Source: an optimization exercise on an open RTL-to-GDS flow (aim: small area and a short achievable clock period). Production flows keep margins and buffers that such runs may drop. RTL that was checked went through simulation tests only; none was proved equivalent to the original. Some runs may be left out. An edit can pass the tests and still lose a function that they never use. Only the layout flow was run in runs 2 to 4; the RTL was not checked for function there. Power is estimated from default activity; no workload was simulated.

File: design.v
module flop 
#(parameter WIDTH = 8)
(input              	clk,
 input  	[WIDTH-1:0] d,
 output reg [WIDTH-1:0] q
);
  always@(posedge clk)
    q <= d;
endmodule
module ahb_decoder(
	input  [31:0] HADDR,
    output [3:0]  HSEL
);
  assign HSEL[0] = (HADDR[31:16] == 16'h0000);  
  assign HSEL[1] = (HADDR[31:17] == 15'h0001);  
  assign HSEL[2] = (HADDR[31:4]  == 28'h2020000);  
  assign HSEL[3] = (HADDR[31:8]  == 24'h200030);   
endmodule
module ahb_mux(
	input  [3:0]  HSEL,
    input  [31:0] HRDATA0, HRDATA1, HRDATA2, HRDATA3,
	output reg [31:0] HRDATA
);
  always@(*)
    casez(HSEL)
      4'b???1: HRDATA = HRDATA0;
      4'b??10: HRDATA = HRDATA1;
      4'b?100: HRDATA = HRDATA2;
      4'b1000: HRDATA = HRDATA3;
      default: HRDATA = 32'b0;
    endcase
endmodule
module ahb_rom(
	input         HCLK,
    input         HSEL,
    input  [15:2] HADDR,
    output [31:0] HRDATA
);
  reg [31:0] rom[63:0];  
  initial
      $readmemh("rom_contents.dat",rom);
  assign HRDATA = rom[HADDR[7:2]];
endmodule
module ahb_ram(
	input         HCLK,
    input         HSEL,
    input  [16:2] HADDR,
    input         HWRITE,
    input  [31:0] HWDATA,
	output [31:0] HRDATA
);
  reg [31:0] ram[15:0];  
  assign HRDATA = ram[HADDR[5:2]];
  always@(posedge HCLK)
    if (HWRITE & HSEL) ram[HADDR[5:2]] <= HWDATA;
endmodule
module ahb_gpio(input  logic        HCLK,
                input  logic        HRESETn,
                input  logic        HSEL,
                input  logic        HADDR,
                input  logic        HWRITE,
                input  logic [31:0] HWDATA,
                output logic [31:0] HRDATA,
                input  logic [31:0] pins_in,
                output logic [31:0] pins_out,
                output logic [31:0] pins_dir);
  logic [31:0] gpio[1:0];      
  logic [31:0] pins;           
  always_ff @(posedge HCLK or negedge HRESETn)
    if (~HRESETn) begin
      gpio[0] <= 32'b0;   
      gpio[1] <= 32'b0;   
    end else if (HWRITE & HSEL)
      gpio[HADDR] <= HWDATA;
  assign HRDATA = HADDR ? gpio[1] : pins;
  assign pins_out = gpio[0];
  assign pins_dir = gpio[1];
  genvar i;
  generate
    for (i=0; i<32; i=i+1) begin: pinloop
      assign pins[i] = gpio[1][i] ? gpio[0][i] : pins_in[i];
    end
  endgenerate
endmodule
module ahb_timer(
	input         HCLK,
    input         HRESETn,
    input         HSEL,
    input  [4:2]  HADDR,
    input         HWRITE,
    input  [31:0] HWDATA,
    output [31:0] HRDATA
);
  reg  [31:0] timers[6:0];      
  wire [31:0] chi, clo;         
  wire [3:0]  match, clr;       
  always@(posedge HCLK or negedge HRESETn)
    if (~HRESETn) begin
      timers[0] <= 32'b0;   
      timers[1] <= 32'b0;   
      timers[2] <= 32'b0;   
      timers[3] <= 32'b0;   
      timers[4] <= 32'b0;   
      timers[5] <= 32'b0;   
      timers[6] <= 32'b0;   
    end 
	else begin
      timers[0] <= {28'b0, match};
      timers[1] <= (HWRITE & HSEL & HADDR == 3'b001) ? HWDATA : clo;
      timers[2] <= (HWRITE & HSEL & HADDR == 3'b010) ? HWDATA : chi;
      if (HWRITE & HSEL & HADDR == 3'b011) timers[3] <= HWDATA;
      if (HWRITE & HSEL & HADDR == 3'b100) timers[4] <= HWDATA;
      if (HWRITE & HSEL & HADDR == 3'b101) timers[5] <= HWDATA;
      if (HWRITE & HSEL & HADDR == 3'b110) timers[6] <= HWDATA;
    end    
  assign HRDATA = (HADDR == 3'b111) ? 32'b0 : timers[HADDR];
  assign {chi, clo} = {timers[2], timers[1]} + 1;
  assign clr = {4{HWRITE & HSEL & HADDR == 3'b000}} & HWDATA[3:0];
  assign match[0] = ~clr[0] & (timers[0][0] | (timers[1] == timers[3]));
  assign match[1] = ~clr[1] & (timers[0][1] | (timers[1] == timers[4]));
  assign match[2] = ~clr[2] & (timers[0][2] | (timers[1] == timers[5]));
  assign match[3] = ~clr[3] & (timers[0][3] | (timers[1] == timers[6]));
endmodule
module ahb_lite(
	input        HCLK,
    input        HRESETn,
    input [31:0] HADDR,
    input        HWRITE,
    input [31:0] HWDATA,
    output[31:0] HRDATA,
    input [31:0] pins_in,
    output[31:0] pins_out,
    output[31:0] pins_dir
);
  wire [3:0] HSEL;
  wire [31:0] HRDATA0, HRDATA1, HRDATA2, HRDATA3;
  wire [31:0] HADDRDEL;
  wire        HWRITEDEL;
  flop #(32)  adrreg(HCLK, HADDR, HADDRDEL);
  flop #(1)   writereg(HCLK, HWRITE, HWRITEDEL);
  ahb_decoder dec(HADDRDEL, HSEL);
  ahb_mux     mux(HSEL, HRDATA0, HRDATA1, HRDATA2, HRDATA3, HRDATA);
  ahb_rom     rom  (HCLK, HSEL[0], HADDRDEL[15:2], HRDATA0);
  ahb_ram     ram  (HCLK, HSEL[1], HADDRDEL[16:2], HWRITEDEL, HWDATA, HRDATA1);
  ahb_gpio    gpio (HCLK, HRESETn, HSEL[2], HADDRDEL[2], HWRITEDEL, HWDATA, HRDATA2, pins_in, pins_out, pins_dir);
  ahb_timer   timer(HCLK, HRESETn, HSEL[3], HADDRDEL[4:2], HWRITEDEL, HWDATA, HRDATA3);
endmodule
File: rom_contents.dat
7857DD86
22222222
BA6F875C
940EEE3C
4DC2A627
33406BC4
E325FAA6
B938451E
68FB90D7
C1D8FAC1
B7740A63
C2354E2B
43E58844
887E8400
3EC33DD6
A2DA95A8
12345678
23456789
7F90ADE7
5AAB0A37
6A769806
86FF0DE2
BA4E6C36
9D9B532A
F6978770
37D72E4A
4F3D4E7B
8B389064
B43D4318
548A84A5
84F42B4B
131DB618
BB3A6A06
C63D5F77
FFE9EC11
DDFA7FA4
34D57084
B070E384
C0A9C8BE
BA49C19F
77F1CAF0
ECB736D8
B5834F4C
D4DD79D3
DF354788
A70B967A
25FBAB1B
88177ABD
366DADC0
DE11EE00
6972F683
FAACED22
0EF8E010
C54BE01C
597538CB
A0F09780
6AA45FE0
7744001A
1FCA7DA2
B9AE5C8F
BE564059
2393446A
C34797C4
53BDF64D
File: run.sh
#!/bin/bash
# synth_recipe.tcl (not shown) runs the flow's synth.tcl, then flattens the netlist and writes it again
# the make line also repeats each setting of config.mk as NAME=value (left out here)
make -C /OpenROAD-flow-scripts/flow DESIGN_CONFIG=/design/flow/config.mk WORK_HOME=/design/flow/orfs CLKGATE_MAP_FILE= SYNTH_SCRIPT=/design/flow/synth_recipe.tcl finish
File: config.mk
export PLATFORM = sky130hd
export DESIGN_NAME = ahb_lite
export DESIGN_NICKNAME = ahb_lite
export VERILOG_FILES = /design/flow/design.v
export SDC_FILE = /design/flow/constraint.sdc
export NUM_CORES = 4
export LEC_CHECK = 0
export CAP_MARGIN = 20
export CORE_MARGIN = 2
export CORE_UTILIZATION = 40
export SLEW_MARGIN = 20
File: constraint.sdc
create_clock -name core_clock -period 8.0 [get_ports {HCLK}]
set_input_delay 1.6000 -clock core_clock [delete_from_list [all_inputs] [get_ports {HCLK}]]
set_output_delay 1.6000 -clock core_clock [all_outputs]
set_load 0.01 [all_outputs]
==> key figures, run 1 <==
CTS
  • Resize count post-CTS: 0
  • CTS max path bufs: 3
  • Clock slew at reported path FFs: 0.07 ns
  • H-tree depth: 3
  • CTS tree: built
  • CTS hold repair buffers: 0
  • CTS root buf: clkbuf_16
  • Worst-Skew Late Latency: 0.68 ns
  • Num CTS Buffers: 88

Die
  • Starting Density: 40.3%
  • Row cnt: 114
  • Die Footprint: 99,900 sq um
  • Die width: 316 microns
  • Die Y: 316 microns

STA
  • Hold_ws: 0.525 ns
  • Setup TNS: 0 ns
  • Unrepaired setup endpoints after global routing: false
  • Max-slew violation count: 0
  • Final hold vios: 0
  • Period minus WS final: 6.49 ns
  • F_max: 0.154 GHz
  • Final period util: 81.1%
  • Slew @ Worst Pin: 1.17 ns

Global route
  • Largest net degree at the start of global routing: 152
  • All-Layer GR Usage: 27.6%
  • Total gr overflow: 0
  • Vias in the first global route: 26,400
  • Global-route wire length before repair: 197,000 microns
  • Initial antenna violation count: 11

Yosys
  • Syn nets: 3,029
  • Async S/R FF share, synth: 31.1%
  • Syn avg cell area: 13.4 sq um
  • Mapped Area: 39,000 sq um
  • Synth Warn #: 9
  • Post-synth EDFFs: 512
  • Synth Register Bits: 835
  • Most used DFF post-synth: edfxtp_1
  • Mapped Cells: 2,910

Critical path
  • Req. time, crit path: 6.40 ns
  • Crit path DAT: 4.89 ns
  • CP top delay family: buffers and inverters
  • Critical path cell sequence: buf_4 > nor2b_2 > buf_4 > nand2_1 > o211a_1 > nor4_1 > a21oi_1 > a21oi_1 > clkdlybuf4s50_1
  • R2r setup slk: 3.90 ns
  • Max incr delay on CP: 0.82 ns
  • Setup crit end kind: primary output
  • Startpoint types: flip-flop
  • Critical path class: reg2out
  • Critical path peak fanout: 35

Final layout
  • P&R area growth vs syn: 16.2%
  • Commonest non-fill, non-tap cell in the layout: edfxtp_1
  • Final nets: 3,161
  • Filler cells: 8,493
  • Seq. cell area: 23,200 sq um
  • Layout cells sized above 1: 19.4%

Power
  • Lkg Pwr: 15.9 nW
  • Worst VDD drop: 0.155 mV

Routing
  • Antenna-violating nets left: 0
  • DR iter-0 viols: 3,914
  • Final WL: 138,000 microns
  • DR vias: 26,900

Run status
  • Status: complete, no violations

Worst hold path
  • Hold Path Class: reg2reg

Job
  • Max_cap viols: 0

Placement
  • Detailed placement HPWL: 92,300 microns
  • Port buffer count: 192
run 1: synth_stat cells (39+ instances only):
master      n  area [sq um]
nand3_1    58           290
mux2i_1    77           771
nand4_1    52           325
a21oi_1   179           896
nor2_1    182           683
xnor2_1   153          1340
nand2b_1   43           269
buf_2      79           395
mux4_2    115          2590
dfrtp_1   260          6510
xor2_1     39           342
dfxtp_1    63          1260
clkbuf_1  116           435
mux2_2    208          2340
edfxtp_1  512         15400
mux2_1     41           462
nand2_1   139           522
o21ai_0   145           726
run 1: power by group:
part	switching [W]	total [W]	internal, W
sequential	0.000191	0.00487	0.00468
combinational	0.000654	0.00109	0.000433
clock	0.00176	0.00430	0.00254
total	0.00261	0.0103	0.00766
run 1: final timing paths:
| check | startpoint | to | depth (start not counted) |
|---|---|---|---|
| max | gpio.HADDR | HRDATA[17] | 9 |
| min reg2reg | gpio.gpio[0][2] | gpio.gpio[0][2] | 1 |
| max in group asynchronous | HRESETn | gpio.gpio[0][10] | 2 |
| min | gpio.gpio[0][2] | gpio.gpio[0][2] | 1 |
| min in group asynchronous | HRESETn | timer.timers[5][30] | 1 |
| max reg2reg | gpio.HADDR | ram.ram[9][4] | 6 |
run 1: worst reg2reg max path, cell delays in order (launching register included):
cell	delay, ns
dfxtp_4	0.56
buf_4	0.57
nor2b_2	0.86
buf_4	0.28
nand2_1	0.22
nor2_4	0.69
buf_4	0.51
run 1: stage by stage:
step | total power, W | cells | instance area, sq um | setup WS [ns]
final | 0.0103 | 4396 | 45200 | 1.51
after global routing | 0.0106 | 4394 | 45200 | 1.29
after CTS | 0.0103 | 4394 | 45300 | 1.47
after detailed placement | 0.00603 | 4228 | 42200 | 2.20
after global placement | 0.00602 | 4227 | 42200 | 2.24
after floorplan | 0.00551 | 2910 | 39000 | 3.75
run 1: registers in the layout, summed over array words and instances (netlist names):
| signal | cells |
|---|---|
| adrreg.q | 29 |
| gpio.HADDR | 1 |
| gpio.gpio | 64 |
| mux.HRDATA0 | 32 |
| ram.ram | 512 |
| timer.timers | 196 |
| writereg.q | 1 |
run 1: per-layer routing:
metal  GRT usage (%)  up-vias  part of all wire [%]
li1                -    11400                     -
met1            40.1    13900                    42
met2            41.5     1424                    45
met3            5.39      227                   9.7
met4            9.10        0                   3.3
met5               0        -                     0
run 1: kinds of logic (layout without fill, tap and decap cells):
| kind of cell | count (synthesis) | in the layout | synth area share [%] |
|---|---|---|---|
| DFF | 835 | 835 | 59.4 |
| and+or+nand+nor | 607 | 607 | 7.80 |
| AOI/OAI and AO/OA | 563 | 563 | 9.12 |
| muxes | 441 | 441 | 15.8 |
| buffers and inverters | 252 | 460 | 2.88 |
| xor gates and xnor gates | 192 | 192 | 4.32 |
| adders and majority gates | 20 | 20 | 0.642 |
| other | 0 | 2 | 0 |
run 1: final cells by class:
type,instances,area share (%)
sequential,835,51.2
tap,1276,3.53
clock inverter,49,1.35
clock buffer,117,5.38
antenna,2,0.0111
multi-input combinational,1823,32.8
timing repair buffer,273,5.59
inverter,21,0.174
Fig. 1: run 1, close-up of the layout
Scale bar: 10 microns. Window x 146 to 171, y 82 to 107 microns. Cells in gray, sequential cells in the stronger gray; small squares are vias.
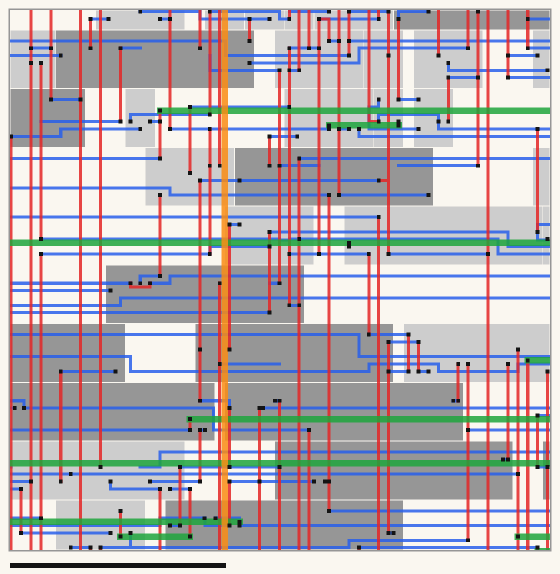
red -> M2
blue -> M1
green -> M3
orange -> M4
netlist names of flops here include = `ram.ram` (4), `timer.timers` (4)
sequential cells in the window = 8
cells with their middle in the window = 22
most frequent = mux2_2 (6), edfxtp_1 (4), dfrtp_1 (4)

Fig. 2: run 1, flops by top-level scope
Other sequential cells in the stronger gray, the rest of the logic in the fainter gray.
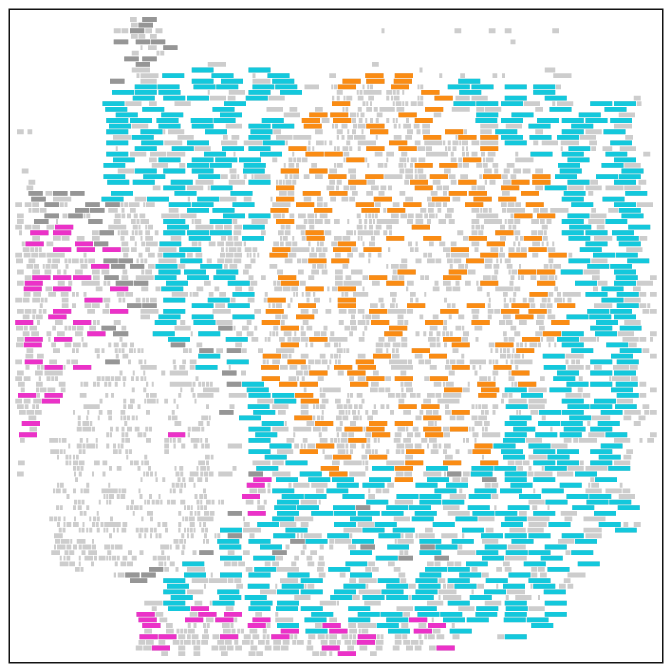
orange -> `timer`  # flops 196
cyan -> `ram`  # flops 512, where widely spread
magenta -> `gpio`  # flops 65
not colored = 62

Fig. 3: run 1, track usage over the die
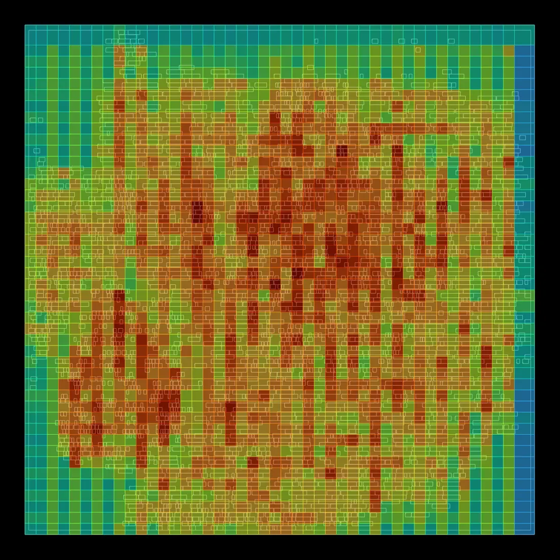
met2 global-route usage: 41.5%
GR Layer Usage met1: 40.1%
M3 GR Usage: 5.39%
drt wl/cell: 31.5 microns
post-layout util: 46.9%

Fig. 4: run 1, I/O pins on the die edge
Scale bar: 100 microns. Pins as bars across the die edge, other pins in gray.
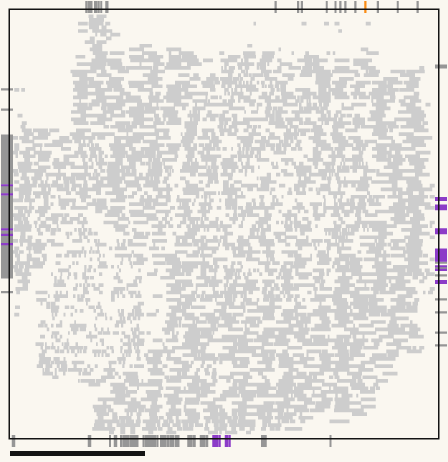

--- run 2 (changed files replaced; the others as in run 1) ---
==> design.v <==
module flop 
#(parameter WIDTH = 8)
(input              	clk,
 input  	[WIDTH-1:0] d,
 output reg [WIDTH-1:0] q
);
  always@(posedge clk)
    q <= d;
endmodule
module ahb_decoder(
	input  [31:0] HADDR,
    output [3:0]  HSEL
);
  assign HSEL[0] = (HADDR[31:16] == 16'h0000);     
  assign HSEL[1] = (HADDR[31:17] == 15'h0001);     
  assign HSEL[2] = (HADDR[31:4]  == 28'h2020000);  
  assign HSEL[3] = (HADDR[31:8]  == 24'h200030);   
endmodule
module ahb_mux(
	input  [3:0]  HSEL,
    input  [31:0] HRDATA0, HRDATA1, HRDATA2, HRDATA3,
	output [31:0] HRDATA
);
  assign HRDATA = ({32{HSEL[0]}} & HRDATA0) |
                  ({32{HSEL[1]}} & HRDATA1) |
                  ({32{HSEL[2]}} & HRDATA2) |
                  ({32{HSEL[3]}} & HRDATA3);
endmodule
module ahb_rom(
    input  [7:2]  HADDR,
    output [31:0] HRDATA
);
  reg [31:0] rom[63:0];  
  initial
      $readmemh("rom_contents.dat",rom);
  assign HRDATA = rom[HADDR[7:2]];
endmodule
module ahb_ram(
	input         HCLK,
    input         WE,         
    input  [3:0]  WADDR,      
    input  [31:0] HWDATA,
    input  [3:0]  RADDR,      
	output [31:0] RDATA       
);
  reg [31:0] ram[15:0];  
  wire [15:0] rsel = 16'b1 << RADDR;
  reg  [31:0] rd;
  integer i;
  always@(*) begin
    rd = 32'b0;
    for (i = 0; i < 16; i = i + 1)
      rd = rd | ({32{rsel[i]}} & ram[i]);
  end
  assign RDATA = (WE & (WADDR == RADDR)) ? HWDATA : rd;
  always@(posedge HCLK)
    if (WE) ram[WADDR] <= HWDATA;
endmodule
module ahb_gpio(input  logic        HCLK,
                input  logic        HRESETn,
                input  logic        WE,       
                input  logic        WADDR,    
                input  logic [31:0] HWDATA,
                input  logic        RADDR,    
                output logic [31:0] RDATA,    
                output logic [31:0] pins_out,
                output logic [31:0] pins_dir);
  logic [31:0] port_d, dir_d;
  assign port_d = (WE & ~WADDR) ? HWDATA : pins_out;
  assign dir_d  = (WE &  WADDR) ? HWDATA : pins_dir;
  always_ff @(posedge HCLK or negedge HRESETn)
    if (~HRESETn) begin
      pins_out <= 32'b0;   
      pins_dir <= 32'b0;   
    end else begin
      pins_out <= port_d;
      pins_dir <= dir_d;
    end
  assign RDATA = RADDR ? dir_d : (dir_d & port_d);
endmodule
module ahb_timer(
	input         HCLK,
    input         HRESETn,
    input         WE,          
    input  [2:0]  WADDR,       
    input  [31:0] HWDATA,
    input  [2:0]  RADDR,       
    output [31:0] RDATA
);
  reg  [3:0]  cs;
  reg  [31:0] clo, chi;
  reg  [31:0] c0, c1, c2, c3;
  wire [31:0] clo_d, chi_d, c0_d, c1_d, c2_d, c3_d;
  wire [3:0]  match, clr;
  wire [7:0]  wsel = {8{WE}} & (8'b1 << WADDR);
  wire [31:0] clo_inc = clo + 1;
  wire [31:0] chi_inc = chi + (&clo);
  assign clo_d = wsel[1] ? HWDATA : clo_inc;
  assign chi_d = wsel[2] ? HWDATA : chi_inc;
  assign c0_d  = wsel[3] ? HWDATA : c0;
  assign c1_d  = wsel[4] ? HWDATA : c1;
  assign c2_d  = wsel[5] ? HWDATA : c2;
  assign c3_d  = wsel[6] ? HWDATA : c3;
  assign clr = {4{wsel[0]}} & HWDATA[3:0];
  assign match[0] = ~clr[0] & (cs[0] | (clo == c0));
  assign match[1] = ~clr[1] & (cs[1] | (clo == c1));
  assign match[2] = ~clr[2] & (cs[2] | (clo == c2));
  assign match[3] = ~clr[3] & (cs[3] | (clo == c3));
  always@(posedge HCLK or negedge HRESETn)
    if (~HRESETn) begin
      cs  <= 4'b0;    
      clo <= 32'b0;   
      chi <= 32'b0;   
      c0  <= 32'b0;   
      c1  <= 32'b0;   
      c2  <= 32'b0;   
      c3  <= 32'b0;   
    end 
	else begin
      cs  <= match;
      clo <= clo_d;
      chi <= chi_d;
      c0  <= c0_d;
      c1  <= c1_d;
      c2  <= c2_d;
      c3  <= c3_d;
    end    
  wire [7:0] rsel = 8'b1 << RADDR;
  assign RDATA = ({32{rsel[0]}} & {28'b0, match}) |
                 ({32{rsel[1]}} & clo_d) |
                 ({32{rsel[2]}} & chi_d) |
                 ({32{rsel[3]}} & c0_d) |
                 ({32{rsel[4]}} & c1_d) |
                 ({32{rsel[5]}} & c2_d) |
                 ({32{rsel[6]}} & c3_d);
endmodule
module ahb_lite(
	input        HCLK,
    input        HRESETn,
    input [31:0] HADDR,
    input        HWRITE,
    input [31:0] HWDATA,
    output[31:0] HRDATA,
    input [31:0] pins_in,
    output[31:0] pins_out,
    output[31:0] pins_dir
);
  wire [3:0]  HSEL;
  wire [31:0] RD0, RD1, RD2, RD3, RDNEXT;
  wire [31:0] RDDEL;
  wire [2:0]  WSEL, WSELDEL;
  wire [3:0]  WADDRDEL;
  wire        PINSELDEL;
  ahb_decoder dec(HADDR, HSEL);
  assign WSEL = {3{HWRITE}} & HSEL[3:1];
  flop #(3)   wselreg(HCLK, WSEL, WSELDEL);
  flop #(4)   waddrreg(HCLK, HADDR[5:2], WADDRDEL);
  ahb_rom     rom  (HADDR[7:2], RD0);
  ahb_ram     ram  (HCLK, WSELDEL[0], WADDRDEL, HWDATA, HADDR[5:2], RD1);
  ahb_gpio    gpio (HCLK, HRESETn, WSELDEL[1], WADDRDEL[0], HWDATA, HADDR[2], RD2, pins_out, pins_dir);
  ahb_timer   timer(HCLK, HRESETn, WSELDEL[2], WADDRDEL[2:0], HWDATA, HADDR[4:2], RD3);
  ahb_mux     mux(HSEL, RD0, RD1, RD2, RD3, RDNEXT);
  flop #(32)  rdreg(HCLK, RDNEXT, RDDEL);
  flop #(1)   pinselreg(HCLK, HSEL[2] & ~HADDR[2], PINSELDEL);
  assign HRDATA = RDDEL | ({32{PINSELDEL}} & ~pins_dir & pins_in);
endmodule
Fig. 5: run 2, I/O pins on the die edge
Scale bar: 100 microns. Pins as bars across the die edge, other pins in gray.
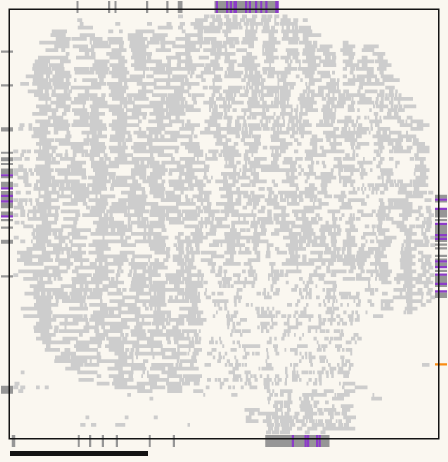
orange -> `HRESETn`  # pins 1, direction input, edge east
purple -> `HRDATA`  # pins 32, direction output, edge 12 north, 10 east, 5 south, 5 west
all pins by edge = 58 south, 58 north, 41 east, 38 west

Fig. 6: run 2, placed cells, one color a class
Scale bar: 100 microns. Fill, decap, tap and diode cells in gray.
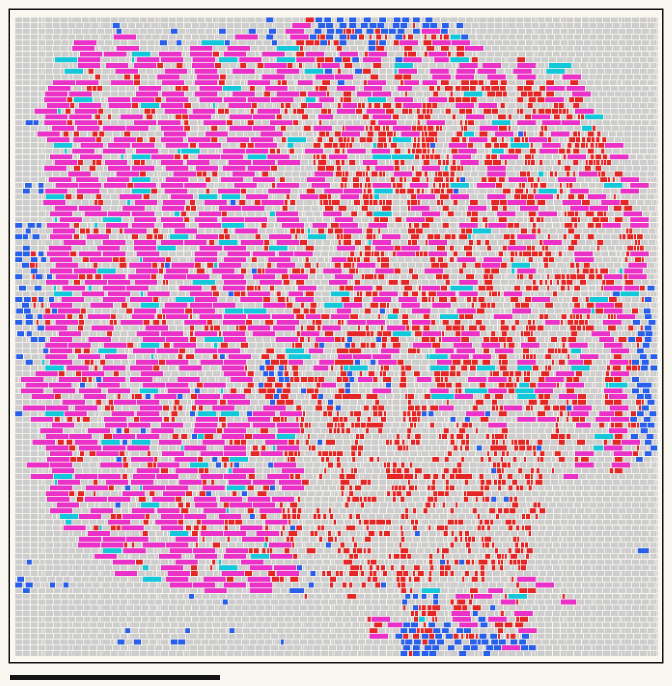
magenta -> registers  # cells 812, share of their area 53%
blue -> remaining buffers and delay cells  # cells 308, share of their area 6.6%
cyan -> clock drivers and dummy loads  # cells 157, share of their area 6.8%
red -> remaining logic cells  # cells 1,993, share of their area 33%

==> run 2 against run 1 <==
Still clean on timing, DRC and antenna; global-route usage grew 2.9 points; synthesized area decreased by 3.4%; cell count up 3.0%; setup slack gained 0.60 ns; clock power fell by 4%; non-clock buffer count is 35 higher; core utilization is 0.37 points higher; total power down 2.3%; flip-flop and latch count decreased by 23; combinational power is 8% higher; design area is 2.6% lower; sequential power down 2%; critical endpoint is now rdreg.q[12].
==> key figures, run 2 <==
CTS
  • CTS max path bufs: 3 (unchanged)
  • H-tree depth: 3 (unchanged)
  • CTS tree: built (unchanged)
  • Post-CTS setup buffer count: 0 (unchanged)
  • CTS hold repair buffers: 0 (unchanged)
  • CTS root buf: clkbuf_16 (unchanged)
  • Worst-Skew Late Latency: 0.66 ns (was 0.68 ns)
  • Clock slew at reported path FFs: 0.06 ns (was 0.07 ns)
  • Total clock sinks: 812 (was 835)
  • Resize count post-CTS: 0 (unchanged)
  • Num CTS Buffers: 86 (was 88)

Yosys
  • Async S/R FF share, synth: 32.0% (was 31.1%)
  • Main combinational cell family by area after synthesis: compound AO/OA/AOI/OAI gates (was multiplexers)
  • Post-synth EDFFs: 512 (unchanged)
  • Mapped Cells: 3,082 (was 2,910)
  • Xor/xnor share of the synthesized area: 4.45% (was 4.32%)
  • Ranking of synthesized cells by area: edfxtp_1 (41%), dfrtp_1 (17%), mux2_2 (5.9%) (was edfxtp_1 (39%), dfrtp_1 (17%), mux4_2 (6.6%))
  • Most used DFF post-synth: edfxtp_1 (unchanged)
  • Area share of the largest cell type after synthesis: 40.9% (was 39.5%)
  • Syn nets: 3,197 (was 3,029)
  • Sequential area share after synthesis: 60.3% (was 59.4%)
  • Most common cell in the synthesized netlist: edfxtp_1 (unchanged)
  • Mux cell area share after synthesis: 6.94% (was 15.8%)
  • Synth Warn #: 8 (was 9)
  • Mapped Area: 37,600 sq um (was 39,000 sq um)
  • Post-synth cell types: 84 (was 72)
  • Compound-cell area share of the yosys netlist: 14.9% (was 9.12%)
  • Top cell type by total area after synthesis: edfxtp_1 (unchanged)
  • Synth Register Bits: 812 (was 835)
  • Most frequent cells after synthesis: edfxtp_1 (512), dfrtp_1 (260), clkbuf_1 (210) (was edfxtp_1 (512), dfrtp_1 (260), mux2_2 (208))
  • Area share of and/or/nand/nor cells after synthesis: 9.85% (was 7.80%)
  • Post-synthesis adder-cell area fraction: 0.532% (was 0.642%)
  • Syn avg cell area: 12.2 sq um (was 13.4 sq um)

Die
  • Die Y: 311 microns (was 316 microns)
  • Starting Density: 40.3% (about the same)
  • Die width: 311 microns (was 316 microns)
  • Core footprint: 93,300 sq um (was 96,600 sq um)
  • Ports: 195 (unchanged)
  • Die Footprint: 96,500 sq um (was 99,900 sq um)
  • Row cnt: 112 (was 114)

STA
  • F_max: 0.170 GHz (was 0.154 GHz)
  • Hold_ws: 0.502 ns (was 0.525 ns)
  • Final period util: 73.6% (was 81.1%)
  • Final setup fails: 0 (unchanged)
  • Setup TNS: 0 ns (unchanged)
  • Final hold vios: 0 (unchanged)
  • Clock skew: 0.0290 ns (was 0.0380 ns)
  • Period minus WS final: 5.89 ns (was 6.49 ns)
  • Max-slew violation count: 0 (unchanged)
  • Worst slew margin: 13.6% (was 21.7%)
  • Slew @ Worst Pin: 1.30 ns (was 1.17 ns)
  • Setup WS post-layout: 2.11 ns (was 1.51 ns)
  • Unrepaired setup endpoints after global routing: false (unchanged)

Final layout
  • Post-route cell area: 44,100 sq um (was 45,200 sq um)
  • Post-layout util: 47.2% (was 46.9%)
  • P&R area growth vs syn: 17.1% (was 16.2%)
  • Leading cell types in the layout, fill and taps excluded: edfxtp_1 (512), dfrtp_1 (260), nand2_1 (205) (was edfxtp_1 (512), dfrtp_1 (260), mux2_2 (208))
  • Commonest non-fill, non-tap cell in the layout: edfxtp_1 (unchanged)
  • Max reg flops: 512 (unchanged)
  • Layout cells sized above 1: 15.8% (was 19.4%)
  • Final nets: 3,316 (was 3,161)

Critical path
  • Crit path DAT: 6.43 ns (was 4.89 ns)
  • CP top delay family: buffers and inverters (unchanged)
  • Worst R2R Path Depth: 15 (was 6)
  • Startpoint types: input port (was flip-flop)
  • Req. time, crit path: 8.54 ns (was 6.40 ns)
  • Max incr delay on CP: 1.08 ns (was 0.82 ns)
  • Critical Path Start: HADDR[3] (was gpio.HADDR)
  • Critical path peak fanout: 24 (was 35)
  • Worst path bufs/invs: 3 (unchanged)
  • R2r setup slk: 2.48 ns (was 3.90 ns)
  • Most used cell, CP: nor3_1
  • Reg2reg end: rdreg.q[26] (was ram.ram[9][4])
  • Setup crit end kind: flip-flop (was primary output)
  • CP Depth: 11 (was 9)
  • Critical path endpoint: rdreg.q[12] (was HRDATA[17])
  • Critical path cell sequence: clkdlybuf4s50_1 > inv_1 > ha_1 > nand2b_1 > nor2_2 > buf_4 > a22oi_1 > nand4_1 > nor3_1 > nor3_1 > a2111o_1 (was buf_4 > nor2b_2 > buf_4 > nand2_1 > o211a_1 > nor4_1 > a21oi_1 > a21oi_1 > clkdlybuf4s50_1)
  • Reg-to-reg startpoint: timer.clo[0] (was gpio.HADDR)
  • Critical path class: in2reg (was reg2out)
  • Slowest CP cell: clkdlybuf4s50_1 (was nor2b_2)

Routing
  • Pre-antenna DRT Iters: 8 (was 7)
  • Final WL: 151,000 microns (was 138,000 microns)
  • DR iter-0 viols: 3,805 (was 3,914)
  • Drt drc: 0 (unchanged)
  • DR vias: 28,800 (was 26,900)
  • Via density per instance: 6.36 (was 6.13)
  • Antenna-violating nets left: 0 (unchanged)
  • Drt wl/cell: 33.3 microns (was 31.5 microns)

Placement
  • Port buffer count: 192 (unchanged)
  • Post-DP Area: 41,100 sq um (was 42,200 sq um)
  • Detailed placement HPWL: 97,000 microns (was 92,300 microns)
  • GP Congestion: 1.03 (was 0.996)
  • Placement Setup Slack: 1.67 ns (was 2.20 ns)

Global route
  • Vias in the first global route: 28,300 (was 26,400)
  • All-Layer GR Usage: 30.5% (was 27.6%)
  • Largest net degree at the start of global routing: 147 (was 152)
  • Global-route wire length before repair: 212,000 microns (was 197,000 microns)
  • Total gr overflow: 0 (unchanged)
  • Initial antenna violation count: 12 (was 11)

Power
  • Lkg Pwr: 15.2 nW (was 15.9 nW)
  • Worst VDD drop: 0.172 mV (was 0.155 mV)
  • Pwr Density: 228 nW/um^2 (was 227 nW/um^2)

Worst hold path
  • Hold Path Class: reg2reg (unchanged)

Job
  • Max_cap viols: 0 (unchanged)

Run status
  • Status: complete, no violations (unchanged)
Fig. 7: run 2, close-up of the layout
Scale bar: 10 microns. Window x 143 to 168, y 81 to 106 microns. Cells in gray, sequential cells in the stronger gray; small squares are vias.
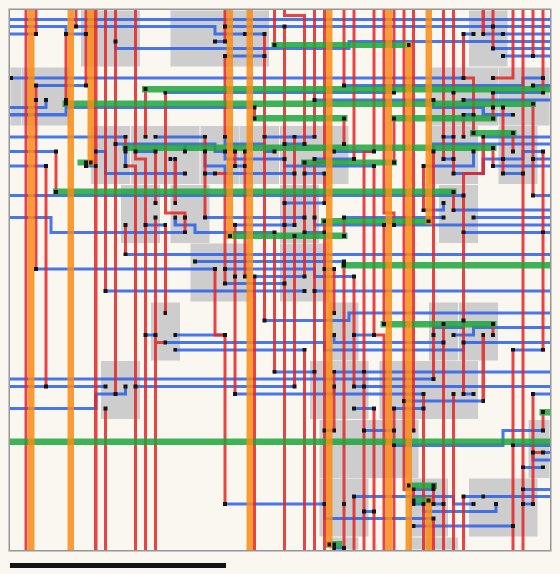
blue -> M1
red -> M2
green -> M3
orange -> M4
sequential cells in the window = 0
most frequent = a21oi_1 (8), ha_1 (3)
cells with their middle in the window = 30

==> run 2: cell count changes in the layout (fill, tap and decap cells not counted), moves of 28 or more <==
cell,previous run,this run
nand4_1,52,81
o21bai_1,0,35
nand3_1,58,95
mux4_2,115,5
xnor2_1,153,125
a21oi_1,178,127
buf_4,77,116
a22oi_1,32,145
mux2_1,41,0
a22o_1,6,56
nand2_1,138,205
mux2i_1,77,28
==> run 2: how the worst min path moves through the flow <==
stage,startpoint,to,slack (ns),depth (start not counted)
4_1_cts,timer.cs[0],timer.cs[0],0.50,1
6_report,timer.cs[0],timer.cs[0],0.50,1
3_3_place_gp,timer.cs[0],timer.cs[0],0.47,1
3_5_place_dp,timer.cs[0],timer.cs[0],0.49,1
2_1_floorplan,timer.cs[0],timer.cs[0],0.46,1
5_1_grt,timer.cs[0],timer.cs[0],0.54,1
==> run 2: worst register-to-register path: stages (launching register included) <==
cell and delay [ns]:
dfrtp_1 0.60, ha_1 0.35, nand4_1 0.22, nor4_2 0.20, buf_4 0.23, nand2_1 0.20, nor3_1 0.49, ha_1 0.34
ha_1 0.25, nand4_1 0.19, nor4_2 0.70, nand4_1 0.23, mux2i_1 0.28, nor3_1 0.15, o31ai_1 0.72, o211ai_1 0.20
==> run 2: kinds of logic after synthesis <==
logic type | count (synthesis)
flip-flops | 812
AO/OA/AOI/OAI | 791
AND/OR/NAND/NOR | 750
buffers and inverters | 292
multiplexers | 230
XOR/XNOR | 191
adder cells (fa/ha/maj) | 16
==> run 2: final cells by class <==
cell class,instances,area [sq um]
inverter,15,56.3
clock inverter,50,596
timing repair buffer,308,2800
fill,8379,49300
multi-input combinational,1978,14000
tap,1254,1570
antenna,5,12.5
sequential,812,22700
clock buffer,107,2310
==> run 2: through the flow <==
step / power [W] / instances
after detailed placement: 0.00596 / 4367
final: 0.0100 / 4529
after floorplan: 0.00539 / 3082
after global placement: 0.00595 / 4366
after global routing: 0.0103 / 4524
after CTS: 0.0100 / 4524
==> run 2: per-layer routing <==
metal	up-vias	routed length, microns	track usage [%]
met1	14600	60600	41.6
met5	-	38	0
met2	1791	66000	45.5
met4	6	8800	16.4
li1	12000	-	-
met3	347	15400	6.46
==> run 2: power by group <==
part	internal (W)	switching, W
Combinational	0.000424	0.000756
Sequential	0.00455	0.000193
Clock	0.00239	0.00172
Fig. 8: run 2, track usage over the die
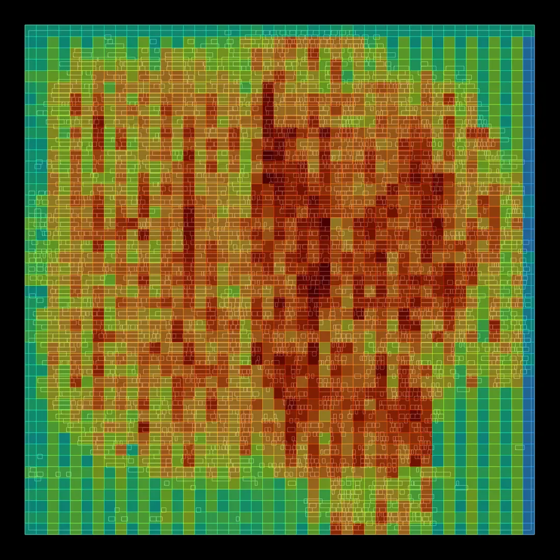

--- run 3 (diff from run 2) ---
--- a/config.mk
+++ b/config.mk
@@ -10,2 +10,3 @@
 export CORE_UTILIZATION = 40
+export SETUP_SLACK_MARGIN = 4.5
 export SLEW_MARGIN = 20
Fig. 9: run 3, track usage over the die
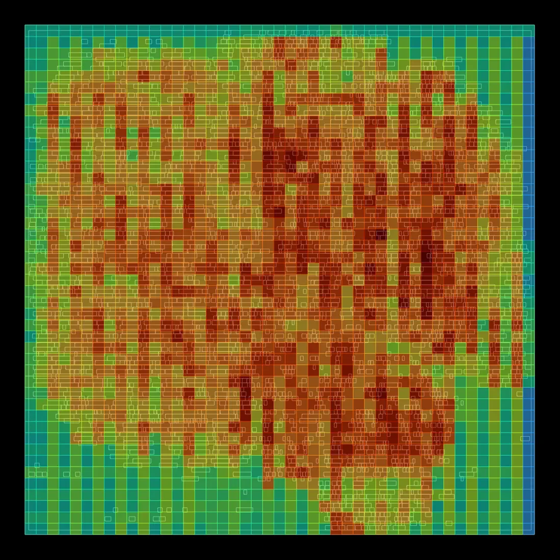
All-Layer GR Usage: 31.9%
met2 global-route usage: 47.9%
M3 GR Usage: 7.22%
post-layout util: 49.9%

Fig. 10: run 3, I/O pins on the die edge
Scale bar: 100 microns. Pins as bars across the die edge, other pins in gray.
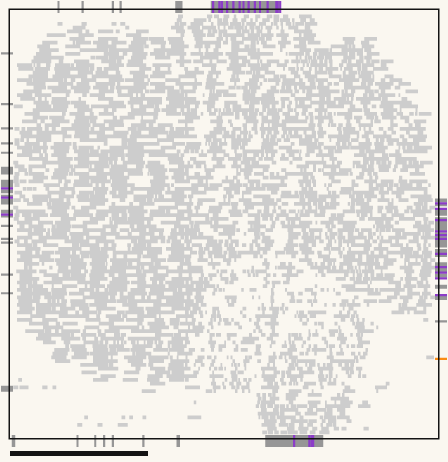
purple -> `HRDATA`  # pins 32, direction output, edge 14 north, 11 east, 4 south, 3 west
orange -> `HRESETn`  # pins 1, direction input, edge east
all pins by edge = 64 north, 54 south, 44 east, 33 west

Fig. 11: run 3, flops by top-level scope
Other sequential cells in the stronger gray, the rest of the logic in the fainter gray.
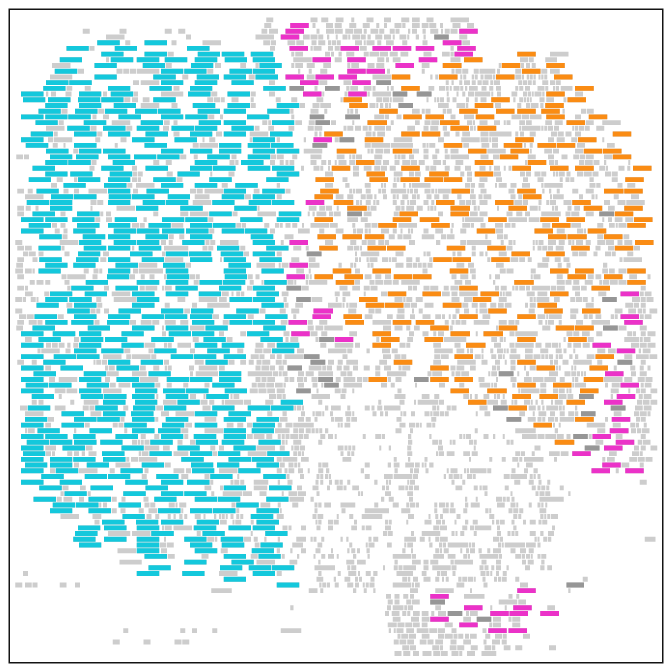
cyan -> `ram`  # flops 512
orange -> `timer`  # flops 196
magenta -> `gpio`  # flops 64
not colored = 40
Die Footprint: 96,500 sq um
Finished Layout Cells: 4,650

==> run 3 against run 2 <==
Global-route usage rose by 1.4 points; clock power barely moved; first-iteration DRC count rose by 25%; worst hold slack improved by 0.0048 ns; sequential share of layout area fell by 2.7 points; maximum frequency rose by 57%; clock skew rose by 0.012 ns; total power rose by 1.6%; flip-flop and latch count did not move; via count rose by 4.1%; synthesized area did not move; critical endpoint is now HRDATA[27]; largest cell class unchanged; largest power group unchanged; highest routed layer unchanged.
==> key figures, run 3 <==
Critical path
  • Critical path peak fanout: 1 (was 24)
  • Worst R2R Path Depth: 16 (was 15)
  • Req. time, crit path: 6.40 ns (was 8.54 ns)
  • Critical path class: in2out (was in2reg)
  • Max incr delay on CP: 0.25 ns (was 1.08 ns)
  • Reg-to-reg startpoint: timer.clo[16] (was timer.clo[0])
  • Reg2reg end: rdreg.q[31] (was rdreg.q[26])
  • Slowest CP cell: o21bai_4 (was clkdlybuf4s50_1)
  • Startpoint types: input port (unchanged)
  • Crit path DAT: 2.16 ns (was 6.43 ns)
  • Critical Path Start: pins_in[27] (was HADDR[3])
  • Setup crit end kind: primary output (was flip-flop)
  • Critical path cell sequence: buf_12 > nand2_4 > o21bai_4 > buf_6 (was clkdlybuf4s50_1 > inv_1 > ha_1 > nand2b_1 > nor2_2 > buf_4 > a22oi_1 > nand4_1 > nor3_1 > nor3_1 > a2111o_1)
  • R2r setup slk: 4.48 ns (was 2.48 ns)

Yosys
  • Sequential area share after synthesis: 60.3% (unchanged)
  • Top cell type by total area after synthesis: edfxtp_1 (unchanged)
  • Post-synth EDFFs: 512 (unchanged)
  • Syn avg cell area: 12.2 sq um (unchanged)
  • Ranking of synthesized cells by area: edfxtp_1 (41%), dfrtp_1 (17%), mux2_2 (5.9%) (unchanged)
  • Most used DFF post-synth: edfxtp_1 (unchanged)
  • Synth Warn #: 8 (unchanged)
  • Mapped Area: 37,600 sq um (unchanged)
  • Post-synth cell types: 84 (unchanged)
  • Most frequent cells after synthesis: edfxtp_1 (512), dfrtp_1 (260), clkbuf_1 (210) (unchanged)
  • Synth Register Bits: 812 (unchanged)
  • Syn nets: 3,197 (unchanged)
  • Async S/R FF share, synth: 32.0% (unchanged)
  • Mapped Cells: 3,082 (unchanged)
  • Area share of the largest cell type after synthesis: 40.9% (unchanged)
  • Most common cell in the synthesized netlist: edfxtp_1 (unchanged)

Run status
  • Status: complete, no violations (unchanged)

Worst hold path
  • Hold Crit Depth: 1 (unchanged)
  • Hold EP: timer.cs[0] (unchanged)
  • HP Start: timer.cs[0] (unchanged)
  • Hold Path Class: reg2reg (unchanged)

STA
  • Setup TNS: 0 ns (unchanged)
  • Max-slew violation count: 0 (unchanged)
  • Unrepaired setup endpoints after global routing: true (was false)
  • Slew @ Worst Pin: 1.12 ns (was 1.30 ns)
  • Clock skew: 0.0408 ns (was 0.0290 ns)
  • Final period util: 47.0% (was 73.6%)
  • Worst slew margin: 25.1% (was 13.6%)
  • F_max: 0.266 GHz (was 0.170 GHz)
  • Final setup fails: 0 (unchanged)
  • Final hold vios: 0 (unchanged)
  • Period minus WS final: 3.76 ns (was 5.89 ns)

Routing
  • Drt drc: 0 (unchanged)
  • Drt wl/cell: 34.3 microns (was 33.3 microns)
  • DR vias: 30,000 (was 28,800)
  • Final WL: 159,000 microns (was 151,000 microns)
  • DR iter-0 viols: 4,738 (was 3,805)
  • Pre-antenna DRT Iters: 6 (was 8)
  • Antenna-violating nets left: 0 (unchanged)
  • Via density per instance: 6.45 (was 6.36)

Power
  • Lkg Pwr: 16.5 nW (was 15.2 nW)
  • Pwr Density: 219 nW/um^2 (was 228 nW/um^2)
  • Pwr Total: 0.0102 W (was 0.0100 W)
  • Worst VDD drop: 0.194 mV (was 0.172 mV)

Global route
  • Largest net degree at the start of global routing: 118 (was 147)
  • Initial antenna violation count: 6 (was 12)
  • Global-route wire length before repair: 220,000 microns (was 212,000 microns)
  • Total gr overflow: 0 (unchanged)
  • Vias in the first global route: 28,300 (about the same)

Final layout
  • N_diodes: 0 (was 5)
  • Max reg flops: 512 (unchanged)
  • P&R area growth vs syn: 23.8% (was 17.1%)
  • Final nets: 3,441 (was 3,316)
  • Filler cells: 8,166 (was 8,379)
  • Leading cell types in the layout, fill and taps excluded: edfxtp_1 (512), dfrtp_1 (237), mux2_2 (196) (was edfxtp_1 (512), dfrtp_1 (260), nand2_1 (205))
  • Commonest non-fill, non-tap cell in the layout: edfxtp_1 (unchanged)
  • Layout cells sized above 1: 26.1% (was 15.8%)

CTS
  • CTS hold repair buffers: 0 (unchanged)
  • Worst-Skew Late Latency: 0.68 ns (was 0.66 ns)
  • Num CTS Buffers: 86 (unchanged)
  • CTS tree: built (unchanged)
  • CTS root buf: clkbuf_16 (unchanged)
  • Total clock sinks: 812 (unchanged)
  • H-tree depth: 3 (unchanged)
  • Clock slew at reported path FFs: 0.06 ns (about the same)
  • CTS max path bufs: 3 (unchanged)

Die
  • Die width: 311 microns (unchanged)
  • Row cnt: 112 (unchanged)
  • Ports: 195 (unchanged)
  • Core footprint: 93,300 sq um (unchanged)
  • Starting Density: 40.3% (unchanged)
  • Die Y: 311 microns (unchanged)

Placement
  • GP Congestion: 0.981 (was 1.03)
  • Detailed placement HPWL: 96,500 microns (was 97,000 microns)
  • Port buffer count: 192 (unchanged)
  • Placed cells: 4,361 (was 4,367)

Job
  • Max_cap viols: 0 (unchanged)
==> run 3: layer usage <==
metal | global-route usage (%) | wire [microns] | vias to the layer above
met5 | 0 | 23 | -
met3 | 7.22 | 17100 | 334
met1 | 44.0 | 63500 | 15300
met2 | 47.9 | 70300 | 2000
li1 | - | - | 12300
met4 | 14.7 | 8640 | 4
==> run 3: worst max-delay path by stage <==
stage                     slack [ns]  cells past startpoint          end
after floorplan                 4.31                     11  rdreg.q[15]
after global placement          2.33                     10  rdreg.q[22]
after detailed placement        2.27                     10  rdreg.q[22]
after CTS                       4.26                      4   HRDATA[27]
after global routing            4.25                      4   HRDATA[27]
final                           4.24                      4   HRDATA[27]
==> run 3: kinds of logic after synthesis <==
logic type	Yosys count	share of synthesized area, %
flip-flops	812	60.3
adder cells (fa/ha/maj)	16	0.532
multiplexers	230	6.94
AND/OR/NAND/NOR	750	9.85
XOR/XNOR	191	4.45
buffers and inverters	292	3.02
AO/OA/AOI/OAI	791	14.9
==> run 3: worst max-delay path, delay by kind of cell <==
family                 cells  cell delay [ns]
and+or+nand+nor            1             0.06
buffers and inverters      2             0.24
AOI/OAI and AO/OA          1             0.25
==> run 3: per-stage QoR <==
| stage | instance area [sq um] | utilization (%) | setup slack (ns) | hold slack [ns] |
|---|---|---|---|---|
| global placement | 41300 | 44.2 | 2.33 | 0.475 |
| global route | 46600 | 49.9 | 4.25 | 0.524 |
| detailed placement | 41300 | 44.2 | 2.27 | 0.485 |
| floorplan | 38100 | - | 4.31 | 0.465 |
| CTS | 45800 | 49.1 | 4.26 | 0.497 |
| finish | 46600 | 49.9 | 4.24 | 0.506 |
==> run 3: repair_timing <==
action,4_1_cts,5_1_grt
gates resized for setup,522,83
pin swaps,86,82
endpoints found under the setup margin,92,64
gates cloned,9,2
buffers inserted,74,46
==> run 3: layout make-up <==
cell class	instances	area, sq um	share of cell area, %
Timing Repair Buffer	430	4240	9.10
Inverter	15	73.8	0.158
Clock inverter	42	547	1.17
Tap cell	1254	1570	3.37
Sequential cell	812	22700	48.8
Multi-Input combinational cell	1981	15100	32.4
Clock buffer	116	2330	5.01
==> run 3: power by group <==
group	internal (W)	switching, W
logic	0.000534	0.000869
clock network	0.00233	0.00175
registers	0.00456	0.000145
Fig. 12: run 3, placed cells, one color a class
Scale bar: 100 microns. Fill, decap, tap and diode cells in gray.
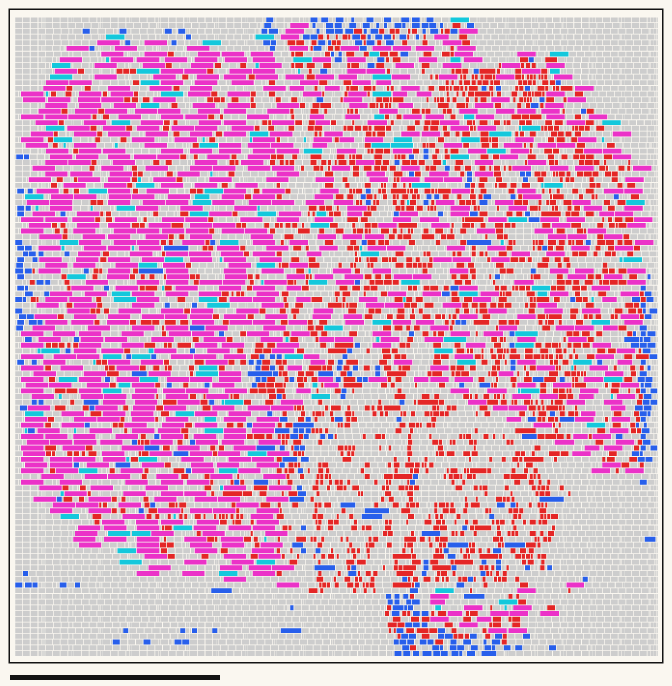

--- run 4 (diff from run 3) ---
--- a/config.mk
+++ b/config.mk
@@ -9,3 +9,3 @@
 export CORE_MARGIN = 2
-export CORE_UTILIZATION = 40
+export CORE_UTILIZATION = 60
 export SETUP_SLACK_MARGIN = 4.5
Fig. 13: run 4, placed cells, one color a class
Scale bar: 100 microns. Fill, decap, tap and diode cells in gray.
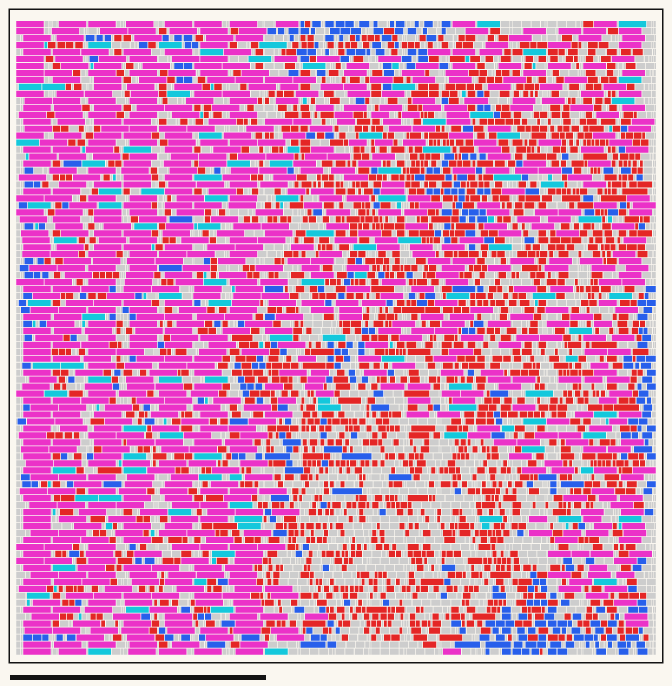
magenta -> registers  # cells 812, share of their area 51%
red -> remaining logic cells  # cells 1,995, share of their area 34%
blue -> remaining buffers and delay cells  # cells 432, share of their area 9.2%
cyan -> clock drivers and dummy loads  # cells 150, share of their area 6.2%
post-layout util: 74.4%
Seq area share: 49.4%
post-route cell area: 46,000 sq um
core footprint: 61,800 sq um
row cnt: 91

Fig. 14: run 4, flops by top-level scope
Other sequential cells in the stronger gray, the rest of the logic in the fainter gray.
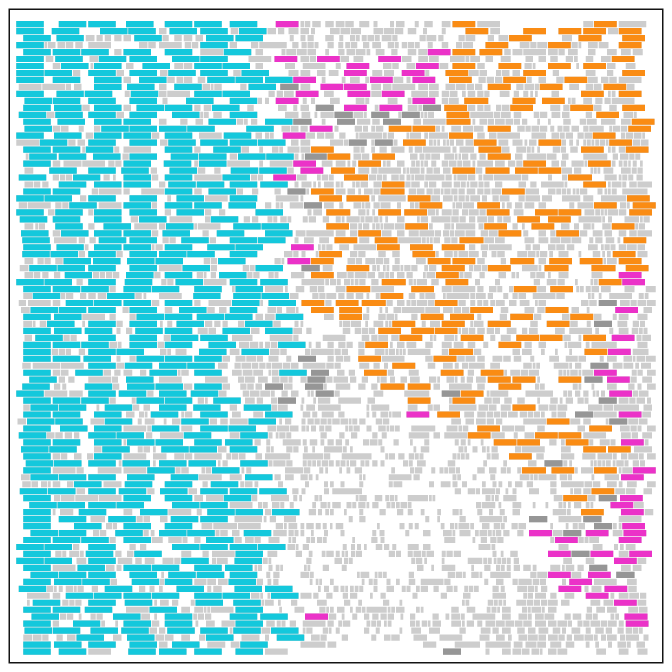
orange -> `timer`  # flops 196
cyan -> `ram`  # flops 512
magenta -> `gpio`  # flops 64
not colored = 40

Fig. 15: run 4, track usage over the die
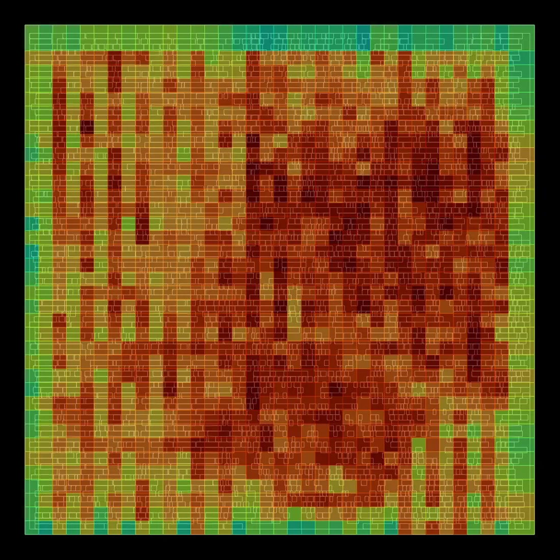
GR Layer Usage met1: 56.3%
M3 GR Usage: 12.8%
drt wl/cell: 35.0 microns
Most Crowded Layer GR: met2

==> run 4 against run 3 <==
Synthesized area stayed put; critical path type is now reg2reg; combinational power is 4% higher; clock power is 3% lower; highest routed layer unchanged; critical path depth is 11 higher; count of clock-buffer cells in the layout is 3 lower; non-clock buffer count is 2 higher; design area is 1.3% lower; total power is 0.57% lower; flip-flop and latch count stayed put; critical endpoint is now rdreg.q[30]; sequential share of layout area is 0.61 points higher; synthesized cell count stayed put.
==> key figures, run 4 <==
STA
  • Final period util: 47.0% (about the same)
  • Period minus WS final: 3.76 ns (about the same)
  • Unrepaired setup endpoints after global routing: true (unchanged)
  • Worst slew margin: 15.5% (was 25.1%)
  • Final hold vios: 0 (unchanged)
  • Final setup fails: 0 (unchanged)
  • Max-slew violation count: 0 (unchanged)
  • F_max: 0.266 GHz (about the same)
  • Clock skew: 0.0424 ns (was 0.0408 ns)
  • Setup TNS: 0 ns (unchanged)

Power
  • Pwr Density: 220 nW/um^2 (was 219 nW/um^2)
  • Lkg Pwr: 16.4 nW (was 16.5 nW)

Critical path
  • Critical path cell sequence: nand3_2 > nor4_4 > nand2_2 > nor3_4 > ha_4 > ha_4 > nand4_1 > buf_6 > buf_4 > nor2_4 > and4_4 > nand2_4 > xor2_4 > o221ai_2 > a221o_1 (was buf_12 > nand2_4 > o21bai_4 > buf_6)
  • Setup crit end kind: flip-flop (was primary output)
  • R2r setup slk: 4.24 ns (was 4.48 ns)
  • Most used cell, CP: ha_4
  • Crit path DAT: 4.29 ns (was 2.16 ns)
  • Worst R2R Path Depth: 15 (was 16)
  • Reg-to-reg startpoint: timer.clo[3] (was timer.clo[16])
  • Startpoint types: flip-flop (was input port)
  • Critical path class: reg2reg (was in2out)
  • Critical path peak fanout: 7 (was 1)
  • Critical Path Start: timer.clo[3] (was pins_in[27])

Run status
  • Status: complete, no violations (unchanged)

CTS
  • Worst-Skew Late Latency: 0.68 ns (about the same)
  • CTS max path bufs: 3 (unchanged)
  • Clock slew at reported path FFs: 0.06 ns (about the same)
  • CTS tree: built (unchanged)

Placement
  • Post-DP Area: 40,700 sq um (was 41,300 sq um)
  • Detailed placement HPWL: 87,200 microns (was 96,500 microns)
  • GP Congestion: 1.06 (was 0.981)
  • Port buffer count: 192 (unchanged)

Yosys
  • Most frequent cells after synthesis: edfxtp_1 (512), dfrtp_1 (260), clkbuf_1 (210) (unchanged)
  • Most used DFF post-synth: edfxtp_1 (unchanged)
  • Mapped Cells: 3,082 (unchanged)
  • Post-synth cell types: 84 (unchanged)
  • Synth Warn #: 8 (unchanged)
  • Area share of the largest cell type after synthesis: 40.9% (unchanged)
  • Synth Register Bits: 812 (unchanged)
  • Sequential area share after synthesis: 60.3% (unchanged)
  • Syn avg cell area: 12.2 sq um (unchanged)

Final layout
  • Leading cell types in the layout, fill and taps excluded: edfxtp_1 (512), dfrtp_1 (239), mux2_2 (196) (was edfxtp_1 (512), dfrtp_1 (237), mux2_2 (196))
  • Final nets: 3,439 (was 3,441)
  • Layout cells sized above 1: 26.6% (was 26.1%)
  • Multi-input logic area: 15,200 sq um (was 15,100 sq um)
  • Commonest non-fill, non-tap cell in the layout: edfxtp_1 (unchanged)
  • Max reg flops: 512 (unchanged)

Routing
  • DR iter-0 viols: 5,295 (was 4,738)
  • Detail Route met3 WL: 19,900 microns (was 17,100 microns)
  • Via density per instance: 7.24 (was 6.45)
  • Antenna-violating nets left: 0 (unchanged)
  • Final WL: 148,000 microns (was 159,000 microns)
  • M1 WL: 50,300 microns (was 63,500 microns)
  • Met2 routed WL: 64,900 microns (was 70,300 microns)
  • DR vias: 30,600 (was 30,000)

Job
  • Max_cap viols: 0 (unchanged)

Die
  • Starting Density: 60.9% (was 40.3%)
  • Die Footprint: 64,700 sq um (was 96,500 sq um)

Global route
  • Global-route wire length before repair: 204,000 microns (was 220,000 microns)
  • Largest net degree at the start of global routing: 176 (was 118)
  • Initial antenna violation count: 4 (was 6)
  • Vias in the first global route: 29,200 (was 28,300)
run 4: cell counts after synthesis:
No cell type changed its count.
run 4: how the worst min path moves through the flow:
stage | start | endpoint | slack [ns] | cells past startpoint
floorplan | timer.cs[0] | timer.cs[0] | 0.46 | 1
global placement | timer.cs[0] | timer.cs[0] | 0.47 | 1
detailed placement | timer.cs[0] | timer.cs[0] | 0.51 | 1
CTS | timer.cs[0] | timer.cs[0] | 0.52 | 1
global route | gpio.pins_out[24] | gpio.pins_out[24] | 0.54 | 1
finish | timer.cs[0] | timer.cs[0] | 0.52 | 1
run 4: cell type report:
type	instances	area share, %
Antenna cell	2	0.0109
Clock buffer	113	4.98
Clock inverter	37	1.10
Inverter	15	0.166
Multi-Input combinational cell	1980	33.1
Sequential cell	812	49.4
Tap cell	837	2.28
Timing Repair Buffer	432	9.02
run 4: through the flow:
stage	total power [W]	std cells	setup slack, ns	utilization [%]
after floorplan	0.00541	3082	4.31	-
after global placement	0.00590	3937	2.20	65.8
after detailed placement	0.00592	3937	2.20	65.8
after CTS	0.00989	4163	4.32	72.4
after global routing	0.0103	4226	4.20	74.4
final	0.0101	4228	4.24	74.4
run 4: critical path, delay by kind of cell (launching register included):
kind	cells	cell delay, ns
buf+inv	2	0.30
compound gates	2	0.49
simple gates	8	1.84
xor+xnor	1	0.19
fa+ha+maj	2	0.34
flops	1	0.48
run 4: where the power goes:
part | switching [W] | total (W) | internal (W)
Combinational | 0.000880 | 0.00146 | 0.000576
Sequential | 0.000149 | 0.00471 | 0.00456
Clock | 0.00171 | 0.00397 | 0.00226
Total | 0.00274 | 0.0101 | 0.00740
run 4: routing by layer:
metal / track usage, % / up-vias
met2: 66.4 / 2543
met3: 12.8 / 703
met4: 30.4 / 8
met1: 56.3 / 15100
li1: - / 12300
met5: 0 / -
run 4: logic make-up after synthesis:
kind of cell             count (synthesis)  share of synthesized area [%]
multiplexers                           230                           6.94
flip-flops                             812                           60.3
XOR/XNOR                               191                           4.45
adder cells (fa/ha/maj)                 16                          0.532
AND/OR/NAND/NOR                        750                           9.85
AO/OA/AOI/OAI                          791                           14.9
buffers and inverters                  292                           3.02
run 4: timing repair:
action | in CTS | in global routing
resized for setup | 473 | 153
endpoints found under the setup margin | 94 | 69
hold endpoints to repair | 0 | 0
pin swaps | 82 | 100
gates cloned | 3 | 6
buffers inserted | 73 | 57
Fig. 16: run 4, I/O pins on the die edge
Scale bar: 100 microns. Pins as bars across the die edge, other pins in gray.
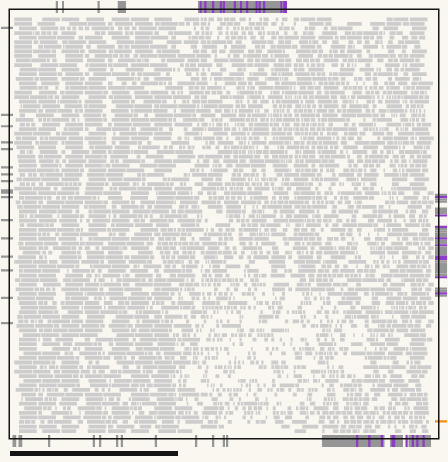

--- run 5 (diff from run 4) ---
--- a/design.v
+++ b/design.v
@@ -92,2 +92,3 @@
   reg  [31:0] c0, c1, c2, c3;
+  reg         clo_max;          
   wire [31:0] clo_d, chi_d, c0_d, c1_d, c2_d, c3_d;
@@ -96,3 +97,3 @@
   wire [31:0] clo_inc = clo + 1;
-  wire [31:0] chi_inc = chi + (&clo);
+  wire [31:0] chi_inc = chi + clo_max;
   assign clo_d = wsel[1] ? HWDATA : clo_inc;
@@ -111,2 +112,3 @@
       cs  <= 4'b0;    
+      clo_max <= 1'b0;
       clo <= 32'b0;   
@@ -121,2 +123,3 @@
       clo <= clo_d;
+      clo_max <= &clo_d;
       chi <= chi_d;
--- a/config.mk
+++ b/config.mk
@@ -9,3 +9,3 @@
 export CORE_MARGIN = 2
-export CORE_UTILIZATION = 60
+export CORE_UTILIZATION = 45
 export SETUP_SLACK_MARGIN = 4.5
Fig. 17: run 5, I/O pins on the die edge
Scale bar: 100 microns. Pins as bars across the die edge, other pins in gray.
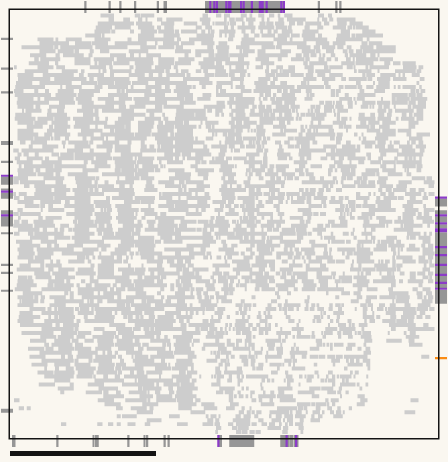
purple -> `HRDATA`  # pins 32, direction output, edge 15 north, 11 east, 3 south, 3 west
orange -> `HRESETn`  # pins 1, direction input, edge east
all pins by edge = 69 north, 53 east, 43 south, 30 west
port buffer count: 192
Die Y: 294 microns
die width: 294 microns

Fig. 18: run 5, placed cells, one color a class
Scale bar: 100 microns. Fill, decap, tap and diode cells in gray.
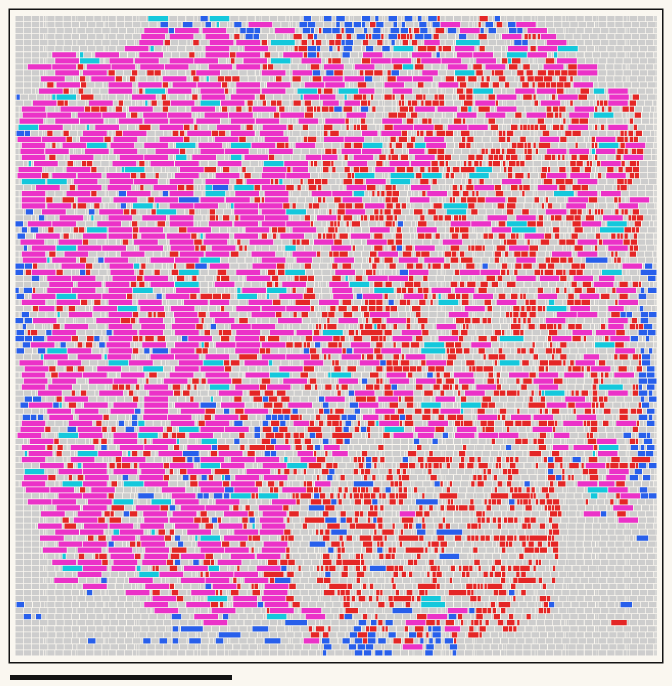
blue -> remaining buffers and delay cells  # cells 363, share of their area 8.0%
cyan -> clock drivers and dummy loads  # cells 165, share of their area 6.7%
red -> remaining logic cells  # cells 1,976, share of their area 34%
magenta -> registers  # cells 813, share of their area 52%
post-layout util: 54.4%
core footprint: 83,300 sq um
post-route cell area: 45,300 sq um
Seq area share: 50.1%
row cnt: 106

Fig. 19: run 5, close-up of the layout
Scale bar: 10 microns. Window x 134 to 159, y 76 to 101 microns. Cells in gray, sequential cells in the stronger gray; small squares are vias.
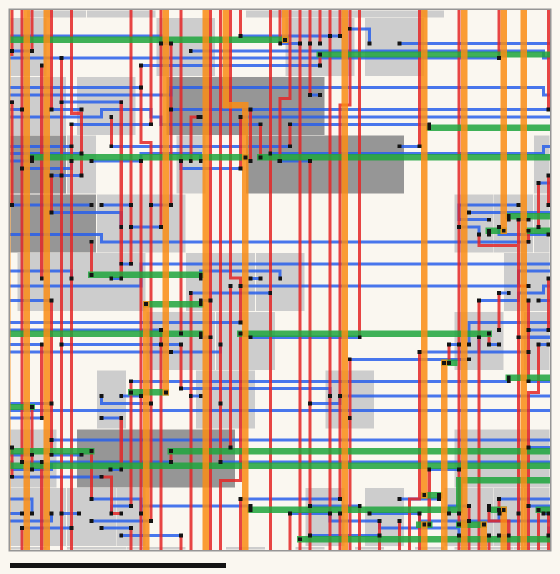
green -> M3
blue -> M1
red -> M2
orange -> M4
cells with their middle in the window = 36
netlist names of flops here include = `waddrreg.q` (2), `wselreg.q` (2)
sequential cells in the window = 4
most frequent = nor2_1 (6), buf_4 (5), dfxtp_1 (4)

==> run 5 against run 4 <==
Still clean; flip-flop and latch count up 1; first-iteration DRC count down 18%; clock skew up 0.016 ns; global-route usage down 9.4 points; register-to-register slack better by 0.33 ns; clock power up 5%; routed wire length up 3.9%; non-clock buffer count down 69; combinational power down 7%; core utilization down 20 points; largest cell class unchanged.
==> key figures, run 5 <==
Global route
  • Largest net degree at the start of global routing: 187 (was 176)
  • Vias in the first global route: 28,300 (was 29,200)
  • All-Layer GR Usage: 35.0% (was 44.4%)
  • Total gr overflow: 0 (unchanged)
  • Initial antenna violation count: 11 (was 4)
  • Global-route wire length before repair: 215,000 microns (was 204,000 microns)

STA
  • F_max: 0.274 GHz (was 0.266 GHz)
  • Slew @ Worst Pin: 1.13 ns (was 1.27 ns)
  • Clock skew: 0.0588 ns (was 0.0424 ns)
  • Period minus WS final: 3.65 ns (was 3.76 ns)
  • Final hold vios: 0 (unchanged)
  • Final period util: 45.6% (was 47.0%)
  • Unrepaired setup endpoints after global routing: true (unchanged)
  • Worst slew margin: 24.1% (was 15.5%)
  • Final setup fails: 0 (unchanged)
  • Max-slew violation count: 0 (unchanged)
  • Setup TNS: 0 ns (unchanged)

Power
  • Pwr Total: 0.0103 W (was 0.0101 W)
  • Lkg Pwr: 16.0 nW (was 16.4 nW)
  • Worst VDD drop: 0.241 mV (was 0.299 mV)
  • Pwr Density: 226 nW/um^2 (was 220 nW/um^2)

Critical path
  • Critical path cell sequence: buf_8 > nand2_8 > o21bai_1 > buf_2 (was nand3_2 > nor4_4 > nand2_2 > nor3_4 > ha_4 > ha_4 > nand4_1 > buf_6 > buf_4 > nor2_4 > and4_4 > nand2_4 > xor2_4 > o221ai_2 > a221o_1)
  • Worst path bufs/invs: 2 (unchanged)
  • Reg2reg end: timer.clo_max (was rdreg.q[30])
  • Req. time, crit path: 6.40 ns (was 8.53 ns)
  • R2r setup slk: 4.57 ns (was 4.24 ns)
  • Worst R2R Path Depth: 7 (was 15)
  • Reg-to-reg startpoint: timer.clo[9] (was timer.clo[3])
  • Max incr delay on CP: 0.16 ns (was 0.48 ns)
  • Critical path class: in2out (was reg2reg)
  • Setup crit end kind: primary output (was flip-flop)
  • Crit path DAT: 2.05 ns (was 4.29 ns)
  • Startpoint types: input port (was flip-flop)
  • CP top delay family: buffers and inverters (was simple AND/OR/NAND/NOR gates)
  • Critical path peak fanout: 1 (was 7)
  • Slowest CP cell: o21bai_1 (was dfrtp_2)

Routing
  • Final WL: 154,000 microns (was 148,000 microns)
  • Drt wl/cell: 34.9 microns (was 35.0 microns)
  • DR vias: 29,400 (was 30,600)
  • DR iter-0 viols: 4,317 (was 5,295)
  • Antenna-violating nets left: 0 (unchanged)
  • Via density per instance: 6.68 (was 7.24)
  • Pre-antenna DRT Iters: 8 (was 7)
  • Drt drc: 0 (unchanged)

Yosys
  • Async S/R FF share, synth: 32.1% (was 32.0%)
  • Sequential area share after synthesis: 60.2% (was 60.3%)
  • Syn nets: 3,170 (was 3,197)
  • Top cell type by total area after synthesis: edfxtp_1 (unchanged)
  • Synth Register Bits: 813 (was 812)
  • Post-synth EDFFs: 512 (unchanged)
  • Synth Warn #: 8 (unchanged)
  • Area share of the largest cell type after synthesis: 40.8% (was 40.9%)
  • Most common cell in the synthesized netlist: edfxtp_1 (unchanged)
  • Ranking of synthesized cells by area: edfxtp_1 (41%), dfrtp_1 (17%), mux2_2 (5.6%) (was edfxtp_1 (41%), dfrtp_1 (17%), mux2_2 (5.9%))
  • Mapped Cells: 3,055 (was 3,082)
  • Post-synth cell types: 84 (unchanged)
  • Most frequent cells after synthesis: edfxtp_1 (512), dfrtp_1 (261), nand2_1 (201) (was edfxtp_1 (512), dfrtp_1 (260), clkbuf_1 (210))
  • Syn avg cell area: 12.3 sq um (was 12.2 sq um)
  • Most used DFF post-synth: edfxtp_1 (unchanged)
  • Mapped Area: 37,700 sq um (was 37,600 sq um)

Final layout
  • Layout cells sized above 1: 22.5% (was 26.6%)
  • Filler cells: 6,986 (was 4,048)
  • Commonest non-fill, non-tap cell in the layout: edfxtp_1 (unchanged)
  • Finished Layout Cells: 4,400 (was 4,228)
  • Seq. cell area: 22,700 sq um (about the same)
  • Max reg flops: 512 (unchanged)
  • P&R area growth vs syn: 20.2% (was 22.3%)
  • Leading cell types in the layout, fill and taps excluded: edfxtp_1 (512), dfrtp_1 (260), nand2_1 (190) (was edfxtp_1 (512), dfrtp_1 (239), mux2_2 (196))
  • Final nets: 3,357 (was 3,439)
  • Multi-input logic area: 14,700 sq um (was 15,200 sq um)

Die
  • Starting Density: 45.3% (was 60.9%)
  • Die Footprint: 86,100 sq um (was 64,700 sq um)
  • Ports: 195 (unchanged)

CTS
  • CTS max path bufs: 3 (unchanged)
  • Worst-Skew Late Latency: 0.68 ns (about the same)
  • Num CTS Buffers: 88 (was 83)
  • Clock slew at reported path FFs: 0.05 ns (was 0.06 ns)
  • Total clock sinks: 813 (was 812)
  • CTS hold repair buffers: 0 (unchanged)
  • CTS root buf: clkbuf_16 (unchanged)
  • H-tree depth: 3 (unchanged)
  • CTS tree: built (unchanged)

Worst hold path
  • Hold Path Class: reg2reg (unchanged)
  • Hold EP: gpio.pins_out[13] (was timer.cs[0])
  • HP Start: gpio.pins_out[13] (was timer.cs[0])
  • Hold Crit Depth: 1 (unchanged)

Run status
  • Status: complete, no violations (unchanged)

Placement
  • Detailed placement HPWL: 95,800 microns (was 87,200 microns)
  • Placed cells: 4,166 (was 3,937)
  • GP Congestion: 1.04 (was 1.06)

Job
  • Max_cap viols: 0 (unchanged)
[run 5: changes by cell type in the layout (fill, tap and decap cells not counted), sizes merged, moves of 12 or more]
cell / change
a21oi: -21
a31oi: +13
buf: -66
clkdlybuf4s50: +12
inv: +16
xnor2: +35
xor2: -42
[run 5: layer usage]
metal  GRT usage, %  wire [microns]  up-vias
li1               -               -    12100
met1           48.0           59300    14900
met2           52.6           67700     2000
met3           7.70           17300      401
met4           17.4            9080       12
met5              0             193        -
[run 5: worst max path at each step]
stage                     slack (ns)  depth (start not counted)        start     endpoint
after floorplan                 4.36                         12     HADDR[2]  rdreg.q[21]
after global placement          2.23                         11     HADDR[3]  rdreg.q[27]
after detailed placement        2.20                         11     HADDR[3]  rdreg.q[27]
after CTS                       4.33                          4   pins_in[0]    HRDATA[0]
after global routing            4.32                          4  pins_in[13]   HRDATA[13]
final                           4.35                          4   pins_in[0]    HRDATA[0]
[run 5: repair_timing]
item	4_1_cts	5_1_grt
buffers inserted	45	11
hold endpoints to repair	0	0
pin swaps	51	52
endpoints found under the setup margin	67	65
resized for setup	392	67
cloned	4	5
[run 5: report_power, final]
group | switching (W) | internal [W]
clock network | 0.00174 | 0.00242
logic | 0.000855 | 0.000503
registers | 0.000189 | 0.00456
[run 5: per-stage QoR]
stage,worst slack [ns],cell area (sq um),util [%],hold WS (ns)
floorplan,4.36,38000,-,0.478
global placement,2.23,41000,49.3,0.505
detailed placement,2.20,41000,49.3,0.503
CTS,4.33,44800,53.8,0.516
global route,4.32,45300,54.4,0.540
finish,4.35,45300,54.4,0.521
[run 5: worst register-to-register path: cells and delay by family (launching register included)]
kind             cells  cell delay [ns]
AND/OR/NAND/NOR      6             2.40
flip-flops           1             0.62
AO/OA/AOI/OAI        1             0.28
[run 5: final cells by class]
class                      instances  share of cell area (%)
inverter                          25                   0.243
sequential                       813                    50.1
tap                             1080                    2.98
antenna                            3                  0.0166
clock buffer                     120                    5.30
clock inverter                    45                    1.24
timing repair buffer             363                    7.73
multi-input combinational       1951                    32.4
[run 5: kinds of logic (layout without fill, tap and decap cells)]
| logic type | after synthesis | count (layout) | share of synthesized area (%) |
|---|---|---|---|
| xor gates and xnor gates | 184 | 184 | 4.27 |
| buffers and inverters | 295 | 553 | 3.21 |
| adders and majority gates | 16 | 16 | 0.531 |
| and+or+nand+nor | 725 | 729 | 9.64 |
| other | 0 | 3 | 0 |
| muxes | 236 | 236 | 7.28 |
| DFF | 813 | 813 | 60.2 |
| AOI/OAI and AO/OA | 786 | 786 | 14.9 |
Fig. 20: run 5, track usage over the die
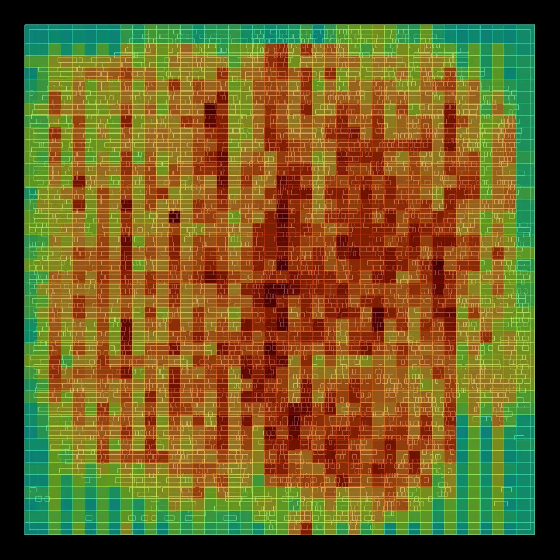

--- run 6 (diff from run 5) ---
--- a/config.mk
+++ b/config.mk
@@ -10,2 +10,4 @@
 export CORE_UTILIZATION = 45
+export CTS_CLUSTER_DIAMETER = 100
+export CTS_CLUSTER_SIZE = 20
 export SETUP_SLACK_MARGIN = 4.5
Fig. 21: run 6, track usage over the die
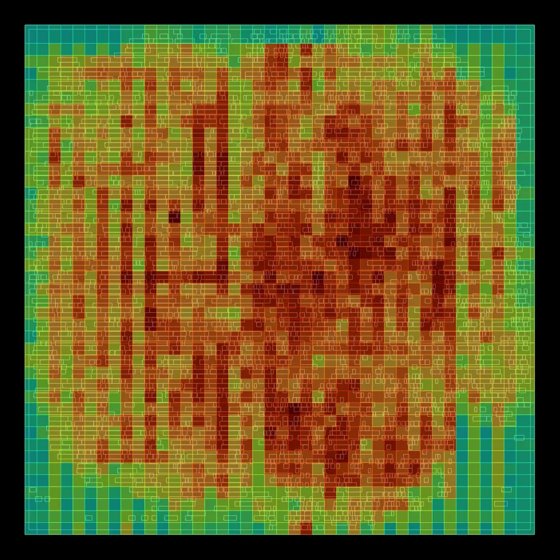
M3 GR Usage: 6.82%
drt wl/cell: 35.5 microns

Fig. 22: run 6, placed cells, one color a class
Scale bar: 100 microns. Fill, decap, tap and diode cells in gray.
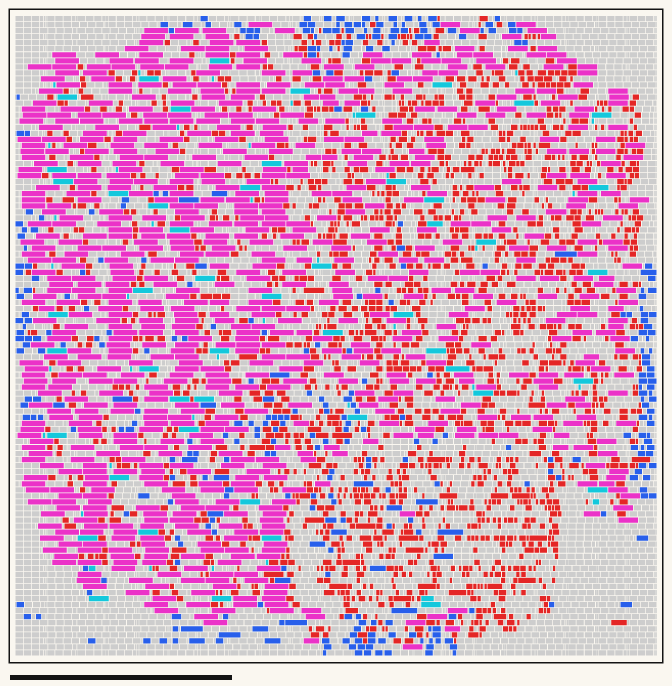
blue -> remaining buffers and delay cells  # cells 370, share of their area 8.5%
cyan -> clock drivers and dummy loads  # cells 88, share of their area 3.3%
red -> remaining logic cells  # cells 1,976, share of their area 35%
magenta -> registers  # cells 813, share of their area 53%
post-route cell area: 43,800 sq um
post-layout util: 52.6%
Seq area share: 51.8%

==> run 6 against run 5 <==
Routed wire length about the same; die area unchanged; setup slack better by 0.0068 ns; sequential power hardly changed; worst hold slack gained 0.0053 ns; maximum frequency grew 0.19%; global-route usage down 0.15 points; total power decreased by 15%; clock power is 38% lower; register-to-register slack about the same; critical endpoint is now HRDATA[14]; highest routed layer unchanged.
==> key figures, run 6 <==
Run status
  • Status: complete, no violations (unchanged)

Yosys
  • Async S/R FF share, synth: 32.1% (unchanged)
  • Sequential area share after synthesis: 60.2% (unchanged)
  • Ranking of synthesized cells by area: edfxtp_1 (41%), dfrtp_1 (17%), mux2_2 (5.6%) (unchanged)
  • Syn avg cell area: 12.3 sq um (unchanged)
  • Synth Warn #: 8 (unchanged)
  • Most used DFF post-synth: edfxtp_1 (unchanged)
  • Synth Register Bits: 813 (unchanged)
  • Most common cell in the synthesized netlist: edfxtp_1 (unchanged)
  • Mapped Area: 37,700 sq um (unchanged)
  • Area share of the largest cell type after synthesis: 40.8% (unchanged)
  • Top cell type by total area after synthesis: edfxtp_1 (unchanged)
  • Mapped Cells: 3,055 (unchanged)
  • Most frequent cells after synthesis: edfxtp_1 (512), dfrtp_1 (261), nand2_1 (201) (unchanged)
  • Syn nets: 3,170 (unchanged)
  • Post-synth EDFFs: 512 (unchanged)
  • Post-synth cell types: 84 (unchanged)

Critical path
  • Crit path DAT: 2.04 ns (was 2.05 ns)
  • Critical path class: in2out (unchanged)
  • Critical path endpoint: HRDATA[14] (was HRDATA[0])
  • Req. time, crit path: 6.40 ns (about the same)
  • Setup crit end kind: primary output (unchanged)
  • Slowest CP cell: o21bai_1 (unchanged)
  • Critical Path Start: pins_in[14] (was pins_in[0])
  • Worst path bufs/invs: 2 (unchanged)
  • CP top delay family: buffers and inverters (unchanged)
  • CP Depth: 4 (unchanged)
  • Critical path peak fanout: 1 (unchanged)
  • Startpoint types: input port (unchanged)
  • Reg-to-reg startpoint: timer.clo[9] (unchanged)
  • Critical path cell sequence: buf_6 > nand2_1 > o21bai_1 > buf_2 (was buf_8 > nand2_8 > o21bai_1 > buf_2)
  • Max incr delay on CP: 0.16 ns (about the same)
  • Worst R2R Path Depth: 7 (unchanged)
  • Reg2reg end: timer.clo_max (unchanged)
  • R2r setup slk: 4.58 ns (was 4.57 ns)

CTS
  • CTS max path bufs: 3 (unchanged)
  • Clock slew at reported path FFs: 0.09 ns (was 0.05 ns)
  • H-tree depth: 2 (was 3)
  • Total clock sinks: 813 (unchanged)
  • Worst-Skew Late Latency: 0.65 ns (was 0.68 ns)
  • CTS hold repair buffers: 0 (unchanged)
  • Num CTS Buffers: 47 (was 88)
  • CTS root buf: clkbuf_16 (unchanged)
  • CTS tree: built (unchanged)

Die
  • Die width: 294 microns (unchanged)
  • Core footprint: 83,300 sq um (unchanged)
  • Row cnt: 106 (unchanged)
  • Starting Density: 45.3% (unchanged)
  • Die Footprint: 86,100 sq um (unchanged)
  • Ports: 195 (unchanged)
  • Die Y: 294 microns (unchanged)

Routing
  • Pre-antenna DRT Iters: 6 (was 8)
  • Via density per instance: 6.75 (was 6.68)
  • DR vias: 29,200 (was 29,400)
  • Antenna-violating nets left: 0 (unchanged)
  • Final WL: 154,000 microns (about the same)
  • Drt drc: 0 (unchanged)
  • DR iter-0 viols: 4,482 (was 4,317)

Placement
  • Port buffer count: 192 (unchanged)
  • Placement Setup Slack: 2.20 ns (unchanged)
  • GP Congestion: 1.04 (unchanged)
  • Post-DP Area: 41,000 sq um (unchanged)
  • Detailed placement HPWL: 95,800 microns (unchanged)

Final layout
  • Max reg flops: 512 (unchanged)
  • Leading cell types in the layout, fill and taps excluded: edfxtp_1 (512), dfrtp_1 (260), nand2_1 (190) (unchanged)
  • Final nets: 3,323 (was 3,357)
  • Filler cells: 7,143 (was 6,986)
  • Commonest non-fill, non-tap cell in the layout: edfxtp_1 (unchanged)
  • Layout cells sized above 1: 20.5% (was 22.5%)
  • Multi-input logic area: 14,600 sq um (was 14,700 sq um)
  • P&R area growth vs syn: 16.2% (was 20.2%)
  • Seq. cell area: 22,700 sq um (unchanged)

STA
  • Slew @ Worst Pin: 1.14 ns (was 1.13 ns)
  • Final period util: 45.5% (was 45.6%)
  • F_max: 0.275 GHz (was 0.274 GHz)
  • Final hold vios: 0 (unchanged)
  • Setup TNS: 0 ns (unchanged)
  • Period minus WS final: 3.64 ns (was 3.65 ns)
  • Final setup fails: 0 (unchanged)
  • Worst slew margin: 23.0% (was 24.1%)
  • Unrepaired setup endpoints after global routing: true (unchanged)
  • Clock skew: 0.0275 ns (was 0.0588 ns)
  • Setup WS post-layout: 4.36 ns (was 4.35 ns)
  • Max-slew violation count: 0 (unchanged)

Global route
  • Global-route wire length before repair: 214,000 microns (was 215,000 microns)
  • Largest net degree at the start of global routing: 187 (unchanged)
  • All-Layer GR Usage: 34.8% (was 35.0%)
  • Initial antenna violation count: 7 (was 11)
  • Total gr overflow: 0 (unchanged)
  • Vias in the first global route: 28,000 (was 28,300)

Power
  • Sw frac: 28.6% (was 27.1%)
  • Worst VDD drop: 0.175 mV (was 0.241 mV)
  • Lkg Pwr: 15.3 nW (was 16.0 nW)
  • Clock power frac: 29.9% (was 40.5%)
  • Switching power: 0.00248 W (was 0.00278 W)
  • Pint: 0.00621 W (was 0.00748 W)
  • Part of the power in combinational logic: 15.6% (was 13.2%)
  • Sequential Power Share: 54.5% (was 46.2%)
  • Pwr Total: 0.00869 W (was 0.0103 W)
  • Pwr Density: 198 nW/um^2 (was 226 nW/um^2)

Job
  • Max_cap viols: 0 (unchanged)

Worst hold path
  • Hold Path Class: reg2reg (unchanged)
Fig. 23: run 6, close-up of the layout
Scale bar: 10 microns. Window x 134 to 159, y 76 to 101 microns. Cells in gray, sequential cells in the stronger gray; small squares are vias.
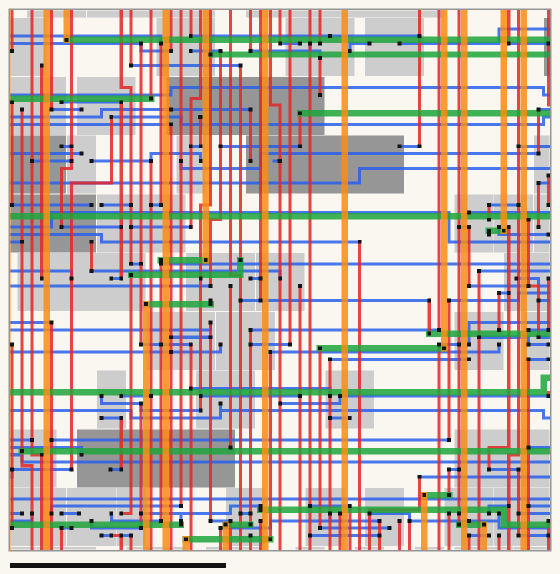
green -> M3
orange -> M4
red -> M2
blue -> M1
cells with their middle in the window = 37
netlist names of flops here include = `waddrreg.q` (2), `wselreg.q` (2)
sequential cells in the window = 4
most frequent = nor2_1 (6), buf_4 (5), dfxtp_1 (4)

-- run 6: area by class of cell --
class | count | area share [%]
flip-flops and latches | 813 | 51.8
multi-input cells | 1951 | 33.4
repair buffers | 370 | 8.24
well taps | 1080 | 3.08
clock buffers | 83 | 3.04
inverters | 25 | 0.257
clock inverters | 5 | 0.191
diodes | 1 | 0.00571
-- run 6: cell families (layout without fill, tap and decap cells) --
family / after synthesis / count (layout) / share of synthesized area, %
AOI/OAI and AO/OA: 786 / 786 / 14.9
xor gates and xnor gates: 184 / 184 / 4.27
adders and majority gates: 16 / 16 / 0.531
buffers and inverters: 295 / 483 / 3.21
DFF: 813 / 813 / 60.2
muxes: 236 / 236 / 7.28
other: 0 / 1 / 0
and+or+nand+nor: 725 / 729 / 9.64
-- run 6: per-stage QoR --
step           util [%]  cells  hold WS (ns)
2_1_floorplan         -   3055         0.478
3_3_place_gp       49.3   4166         0.505
3_5_place_dp       49.3   4166         0.503
4_1_cts            52.0   4303         0.524
5_1_grt            52.6   4327         0.548
6_report           52.6   4328         0.526
-- run 6: power by group through the flow --
stage,Clock [W],Sequential (W),Combinational [W]
after floorplan,0,0.00468,0.000793
after global placement,0,0.00482,0.00122
after detailed placement,0,0.00482,0.00122
after CTS,0.00261,0.00473,0.00128
after global routing,0.00277,0.00475,0.00140
final,0.00260,0.00474,0.00135
-- run 6: worst min path at each step --
stage | start | endpoint | slack [ns] | cells past startpoint
2_1_floorplan | timer.cs[1] | timer.cs[1] | 0.48 | 2
3_3_place_gp | gpio.pins_out[0] | gpio.pins_out[0] | 0.50 | 1
3_5_place_dp | timer.cs[0] | timer.cs[0] | 0.50 | 2
4_1_cts | timer.cs[0] | timer.cs[0] | 0.52 | 2
5_1_grt | gpio.pins_out[12] | gpio.pins_out[12] | 0.55 | 1
6_report | timer.cs[1] | timer.cs[1] | 0.53 | 2
-- run 6: per-layer routing --
metal	GRT usage (%)	vias up	part of all wire [%]
met5	0	-	0.027
met4	17.4	8	5.7
met3	6.82	358	11
met2	52.4	1977	44
met1	48.3	14900	39
li1	-	12000	-
-- run 6: what timing repair did --
action / 4_1_cts / 5_1_grt
endpoints found under the setup margin: 67 / 65
resized for setup: 403 / 46
buffers inserted: 44 / 17
pin swaps: 52 / 48
gates cloned: 5 / 6
-- run 6: worst min-delay path: cells and delay by family (launching register included) --
family | cells | cell delay, ns
compound gates | 2 | 0.15
flops | 1 | 0.33
Fig. 24: run 6, flops by top-level scope
Other sequential cells in the stronger gray, the rest of the logic in the fainter gray.
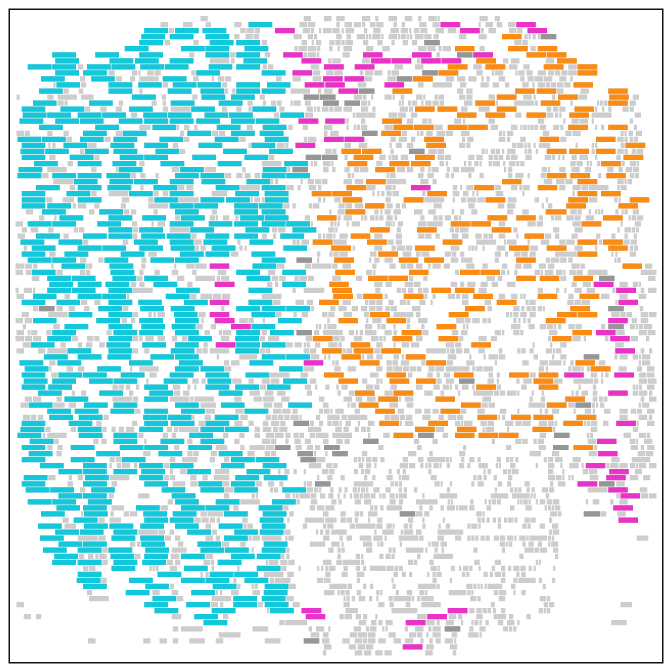

--- run 7 (diff from run 6) ---
--- a/design.v
+++ b/design.v
@@ -65,2 +65,3 @@
                 output logic [31:0] RDATA,    
+                output logic [31:0] INDIR,    
                 output logic [31:0] pins_out,
@@ -79,2 +80,3 @@
   assign RDATA = RADDR ? dir_d : (dir_d & port_d);
+  assign INDIR = ~dir_d;
 endmodule
@@ -155,3 +157,3 @@
   wire [3:0]  WADDRDEL;
-  wire        PINSELDEL;
+  wire [31:0] INDIR, PINSELDEL;
   ahb_decoder dec(HADDR, HSEL);
@@ -162,3 +164,3 @@
   ahb_ram     ram  (HCLK, WSELDEL[0], WADDRDEL, HWDATA, HADDR[5:2], RD1);
-  ahb_gpio    gpio (HCLK, HRESETn, WSELDEL[1], WADDRDEL[0], HWDATA, HADDR[2], RD2, pins_out, pins_dir);
+  ahb_gpio    gpio (HCLK, HRESETn, WSELDEL[1], WADDRDEL[0], HWDATA, HADDR[2], RD2, INDIR, pins_out, pins_dir);
   ahb_timer   timer(HCLK, HRESETn, WSELDEL[2], WADDRDEL[2:0], HWDATA, HADDR[4:2], RD3);
@@ -166,4 +168,4 @@
   flop #(32)  rdreg(HCLK, RDNEXT, RDDEL);
-  flop #(1)   pinselreg(HCLK, HSEL[2] & ~HADDR[2], PINSELDEL);
-  assign HRDATA = RDDEL | ({32{PINSELDEL}} & ~pins_dir & pins_in);
+  flop #(32)  pinselreg(HCLK, {32{HSEL[2] & ~HADDR[2]}} & INDIR, PINSELDEL);
+  assign HRDATA = RDDEL | (PINSELDEL & pins_in);
 endmodule
==> flow/run.sh (new file) <==
#!/bin/bash
# Standard layout, with small port buffers.
set -euo pipefail
here=$(pwd)
export BUFFER_PORTS_ARGS="-buffer_cell sky130_fd_sc_hd__buf_1"
bash standard.sh > $here/standard.log 2>&1
==> standard.sh (new file) <==
#!/bin/bash
# synth_recipe.tcl (not shown) runs the flow's synth.tcl, then flattens the netlist and writes it again
# the make line also repeats each setting of config.mk as NAME=value (left out here)
make -C /OpenROAD-flow-scripts/flow DESIGN_CONFIG=/design/flow/config.mk WORK_HOME=/design/flow/orfs CLKGATE_MAP_FILE= SYNTH_SCRIPT=/design/flow/synth_recipe.tcl "${@:-finish}"
removed: run.sh
Fig. 25: run 7, flops by top-level scope
Other sequential cells in the stronger gray, the rest of the logic in the fainter gray.
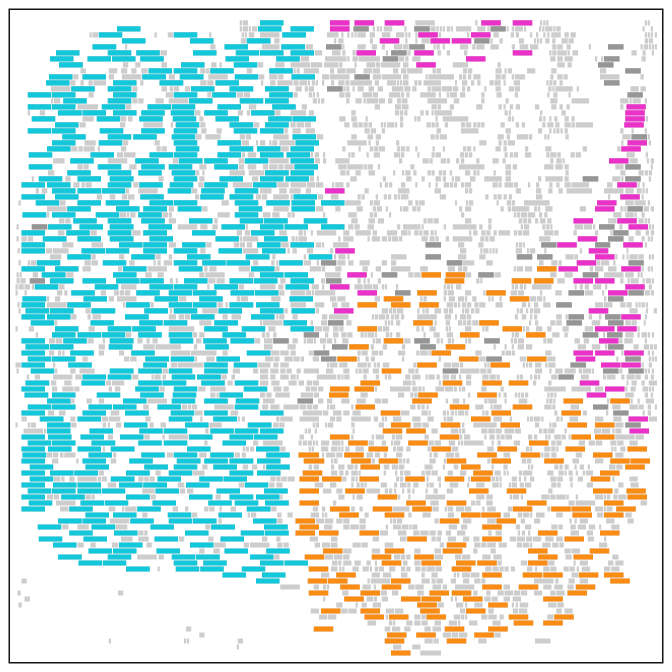
cyan -> `ram`  # flops 512
orange -> `timer`  # flops 197
magenta -> `gpio`  # flops 64
not colored = 71
post-layout util: 52.8%
Die Footprint: 87,300 sq um
Finished Layout Cells: 4,492

Fig. 26: run 7, close-up of the layout
Scale bar: 10 microns. Window x 135 to 160, y 76 to 101 microns. Cells in gray, sequential cells in the stronger gray; small squares are vias.
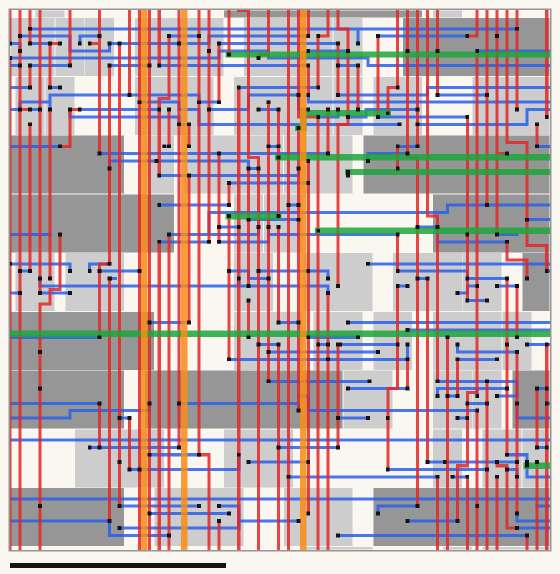
green -> M3
orange -> M4
blue -> M1
red -> M2
most frequent = dfrtp_1 (8), xnor2_1 (6), nand2_1 (6)
cells with their middle in the window = 50
sequential cells in the window = 10
netlist names of flops here include = `timer.clo` (6), `timer.c2` (2)

==> run 7 against run 6 <==
Non-clock buffer count rose by 36; register-to-register slack got worse by 0.14 ns; synthesized cell count rose by 2.2%; clock skew rose by 0.0015 ns; critical path depth rose by 9; combinational power fell by 8%; first-iteration DRC count fell by 5.1%; synthesized area rose by 1.4%; setup slack got worse by 0.022 ns; critical path type is now in2reg; highest routed layer unchanged.
==> key figures, run 7 <==
Placement
  • GP Congestion: 0.971 (was 1.04)
  • Placement Setup Slack: 2.18 ns (was 2.20 ns)
  • Detailed placement HPWL: 96,000 microns (was 95,800 microns)
  • Port buffer count: 192 (unchanged)

STA
  • Unrepaired setup endpoints after global routing: true (unchanged)
  • F_max: 0.273 GHz (was 0.275 GHz)
  • Max-slew violation count: 0 (unchanged)
  • Setup WS post-layout: 4.34 ns (was 4.36 ns)
  • Clock skew: 0.0290 ns (was 0.0275 ns)
  • Setup TNS: 0 ns (unchanged)
  • Final setup fails: 0 (unchanged)
  • Slew @ Worst Pin: 1.01 ns (was 1.14 ns)
  • Final period util: 45.8% (was 45.5%)
  • Period minus WS final: 3.66 ns (was 3.64 ns)
  • Worst slew margin: 32.6% (was 23.0%)
  • Final hold vios: 0 (unchanged)

Yosys
  • Post-synth cell types: 83 (was 84)
  • Area share of the largest cell type after synthesis: 40.2% (was 40.8%)
  • Mapped Cells: 3,122 (was 3,055)
  • Most frequent cells after synthesis: edfxtp_1 (512), dfrtp_1 (261), clkbuf_1 (219) (was edfxtp_1 (512), dfrtp_1 (261), nand2_1 (201))
  • Async S/R FF share, synth: 30.9% (was 32.1%)
  • Syn avg cell area: 12.3 sq um (about the same)
  • Ranking of synthesized cells by area: edfxtp_1 (40%), dfrtp_1 (17%), mux2_2 (5.6%) (was edfxtp_1 (41%), dfrtp_1 (17%), mux2_2 (5.6%))
  • Sequential area share after synthesis: 61.0% (was 60.2%)
  • Post-synth EDFFs: 512 (unchanged)
  • Top cell type by total area after synthesis: edfxtp_1 (unchanged)
  • Most common cell in the synthesized netlist: edfxtp_1 (unchanged)
  • Mapped Area: 38,300 sq um (was 37,700 sq um)
  • Most used DFF post-synth: edfxtp_1 (unchanged)
  • Synth Register Bits: 844 (was 813)
  • Synth Warn #: 7 (was 8)
  • Syn nets: 3,237 (was 3,170)

Global route
  • Initial antenna violation count: 12 (was 7)
  • Global-route wire length before repair: 214,000 microns (about the same)
  • Largest net degree at the start of global routing: 140 (was 187)
  • Vias in the first global route: 28,100 (was 28,000)
  • Total gr overflow: 0 (unchanged)

Job
  • Max_cap viols: 0 (unchanged)

Final layout
  • Filler cells: 7,120 (was 7,143)
  • Final nets: 3,428 (was 3,323)
  • Leading cell types in the layout, fill and taps excluded: edfxtp_1 (512), dfrtp_1 (259), nand2_1 (202) (was edfxtp_1 (512), dfrtp_1 (260), nand2_1 (190))
  • Commonest non-fill, non-tap cell in the layout: edfxtp_1 (unchanged)
  • Seq. cell area: 23,300 sq um (was 22,700 sq um)
  • Max reg flops: 512 (unchanged)
  • P&R area growth vs syn: 15.9% (was 16.2%)
  • Multi-input logic area: 14,700 sq um (was 14,600 sq um)
  • Layout cells sized above 1: 20.5% (about the same)

CTS
  • CTS tree: built (unchanged)
  • CTS max path bufs: 3 (unchanged)
  • Num CTS Buffers: 49 (was 47)
  • Worst-Skew Late Latency: 0.66 ns (was 0.65 ns)
  • CTS root buf: clkbuf_16 (unchanged)
  • Total clock sinks: 844 (was 813)
  • Clock slew at reported path FFs: 0.09 ns (about the same)
  • H-tree depth: 2 (unchanged)

Power
  • Pwr Density: 198 nW/um^2 (about the same)
  • Part of the power in combinational logic: 14.1% (was 15.6%)
  • Switching power: 0.00246 W (was 0.00248 W)
  • Sw frac: 28.0% (was 28.6%)
  • Sequential Power Share: 55.3% (was 54.5%)
  • Pint: 0.00634 W (was 0.00621 W)
  • Lkg Pwr: 15.8 nW (was 15.3 nW)
  • Clock power frac: 30.6% (was 29.9%)
  • Worst VDD drop: 0.216 mV (was 0.175 mV)

Routing
  • Drt drc: 0 (unchanged)
  • DR vias: 29,500 (was 29,200)
  • DR iter-0 viols: 4,254 (was 4,482)
  • Final WL: 154,000 microns (about the same)
  • Via density per instance: 6.57 (was 6.75)
  • Pre-antenna DRT Iters: 6 (unchanged)
  • Antenna-violating nets left: 0 (unchanged)

Die
  • Starting Density: 45.6% (was 45.3%)
  • Ports: 195 (unchanged)
  • Row cnt: 106 (unchanged)
  • Die Y: 296 microns (was 294 microns)
  • Core footprint: 84,000 sq um (was 83,300 sq um)
  • Die width: 296 microns (was 294 microns)

Critical path
  • Slowest CP cell: nand4_1 (was o21bai_1)
  • Crit path DAT: 4.22 ns (was 2.04 ns)
  • Critical path peak fanout: 5 (was 1)
  • Critical path cell sequence: buf_12 > buf_12 > inv_8 > ha_4 > buf_6 > and3b_4 > buf_6 > a22o_1 > a221oi_4 > nand4_1 > mux2i_1 > o221ai_2 > a211o_1 (was buf_6 > nand2_1 > o21bai_1 > buf_2)
  • Setup crit end kind: flip-flop (was primary output)
  • Req. time, crit path: 8.56 ns (was 6.40 ns)
  • Startpoint types: input port (unchanged)
  • Worst path bufs/invs: 5 (was 2)
  • Critical path class: in2reg (was in2out)
  • CP top delay family: compound AO/OA/AOI/OAI gates (was buffers and inverters)
  • Max incr delay on CP: 0.47 ns (was 0.16 ns)

Run status
  • Status: complete, no violations (unchanged)

Worst hold path
  • Hold Path Class: reg2reg (unchanged)
Fig. 27: run 7, track usage over the die
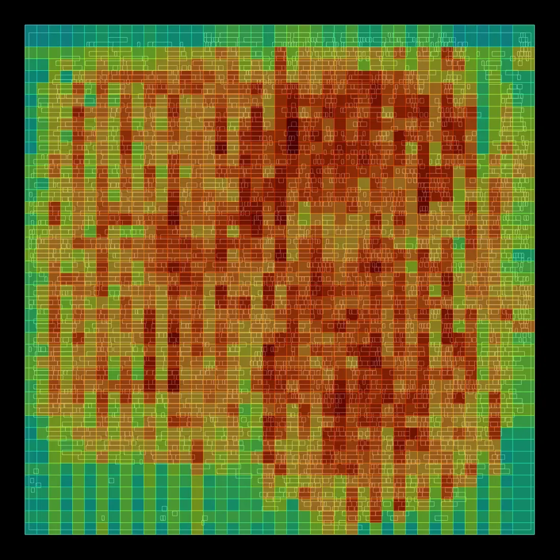
met2 global-route usage: 52.0%
GR Layer Usage met1: 47.6%
drt wl/cell: 34.3 microns
All-Layer GR Usage: 34.7%
M3 GR Usage: 8.25%

-- run 7: final timing paths --
| check | start | endpoint | slack (ns) | cells past startpoint |
|---|---|---|---|---|
| min reg2reg | gpio.pins_out[15] | gpio.pins_out[15] | 0.53 | 1 |
| min in group asynchronous | HRESETn | timer.c2[15] | 1.06 | 1 |
| min | gpio.pins_out[15] | gpio.pins_out[15] | 0.53 | 1 |
| max in group asynchronous | HRESETn | gpio.pins_dir[12] | 5.48 | 2 |
| max reg2reg | timer.clo[0] | timer.clo_max | 4.44 | 8 |
| max | HADDR[3] | rdreg.q[23] | 4.34 | 13 |
-- run 7: area by class of cell --
type / count / area share (%)
timing repair buffer: 406 / 7.36
clock buffer: 86 / 3.10
timing repair inverter: 1 / 0.0169
tap: 1134 / 3.20
sequential: 844 / 52.6
clock inverter: 6 / 0.246
multi-input combinational: 1985 / 33.1
inverter: 26 / 0.288
antenna: 4 / 0.0226
-- run 7: routing by layer --
metal  share of wire [%]  vias up  global-route usage [%]
met4                 5.6        8                    16.6
met3                  11      374                    8.25
met2                  44     1819                    52.0
li1                    -    12300                       -
met1                  40    15000                    47.6
met5               0.034        -                       0
-- run 7: cell families (layout without fill, tap and decap cells) --
family,count (synthesis),count (layout),share of synthesized area [%]
buffers and inverters,296,525,3.10
other,0,4,0
muxes,218,218,6.72
xor gates and xnor gates,183,183,4.19
and+or+nand+nor,797,800,10.4
adders and majority gates,16,16,0.523
DFF,844,844,61.0
AOI/OAI and AO/OA,768,768,14.1
-- run 7: what timing repair did --
action,in CTS,in global routing
pin swaps,25,35
resized for setup,197,86
hold buffers,0,0
buffers inserted,68,19
cloned,13,1
setup endpoints to repair,96,82
-- run 7: power by group through the flow --
stage | Clock [W] | Combinational (W) | Sequential (W)
5_1_grt | 0.00286 | 0.00129 | 0.00487
4_1_cts | 0.00272 | 0.00117 | 0.00486
3_5_place_dp | 0 | 0.00108 | 0.00495
6_report | 0.00269 | 0.00124 | 0.00486
2_1_floorplan | 0 | 0.000728 | 0.00483
3_3_place_gp | 0 | 0.00107 | 0.00495
-- run 7: stage by stage --
step | std cells | cell area, sq um | utilization [%] | hold slack, ns | total power [W]
after global placement | 4295 | 40600 | 48.3 | 0.503 | 0.00602
final | 4492 | 44300 | 52.8 | 0.528 | 0.00879
after floorplan | 3122 | 38600 | - | 0.478 | 0.00556
after global routing | 4488 | 44300 | 52.8 | 0.534 | 0.00902
after CTS | 4468 | 43800 | 52.2 | 0.528 | 0.00874
after detailed placement | 4295 | 40600 | 48.3 | 0.508 | 0.00603
Fig. 28: run 7, I/O pins on the die edge
Scale bar: 100 microns. Pins as bars across the die edge, other pins in gray.
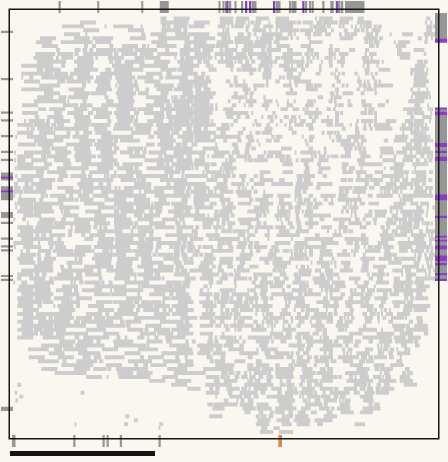

--- run 8 (diff from run 7) ---
==> flow/run.sh (replaced) <==
#!/bin/bash
# Standard layout, with small port buffers and the pins_in/HRDATA pins paired.
set -euo pipefail
here=$(pwd)
export BUFFER_PORTS_ARGS="-buffer_cell sky130_fd_sc_hd__buf_1"
export PRE_IO_PLACEMENT_TCL=$here/flow/io.tcl
bash standard.sh > $here/standard.log 2>&1
==> flow/io.tcl (new file) <==
# keep each pins_in bit beside the HRDATA bit it feeds
set_io_pin_constraint -group -order -pin_names {pins_in[0] HRDATA[0] pins_in[1] HRDATA[1] pins_in[2] HRDATA[2] pins_in[3] HRDATA[3] pins_in[4] HRDATA[4] pins_in[5] HRDATA[5] pins_in[6] HRDATA[6] pins_in[7] HRDATA[7] pins_in[8] HRDATA[8] pins_in[9] HRDATA[9] pins_in[10] HRDATA[10] pins_in[11] HRDATA[11] pins_in[12] HRDATA[12] pins_in[13] HRDATA[13] pins_in[14] HRDATA[14] pins_in[15] HRDATA[15] pins_in[16] HRDATA[16] pins_in[17] HRDATA[17] pins_in[18] HRDATA[18] pins_in[19] HRDATA[19] pins_in[20] HRDATA[20] pins_in[21] HRDATA[21] pins_in[22] HRDATA[22] pins_in[23] HRDATA[23] pins_in[24] HRDATA[24] pins_in[25] HRDATA[25] pins_in[26] HRDATA[26] pins_in[27] HRDATA[27] pins_in[28] HRDATA[28] pins_in[29] HRDATA[29] pins_in[30] HRDATA[30] pins_in[31] HRDATA[31]}
--- a/config.mk
+++ b/config.mk
@@ -12,3 +12,3 @@
 export CTS_CLUSTER_SIZE = 20
-export SETUP_SLACK_MARGIN = 4.5
+export SETUP_SLACK_MARGIN = 4.4
 export SLEW_MARGIN = 20
Fig. 29: run 8, I/O pins on the die edge
Scale bar: 100 microns. Pins as bars across the die edge, other pins in gray.
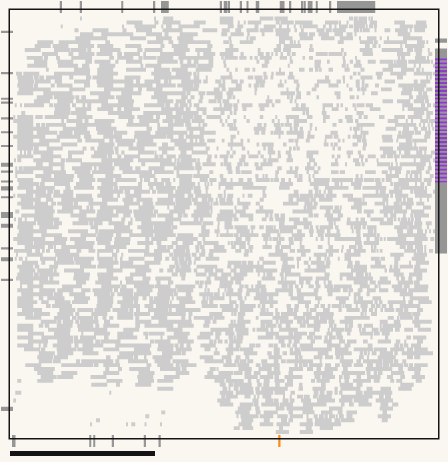
orange -> `HRESETn`  # pins 1, direction input, edge south
purple -> `HRDATA`  # pins 32, direction output, edge east
all pins by edge = 106 east, 56 north, 25 west, 8 south
Die Y: 296 microns
die width: 296 microns

Fig. 30: run 8, placed cells, one color a class
Scale bar: 100 microns. Fill, decap, tap and diode cells in gray.
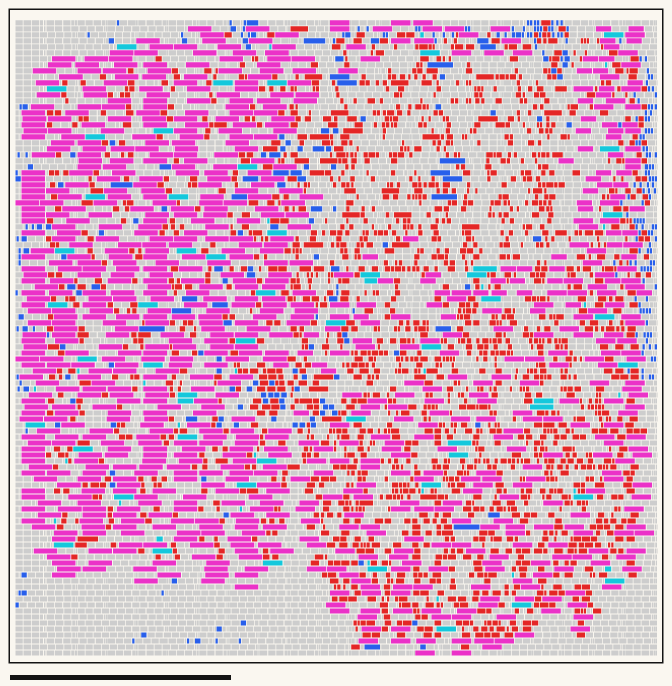
magenta -> registers  # cells 844, share of their area 56%
red -> remaining logic cells  # cells 2,009, share of their area 35%
blue -> remaining buffers and delay cells  # cells 342, share of their area 5.6%
cyan -> clock drivers and dummy loads  # cells 80, share of their area 3.5%
post-layout util: 51.4%
post-route cell area: 43,100 sq um
Seq area share: 54.1%
core footprint: 84,000 sq um

Fig. 31: run 8, track usage over the die
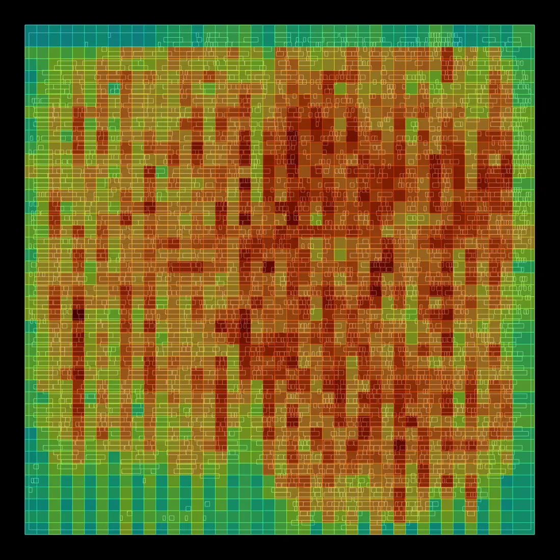
M3 GR Usage: 6.86%
drt wl/cell: 34.2 microns
All-Layer GR Usage: 34.1%

==> run 8 against run 7 <==
Sequential share of layout area is 1.5 points higher; non-clock buffer count down 64; design area shrank 2.7%; combinational power shrank 3%; still clean; first-iteration DRC count is 0.16% higher; largest cell class unchanged.
==> key figures, run 8 <==
Run status
  • Status: complete, no violations (unchanged)

Worst hold path
  • Hold Path Class: reg2reg (unchanged)

STA
  • Setup TNS: 0 ns (unchanged)
  • Final hold vios: 0 (unchanged)
  • Final setup fails: 0 (unchanged)
  • Hold_ws: 0.532 ns (was 0.528 ns)
  • Clock skew: 0.0601 ns (was 0.0290 ns)
  • Max-slew violation count: 0 (unchanged)
  • Slew @ Worst Pin: 1.06 ns (was 1.01 ns)
  • Period minus WS final: 3.74 ns (was 3.66 ns)
  • Worst slew margin: 29.3% (was 32.6%)
  • F_max: 0.267 GHz (was 0.273 GHz)
  • Final period util: 46.8% (was 45.8%)
  • Unrepaired setup endpoints after global routing: true (unchanged)

Yosys
  • Mapped Cells: 3,122 (unchanged)
  • Post-synth EDFFs: 512 (unchanged)
  • Synth Warn #: 7 (unchanged)
  • Top cell type by total area after synthesis: edfxtp_1 (unchanged)
  • Sequential area share after synthesis: 61.0% (unchanged)
  • Most frequent cells after synthesis: edfxtp_1 (512), dfrtp_1 (261), clkbuf_1 (219) (unchanged)
  • Ranking of synthesized cells by area: edfxtp_1 (40%), dfrtp_1 (17%), mux2_2 (5.6%) (unchanged)
  • Syn avg cell area: 12.3 sq um (unchanged)
  • Async S/R FF share, synth: 30.9% (unchanged)
  • Synth Register Bits: 844 (unchanged)
  • Mapped Area: 38,300 sq um (unchanged)
  • Most used DFF post-synth: edfxtp_1 (unchanged)
  • Syn nets: 3,237 (unchanged)
  • Area share of the largest cell type after synthesis: 40.2% (unchanged)
  • Most common cell in the synthesized netlist: edfxtp_1 (unchanged)
  • Post-synth cell types: 83 (unchanged)

Final layout
  • Leading cell types in the layout, fill and taps excluded: edfxtp_1 (512), dfrtp_1 (260), nand2_1 (202) (was edfxtp_1 (512), dfrtp_1 (259), nand2_1 (202))
  • Commonest non-fill, non-tap cell in the layout: edfxtp_1 (unchanged)
  • Layout cells sized above 1: 17.0% (was 20.5%)
  • P&R area growth vs syn: 12.7% (was 15.9%)
  • Max reg flops: 512 (unchanged)
  • Final nets: 3,361 (was 3,428)

Critical path
  • Crit path DAT: 4.27 ns (was 4.22 ns)
  • Req. time, crit path: 8.53 ns (was 8.56 ns)
  • Critical path class: in2reg (unchanged)
  • Startpoint types: input port (unchanged)
  • Setup crit end kind: flip-flop (unchanged)
  • Critical path peak fanout: 7 (was 5)

Routing
  • Via density per instance: 6.57 (about the same)
  • Pre-antenna DRT Iters: 6 (unchanged)
  • DR vias: 29,000 (was 29,500)
  • Drt drc: 0 (unchanged)
  • DR iter-0 viols: 4,261 (was 4,254)
  • Antenna-violating nets left: 0 (unchanged)
  • Final WL: 151,000 microns (was 154,000 microns)

Placement
  • Port buffer count: 192 (unchanged)
  • Detailed placement HPWL: 97,900 microns (was 96,000 microns)
  • GP Congestion: 0.965 (was 0.971)

Power
  • Pwr Density: 202 nW/um^2 (was 198 nW/um^2)
  • Pwr Total: 0.00873 W (was 0.00879 W)
  • Lkg Pwr: 15.1 nW (was 15.8 nW)
  • Worst VDD drop: 0.194 mV (was 0.216 mV)

CTS
  • CTS root buf: clkbuf_16 (unchanged)
  • Total clock sinks: 844 (unchanged)
  • Num CTS Buffers: 49 (unchanged)
  • Clock slew at reported path FFs: 0.09 ns (about the same)
  • CTS tree: built (unchanged)
  • CTS max path bufs: 3 (unchanged)
  • H-tree depth: 2 (unchanged)
  • CTS hold repair buffers: 0 (unchanged)
  • Worst-Skew Late Latency: 0.68 ns (was 0.66 ns)

Die
  • Starting Density: 45.6% (unchanged)
  • Row cnt: 106 (unchanged)
  • Ports: 195 (unchanged)
  • Die Footprint: 87,300 sq um (unchanged)

Global route
  • Met2 global-route usage: 52.3% (was 52.0%)
  • Largest net degree at the start of global routing: 161 (was 140)
  • Most Crowded Layer GR: met2 (unchanged)
  • Total gr overflow: 0 (unchanged)
  • Initial antenna violation count: 8 (was 12)
  • GR Layer Usage met1: 47.0% (was 47.6%)
  • Global-route wire length before repair: 210,000 microns (was 214,000 microns)
  • Vias in the first global route: 27,400 (was 28,100)

Job
  • Max_cap viols: 0 (unchanged)
## run 8: changes by cell type in the layout (fill, tap and decap cells not counted), moves of 4 or more
cell and delta:
buf_4 -40, buf_1 +34, clkbuf_2 -25, buf_12 -23, clkbuf_1 -14, a221oi_1 +12
a221oi_2 -10, buf_6 -6, and3b_2 -4, bufbuf_16 -4
## run 8: logic make-up after synthesis
kind of cell	share of synthesized area, %
DFF	61.0
and+or+nand+nor	10.4
AOI/OAI and AO/OA	14.1
buffers and inverters	3.10
muxes	6.72
xor gates and xnor gates	4.19
adders and majority gates	0.523
## run 8: per-layer routing
layer / vias up / wire [microns]
met2: 1797 / 67100
met1: 14800 / 60500
met3: 310 / 15500
met4: 0 / 7840
li1: 12100 / -
met5: - / 0
## run 8: area by class of cell
type | instances | area [sq um]
Fill cell | 7370 | 40800
Sequential cell | 844 | 23300
Multi-Input combinational cell | 1982 | 14400
Timing Repair Buffer | 342 | 2340
Tap cell | 1134 | 1420
Clock buffer | 71 | 1310
Clock inverter | 9 | 153
Inverter | 26 | 120
Timing Repair inverter | 1 | 5.00
Antenna cell | 1 | 2.50
## run 8: through the flow
stage               cell area (sq um)  setup WS (ns)  instances  utilization (%)
floorplan                       38400           4.29       3122                -
global placement                40400           2.62       4289             48.2
detailed placement              40400           2.58       4289             48.2
CTS                             42800           4.33       4393             51.0
global route                    43100           4.34       4409             51.4
finish                          43100           4.26       4410             51.4
## run 8: power by group
| part | switching [W] | internal [W] | leakage, nW |
|---|---|---|---|
| clock | 0.00149 | 0.00119 | 0.698 |
| sequential | 0.000162 | 0.00469 | 8.19 |
| combinational | 0.000791 | 0.000405 | 6.23 |
## run 8: repair_timing
action	in CTS	in global routing
resized for setup	132	38
setup endpoints to repair	65	35
buffers inserted	17	12
cloned	7	3
pin swaps	15	15
## run 8: worst paths after layout
| path | end | cells after the start | slack, ns | startpoint |
|---|---|---|---|---|
| max reg2reg | rdreg.q[3] | 8 | 4.52 | waddrreg.q[0] |
| max in group asynchronous | gpio.pins_dir[13] | 2 | 5.57 | HRESETn |
| min reg2reg | gpio.pins_out[11] | 1 | 0.53 | gpio.pins_out[11] |
| min in group asynchronous | timer.c3[10] | 1 | 0.96 | HRESETn |
| min | gpio.pins_out[11] | 1 | 0.53 | gpio.pins_out[11] |
| max | rdreg.q[15] | 13 | 4.26 | HADDR[3] |
## run 8: critical path: stages
cell and delay (ns):
buf_8 0.10, buf_12 0.14, inv_8 0.05, ha_4 0.16
buf_6 0.13, and3_4 0.21, buf_8 0.14, a22o_1 0.26
a221oi_4 0.30, nand4_1 0.43, mux2i_1 0.37, o221ai_1 0.15
a21o_1 0.20
Fig. 32: run 8, flops by top-level scope
Other sequential cells in the stronger gray, the rest of the logic in the fainter gray.
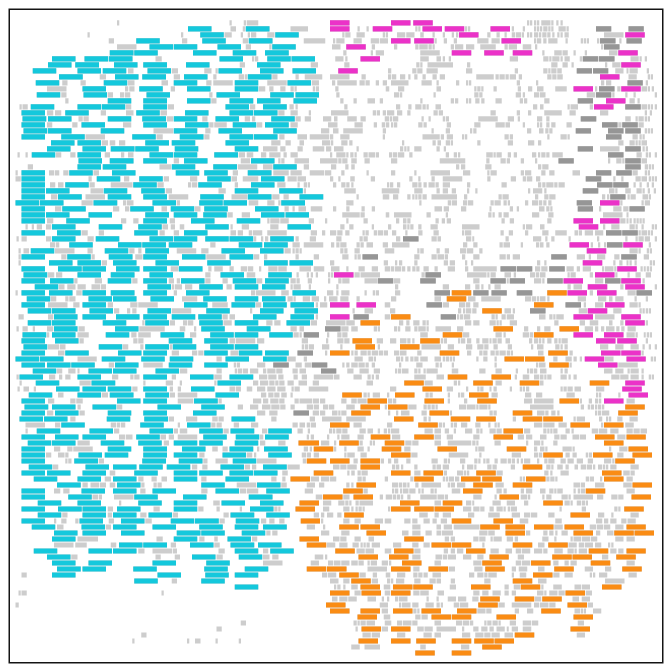

--- run 9 (diff from run 8) ---
--- a/config.mk
+++ b/config.mk
@@ -12,3 +12,3 @@
 export CTS_CLUSTER_SIZE = 20
-export SETUP_SLACK_MARGIN = 4.4
+export SETUP_SLACK_MARGIN = 5.0
 export SLEW_MARGIN = 20
Fig. 33: run 9, flops by top-level scope
Other sequential cells in the stronger gray, the rest of the logic in the fainter gray.
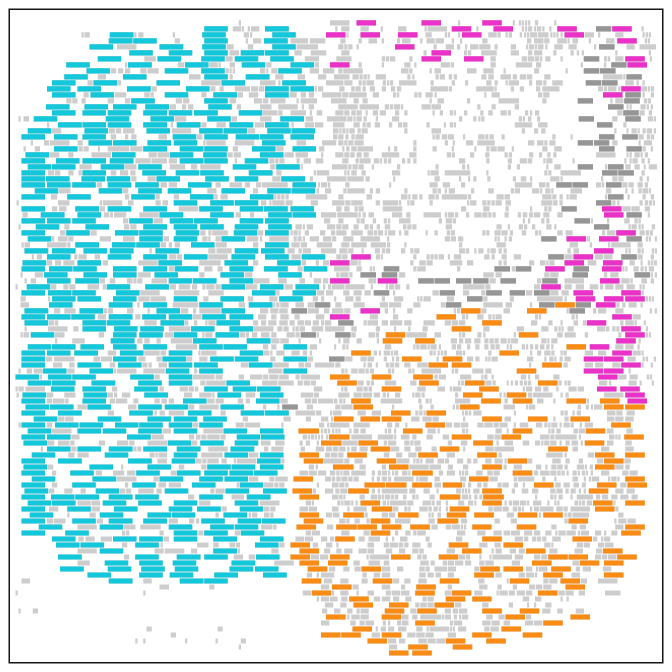
cyan -> `ram`  # flops 512
orange -> `timer`  # flops 197
magenta -> `gpio`  # flops 64
post-layout util: 55.2%
Finished Layout Cells: 4,567

Fig. 34: run 9, I/O pins on the die edge
Scale bar: 100 microns. Pins as bars across the die edge, other pins in gray.
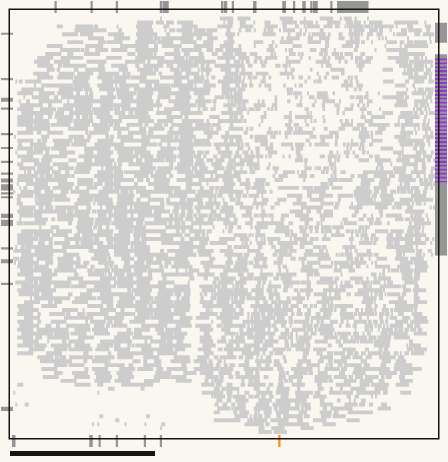
orange -> `HRESETn`  # pins 1, direction input, edge south
purple -> `HRDATA`  # pins 32, direction output, edge east
all pins by edge = 112 east, 47 north, 27 west, 9 south

Fig. 35: run 9, close-up of the layout
Scale bar: 10 microns. Window x 135 to 160, y 76 to 101 microns. Cells in gray, sequential cells in the stronger gray; small squares are vias.
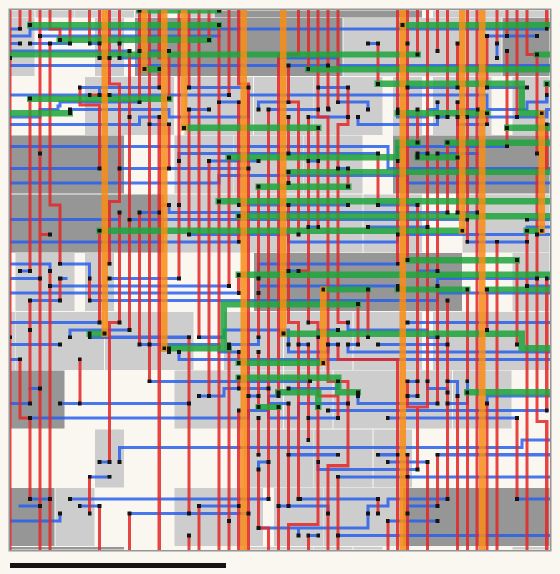
green -> M3
red -> M2
blue -> M1
orange -> M4
most frequent = buf_4 (7)
cells with their middle in the window = 45
sequential cells in the window = 6
netlist names of flops here include = `timer.clo` (3), `timer.c1` (2)

==> run 9 against run 8 <==
Still clean; combinational power is 21% higher; clock skew down 0.014 ns; via count grew 4.1%; die area unchanged; non-clock buffer count is 144 higher; global-route usage increased by 1.7 points; clock power hardly changed; sequential power down 1%; sequential share of layout area down 3.7 points; total power grew 2.5%; maximum frequency rose by 4.3%; first-iteration DRC count increased by 2.7%; critical endpoint is now HRDATA[11].
==> key figures, run 9 <==
CTS
  • H-tree depth: 2 (unchanged)
  • CTS root buf: clkbuf_16 (unchanged)
  • CTS hold repair buffers: 0 (unchanged)
  • Num CTS Buffers: 49 (unchanged)
  • Worst-Skew Late Latency: 0.66 ns (was 0.68 ns)
  • Clock slew at reported path FFs: 0.08 ns (was 0.09 ns)
  • CTS tree: built (unchanged)
  • CTS max path bufs: 3 (unchanged)
  • Total clock sinks: 844 (unchanged)

Routing
  • Pre-antenna DRT Iters: 8 (was 6)
  • Antenna-violating nets left: 0 (unchanged)
  • Final WL: 159,000 microns (was 151,000 microns)
  • Drt drc: 0 (unchanged)
  • Drt wl/cell: 34.8 microns (was 34.2 microns)
  • DR vias: 30,100 (was 29,000)
  • Via density per instance: 6.60 (was 6.57)
  • DR iter-0 viols: 4,375 (was 4,261)

STA
  • Max-slew violation count: 0 (unchanged)
  • Clock skew: 0.0457 ns (was 0.0601 ns)
  • Setup TNS: 0 ns (unchanged)
  • Final hold vios: 0 (unchanged)
  • Final period util: 44.9% (was 46.8%)
  • Hold_ws: 0.529 ns (was 0.532 ns)
  • Slew @ Worst Pin: 1.01 ns (was 1.06 ns)
  • Final setup fails: 0 (unchanged)
  • Unrepaired setup endpoints after global routing: true (unchanged)
  • Worst slew margin: 31.7% (was 29.3%)
  • F_max: 0.279 GHz (was 0.267 GHz)
  • Period minus WS final: 3.59 ns (was 3.74 ns)

Placement
  • Port buffer count: 192 (unchanged)
  • GP Congestion: 0.988 (was 0.965)
  • Detailed placement HPWL: 97,700 microns (was 97,900 microns)
  • Placed cells: 4,291 (was 4,289)
  • Post-DP Area: 40,600 sq um (was 40,400 sq um)

Die
  • Die Y: 296 microns (unchanged)
  • Die Footprint: 87,300 sq um (unchanged)
  • Starting Density: 45.6% (unchanged)
  • Core footprint: 84,000 sq um (unchanged)
  • Row cnt: 106 (unchanged)
  • Ports: 195 (unchanged)
  • Die width: 296 microns (unchanged)

Final layout
  • Final nets: 3,505 (was 3,361)
  • P&R area growth vs syn: 21.1% (was 12.7%)
  • Seq. cell area: 23,300 sq um (about the same)
  • Leading cell types in the layout, fill and taps excluded: edfxtp_1 (512), dfrtp_1 (246), nand2_1 (195) (was edfxtp_1 (512), dfrtp_1 (260), nand2_1 (202))
  • Layout cells sized above 1: 26.3% (was 17.0%)
  • Max reg flops: 512 (unchanged)
  • Commonest non-fill, non-tap cell in the layout: edfxtp_1 (unchanged)
  • Post-route cell area: 46,300 sq um (was 43,100 sq um)
  • Multi-input logic area: 15,600 sq um (was 14,400 sq um)
  • Filler cells: 6,983 (was 7,370)

Power
  • Pwr Density: 193 nW/um^2 (was 202 nW/um^2)
  • Sequential Power Share: 53.7% (was 55.6%)
  • Lkg Pwr: 16.5 nW (was 15.1 nW)
  • Pwr Total: 0.00894 W (was 0.00873 W)
  • Part of the power in combinational logic: 16.3% (was 13.7%)
  • Switching power: 0.00251 W (was 0.00244 W)
  • Clock power frac: 30.0% (was 30.7%)
  • Pint: 0.00643 W (was 0.00629 W)
  • Worst VDD drop: 0.231 mV (was 0.194 mV)
  • Sw frac: 28.1% (was 27.9%)

Yosys
  • Most frequent cells after synthesis: edfxtp_1 (512), dfrtp_1 (261), clkbuf_1 (219) (unchanged)
  • Area share of the largest cell type after synthesis: 40.2% (unchanged)
  • Synth Register Bits: 844 (unchanged)
  • Mapped Area: 38,300 sq um (unchanged)
  • Async S/R FF share, synth: 30.9% (unchanged)
  • Syn avg cell area: 12.3 sq um (unchanged)
  • Most used DFF post-synth: edfxtp_1 (unchanged)
  • Most common cell in the synthesized netlist: edfxtp_1 (unchanged)
  • Synth Warn #: 7 (unchanged)
  • Top cell type by total area after synthesis: edfxtp_1 (unchanged)
  • Post-synth cell types: 83 (unchanged)
  • Post-synth EDFFs: 512 (unchanged)
  • Xor/xnor share of the synthesized area: 4.19% (unchanged)
  • Mapped Cells: 3,122 (unchanged)
  • Post-synthesis adder-cell area fraction: 0.523% (unchanged)
  • Area share of and/or/nand/nor cells after synthesis: 10.4% (unchanged)
  • Compound-cell area share of the yosys netlist: 14.1% (unchanged)
  • Sequential area share after synthesis: 61.0% (unchanged)
  • Ranking of synthesized cells by area: edfxtp_1 (40%), dfrtp_1 (17%), mux2_2 (5.6%) (unchanged)
  • Main combinational cell family by area after synthesis: compound AO/OA/AOI/OAI gates (unchanged)
  • Syn nets: 3,237 (unchanged)
  • Mux cell area share after synthesis: 6.72% (unchanged)

Global route
  • All-Layer GR Usage: 35.8% (was 34.1%)
  • Global-route wire length before repair: 220,000 microns (was 210,000 microns)
  • Largest net degree at the start of global routing: 145 (was 161)
  • Initial antenna violation count: 4 (was 8)
  • Vias in the first global route: 28,600 (was 27,400)
  • Total gr overflow: 0 (unchanged)

Worst hold path
  • Hold Crit Depth: 1 (unchanged)
  • Hold Path Class: reg2reg (unchanged)

Critical path
  • Critical path class: in2out (was in2reg)
  • Critical path peak fanout: 1 (was 7)
  • Req. time, crit path: 6.40 ns (was 8.53 ns)
  • Setup crit end kind: primary output (was flip-flop)
  • Crit path DAT: 1.99 ns (was 4.27 ns)
  • Startpoint types: input port (unchanged)
  • Worst R2R Path Depth: 8 (unchanged)

Job
  • Max_cap viols: 0 (unchanged)

Run status
  • Status: complete, no violations (unchanged)
[run 9: changes by cell type in the layout (fill, tap and decap cells not counted), moves of 29 or more]
cell	previous run	this run
buf_1	182	147
clkbuf_2	5	34
a221oi_1	36	7
buf_4	110	172
buf_12	8	39
buf_6	14	49
[run 9: cell type report]
type	count	share of cell area (%)
Antenna cell	2	0.0108
Clock buffer	86	3.02
Clock inverter	6	0.170
Inverter	26	0.273
Multi-Input combinational cell	1983	33.7
Sequential cell	844	50.4
Tap cell	1134	3.06
Timing Repair Buffer	486	9.34
[run 9: cells by family after synthesis]
kind of cell	after synthesis
XOR/XNOR	183
AND/OR/NAND/NOR	797
multiplexers	218
AO/OA/AOI/OAI	768
buffers and inverters	296
adder cells (fa/ha/maj)	16
flip-flops	844
[run 9: power groups by stage]
stage | clock, W | sequential, W | combinational [W]
final | 0.00269 | 0.00480 | 0.00145
after global routing | 0.00286 | 0.00481 | 0.00150
after CTS | 0.00272 | 0.00480 | 0.00137
after detailed placement | 0 | 0.00495 | 0.00110
after global placement | 0 | 0.00494 | 0.00109
after floorplan | 0 | 0.00483 | 0.000728
[run 9: stage by stage]
| stage | setup WS (ns) | utilization (%) |
|---|---|---|
| detailed placement | 2.51 | 48.3 |
| floorplan | 4.30 | - |
| global placement | 2.53 | 48.3 |
| finish | 4.41 | 55.2 |
| CTS | 4.41 | 54.0 |
| global route | 4.40 | 55.2 |
[run 9: repair_timing]
| item | 4_1_cts | 5_1_grt |
|---|---|---|
| cloned | 20 | 3 |
| pin swaps | 126 | 106 |
| buffers inserted | 120 | 39 |
| resized for setup | 417 | 136 |
| endpoints found under the setup margin | 100 | 97 |
[run 9: layer usage]
| metal | vias up | GRT usage [%] | routed length [microns] |
|---|---|---|---|
| met5 | - | 0 | 0 |
| met4 | 0 | 18.3 | 9860 |
| met3 | 439 | 7.12 | 16500 |
| met2 | 2036 | 54.5 | 70200 |
| met1 | 15200 | 48.8 | 62500 |
| li1 | 12400 | - | - |
[run 9: path summary, 6_finish.rpt]
kind | start | endpoint | slack, ns
setup / recovery | pins_in[11] | HRDATA[11] | 4.41
hold / removal | gpio.pins_out[13] | gpio.pins_out[13] | 0.53
setup reg to reg | waddrreg.q[0] | rdreg.q[10] | 4.64
hold reg to reg | gpio.pins_out[13] | gpio.pins_out[13] | 0.53
max in group asynchronous | HRESETn | gpio.pins_out[26] | 5.67
min in group asynchronous | HRESETn | timer.c3[10] | 1.02
[run 9: worst max-delay path: stages]
cell,delay (ns)
buf_1,0.09
a21o_1,0.17
clkbuf_2,0.13

-- port drivers added, routing unchanged --
In the flow no input, the clock included, has a driving cell. The finished layouts below were timed again as built, in two steps. Step 1 (the two cells are an assumption about what drives the block):
set clk [get_ports {HCLK}]
set_driving_cell -lib_cell sky130_fd_sc_hd__clkbuf_16 $clk
set_driving_cell -lib_cell sky130_fd_sc_hd__buf_2 [delete_from_list [all_inputs] $clk]
Step 2 moves the port delays by t, midway between the first and last clock arrival at a register: inputs arrive t later, outputs are due t later. That takes back most of the time a late clock gives input paths. a / b / c = ideal / step 1 / step 2; a / b = the first two.
run | shift t [ns] | slack for setup (ns) | worst setup path at the end | slew at the worst register clock pin (ns) | worst slew at a driven data input, ns
run 1 | 0.732 | 1.511 / 1.439 / 2.115 | input to output | 0.07 / 0.07 | 0.09
run 2 | 0.716 | 2.110 / 2.154 / 1.439 | input to register | 0.07 / 0.07 | 0.05
run 3 | 0.730 | 4.239 / 4.164 / 3.525 | input to register | 0.07 / 0.07 | 0.24
run 4 | 0.722 | 4.237 / 4.237 / 3.534 | input to register | 0.07 / 0.07 | 0.23
run 5 | 0.720 | 4.352 / 4.229 / 3.735 | input to register | 0.07 / 0.07 | 0.12
run 6 | 0.710 | 4.359 / 4.237 / 3.765 | input to register | 0.10 / 0.10 | 0.23
run 7 | 0.712 | 4.337 / 4.303 / 3.619 | input to register | 0.10 / 0.10 | 0.07
run 8 | 0.718 | 4.257 / 4.271 / 3.553 | input to register | 0.10 / 0.10 | 0.07
run 9 | 0.707 | 4.411 / 4.378 / 3.684 | input to register | 0.10 / 0.10 | 0.22
After both steps every run listed still meets setup and hold. For run 9, which loses most, drivers alone change the setup slack by -0.033 ns; drivers and shift together by -0.727 ns.
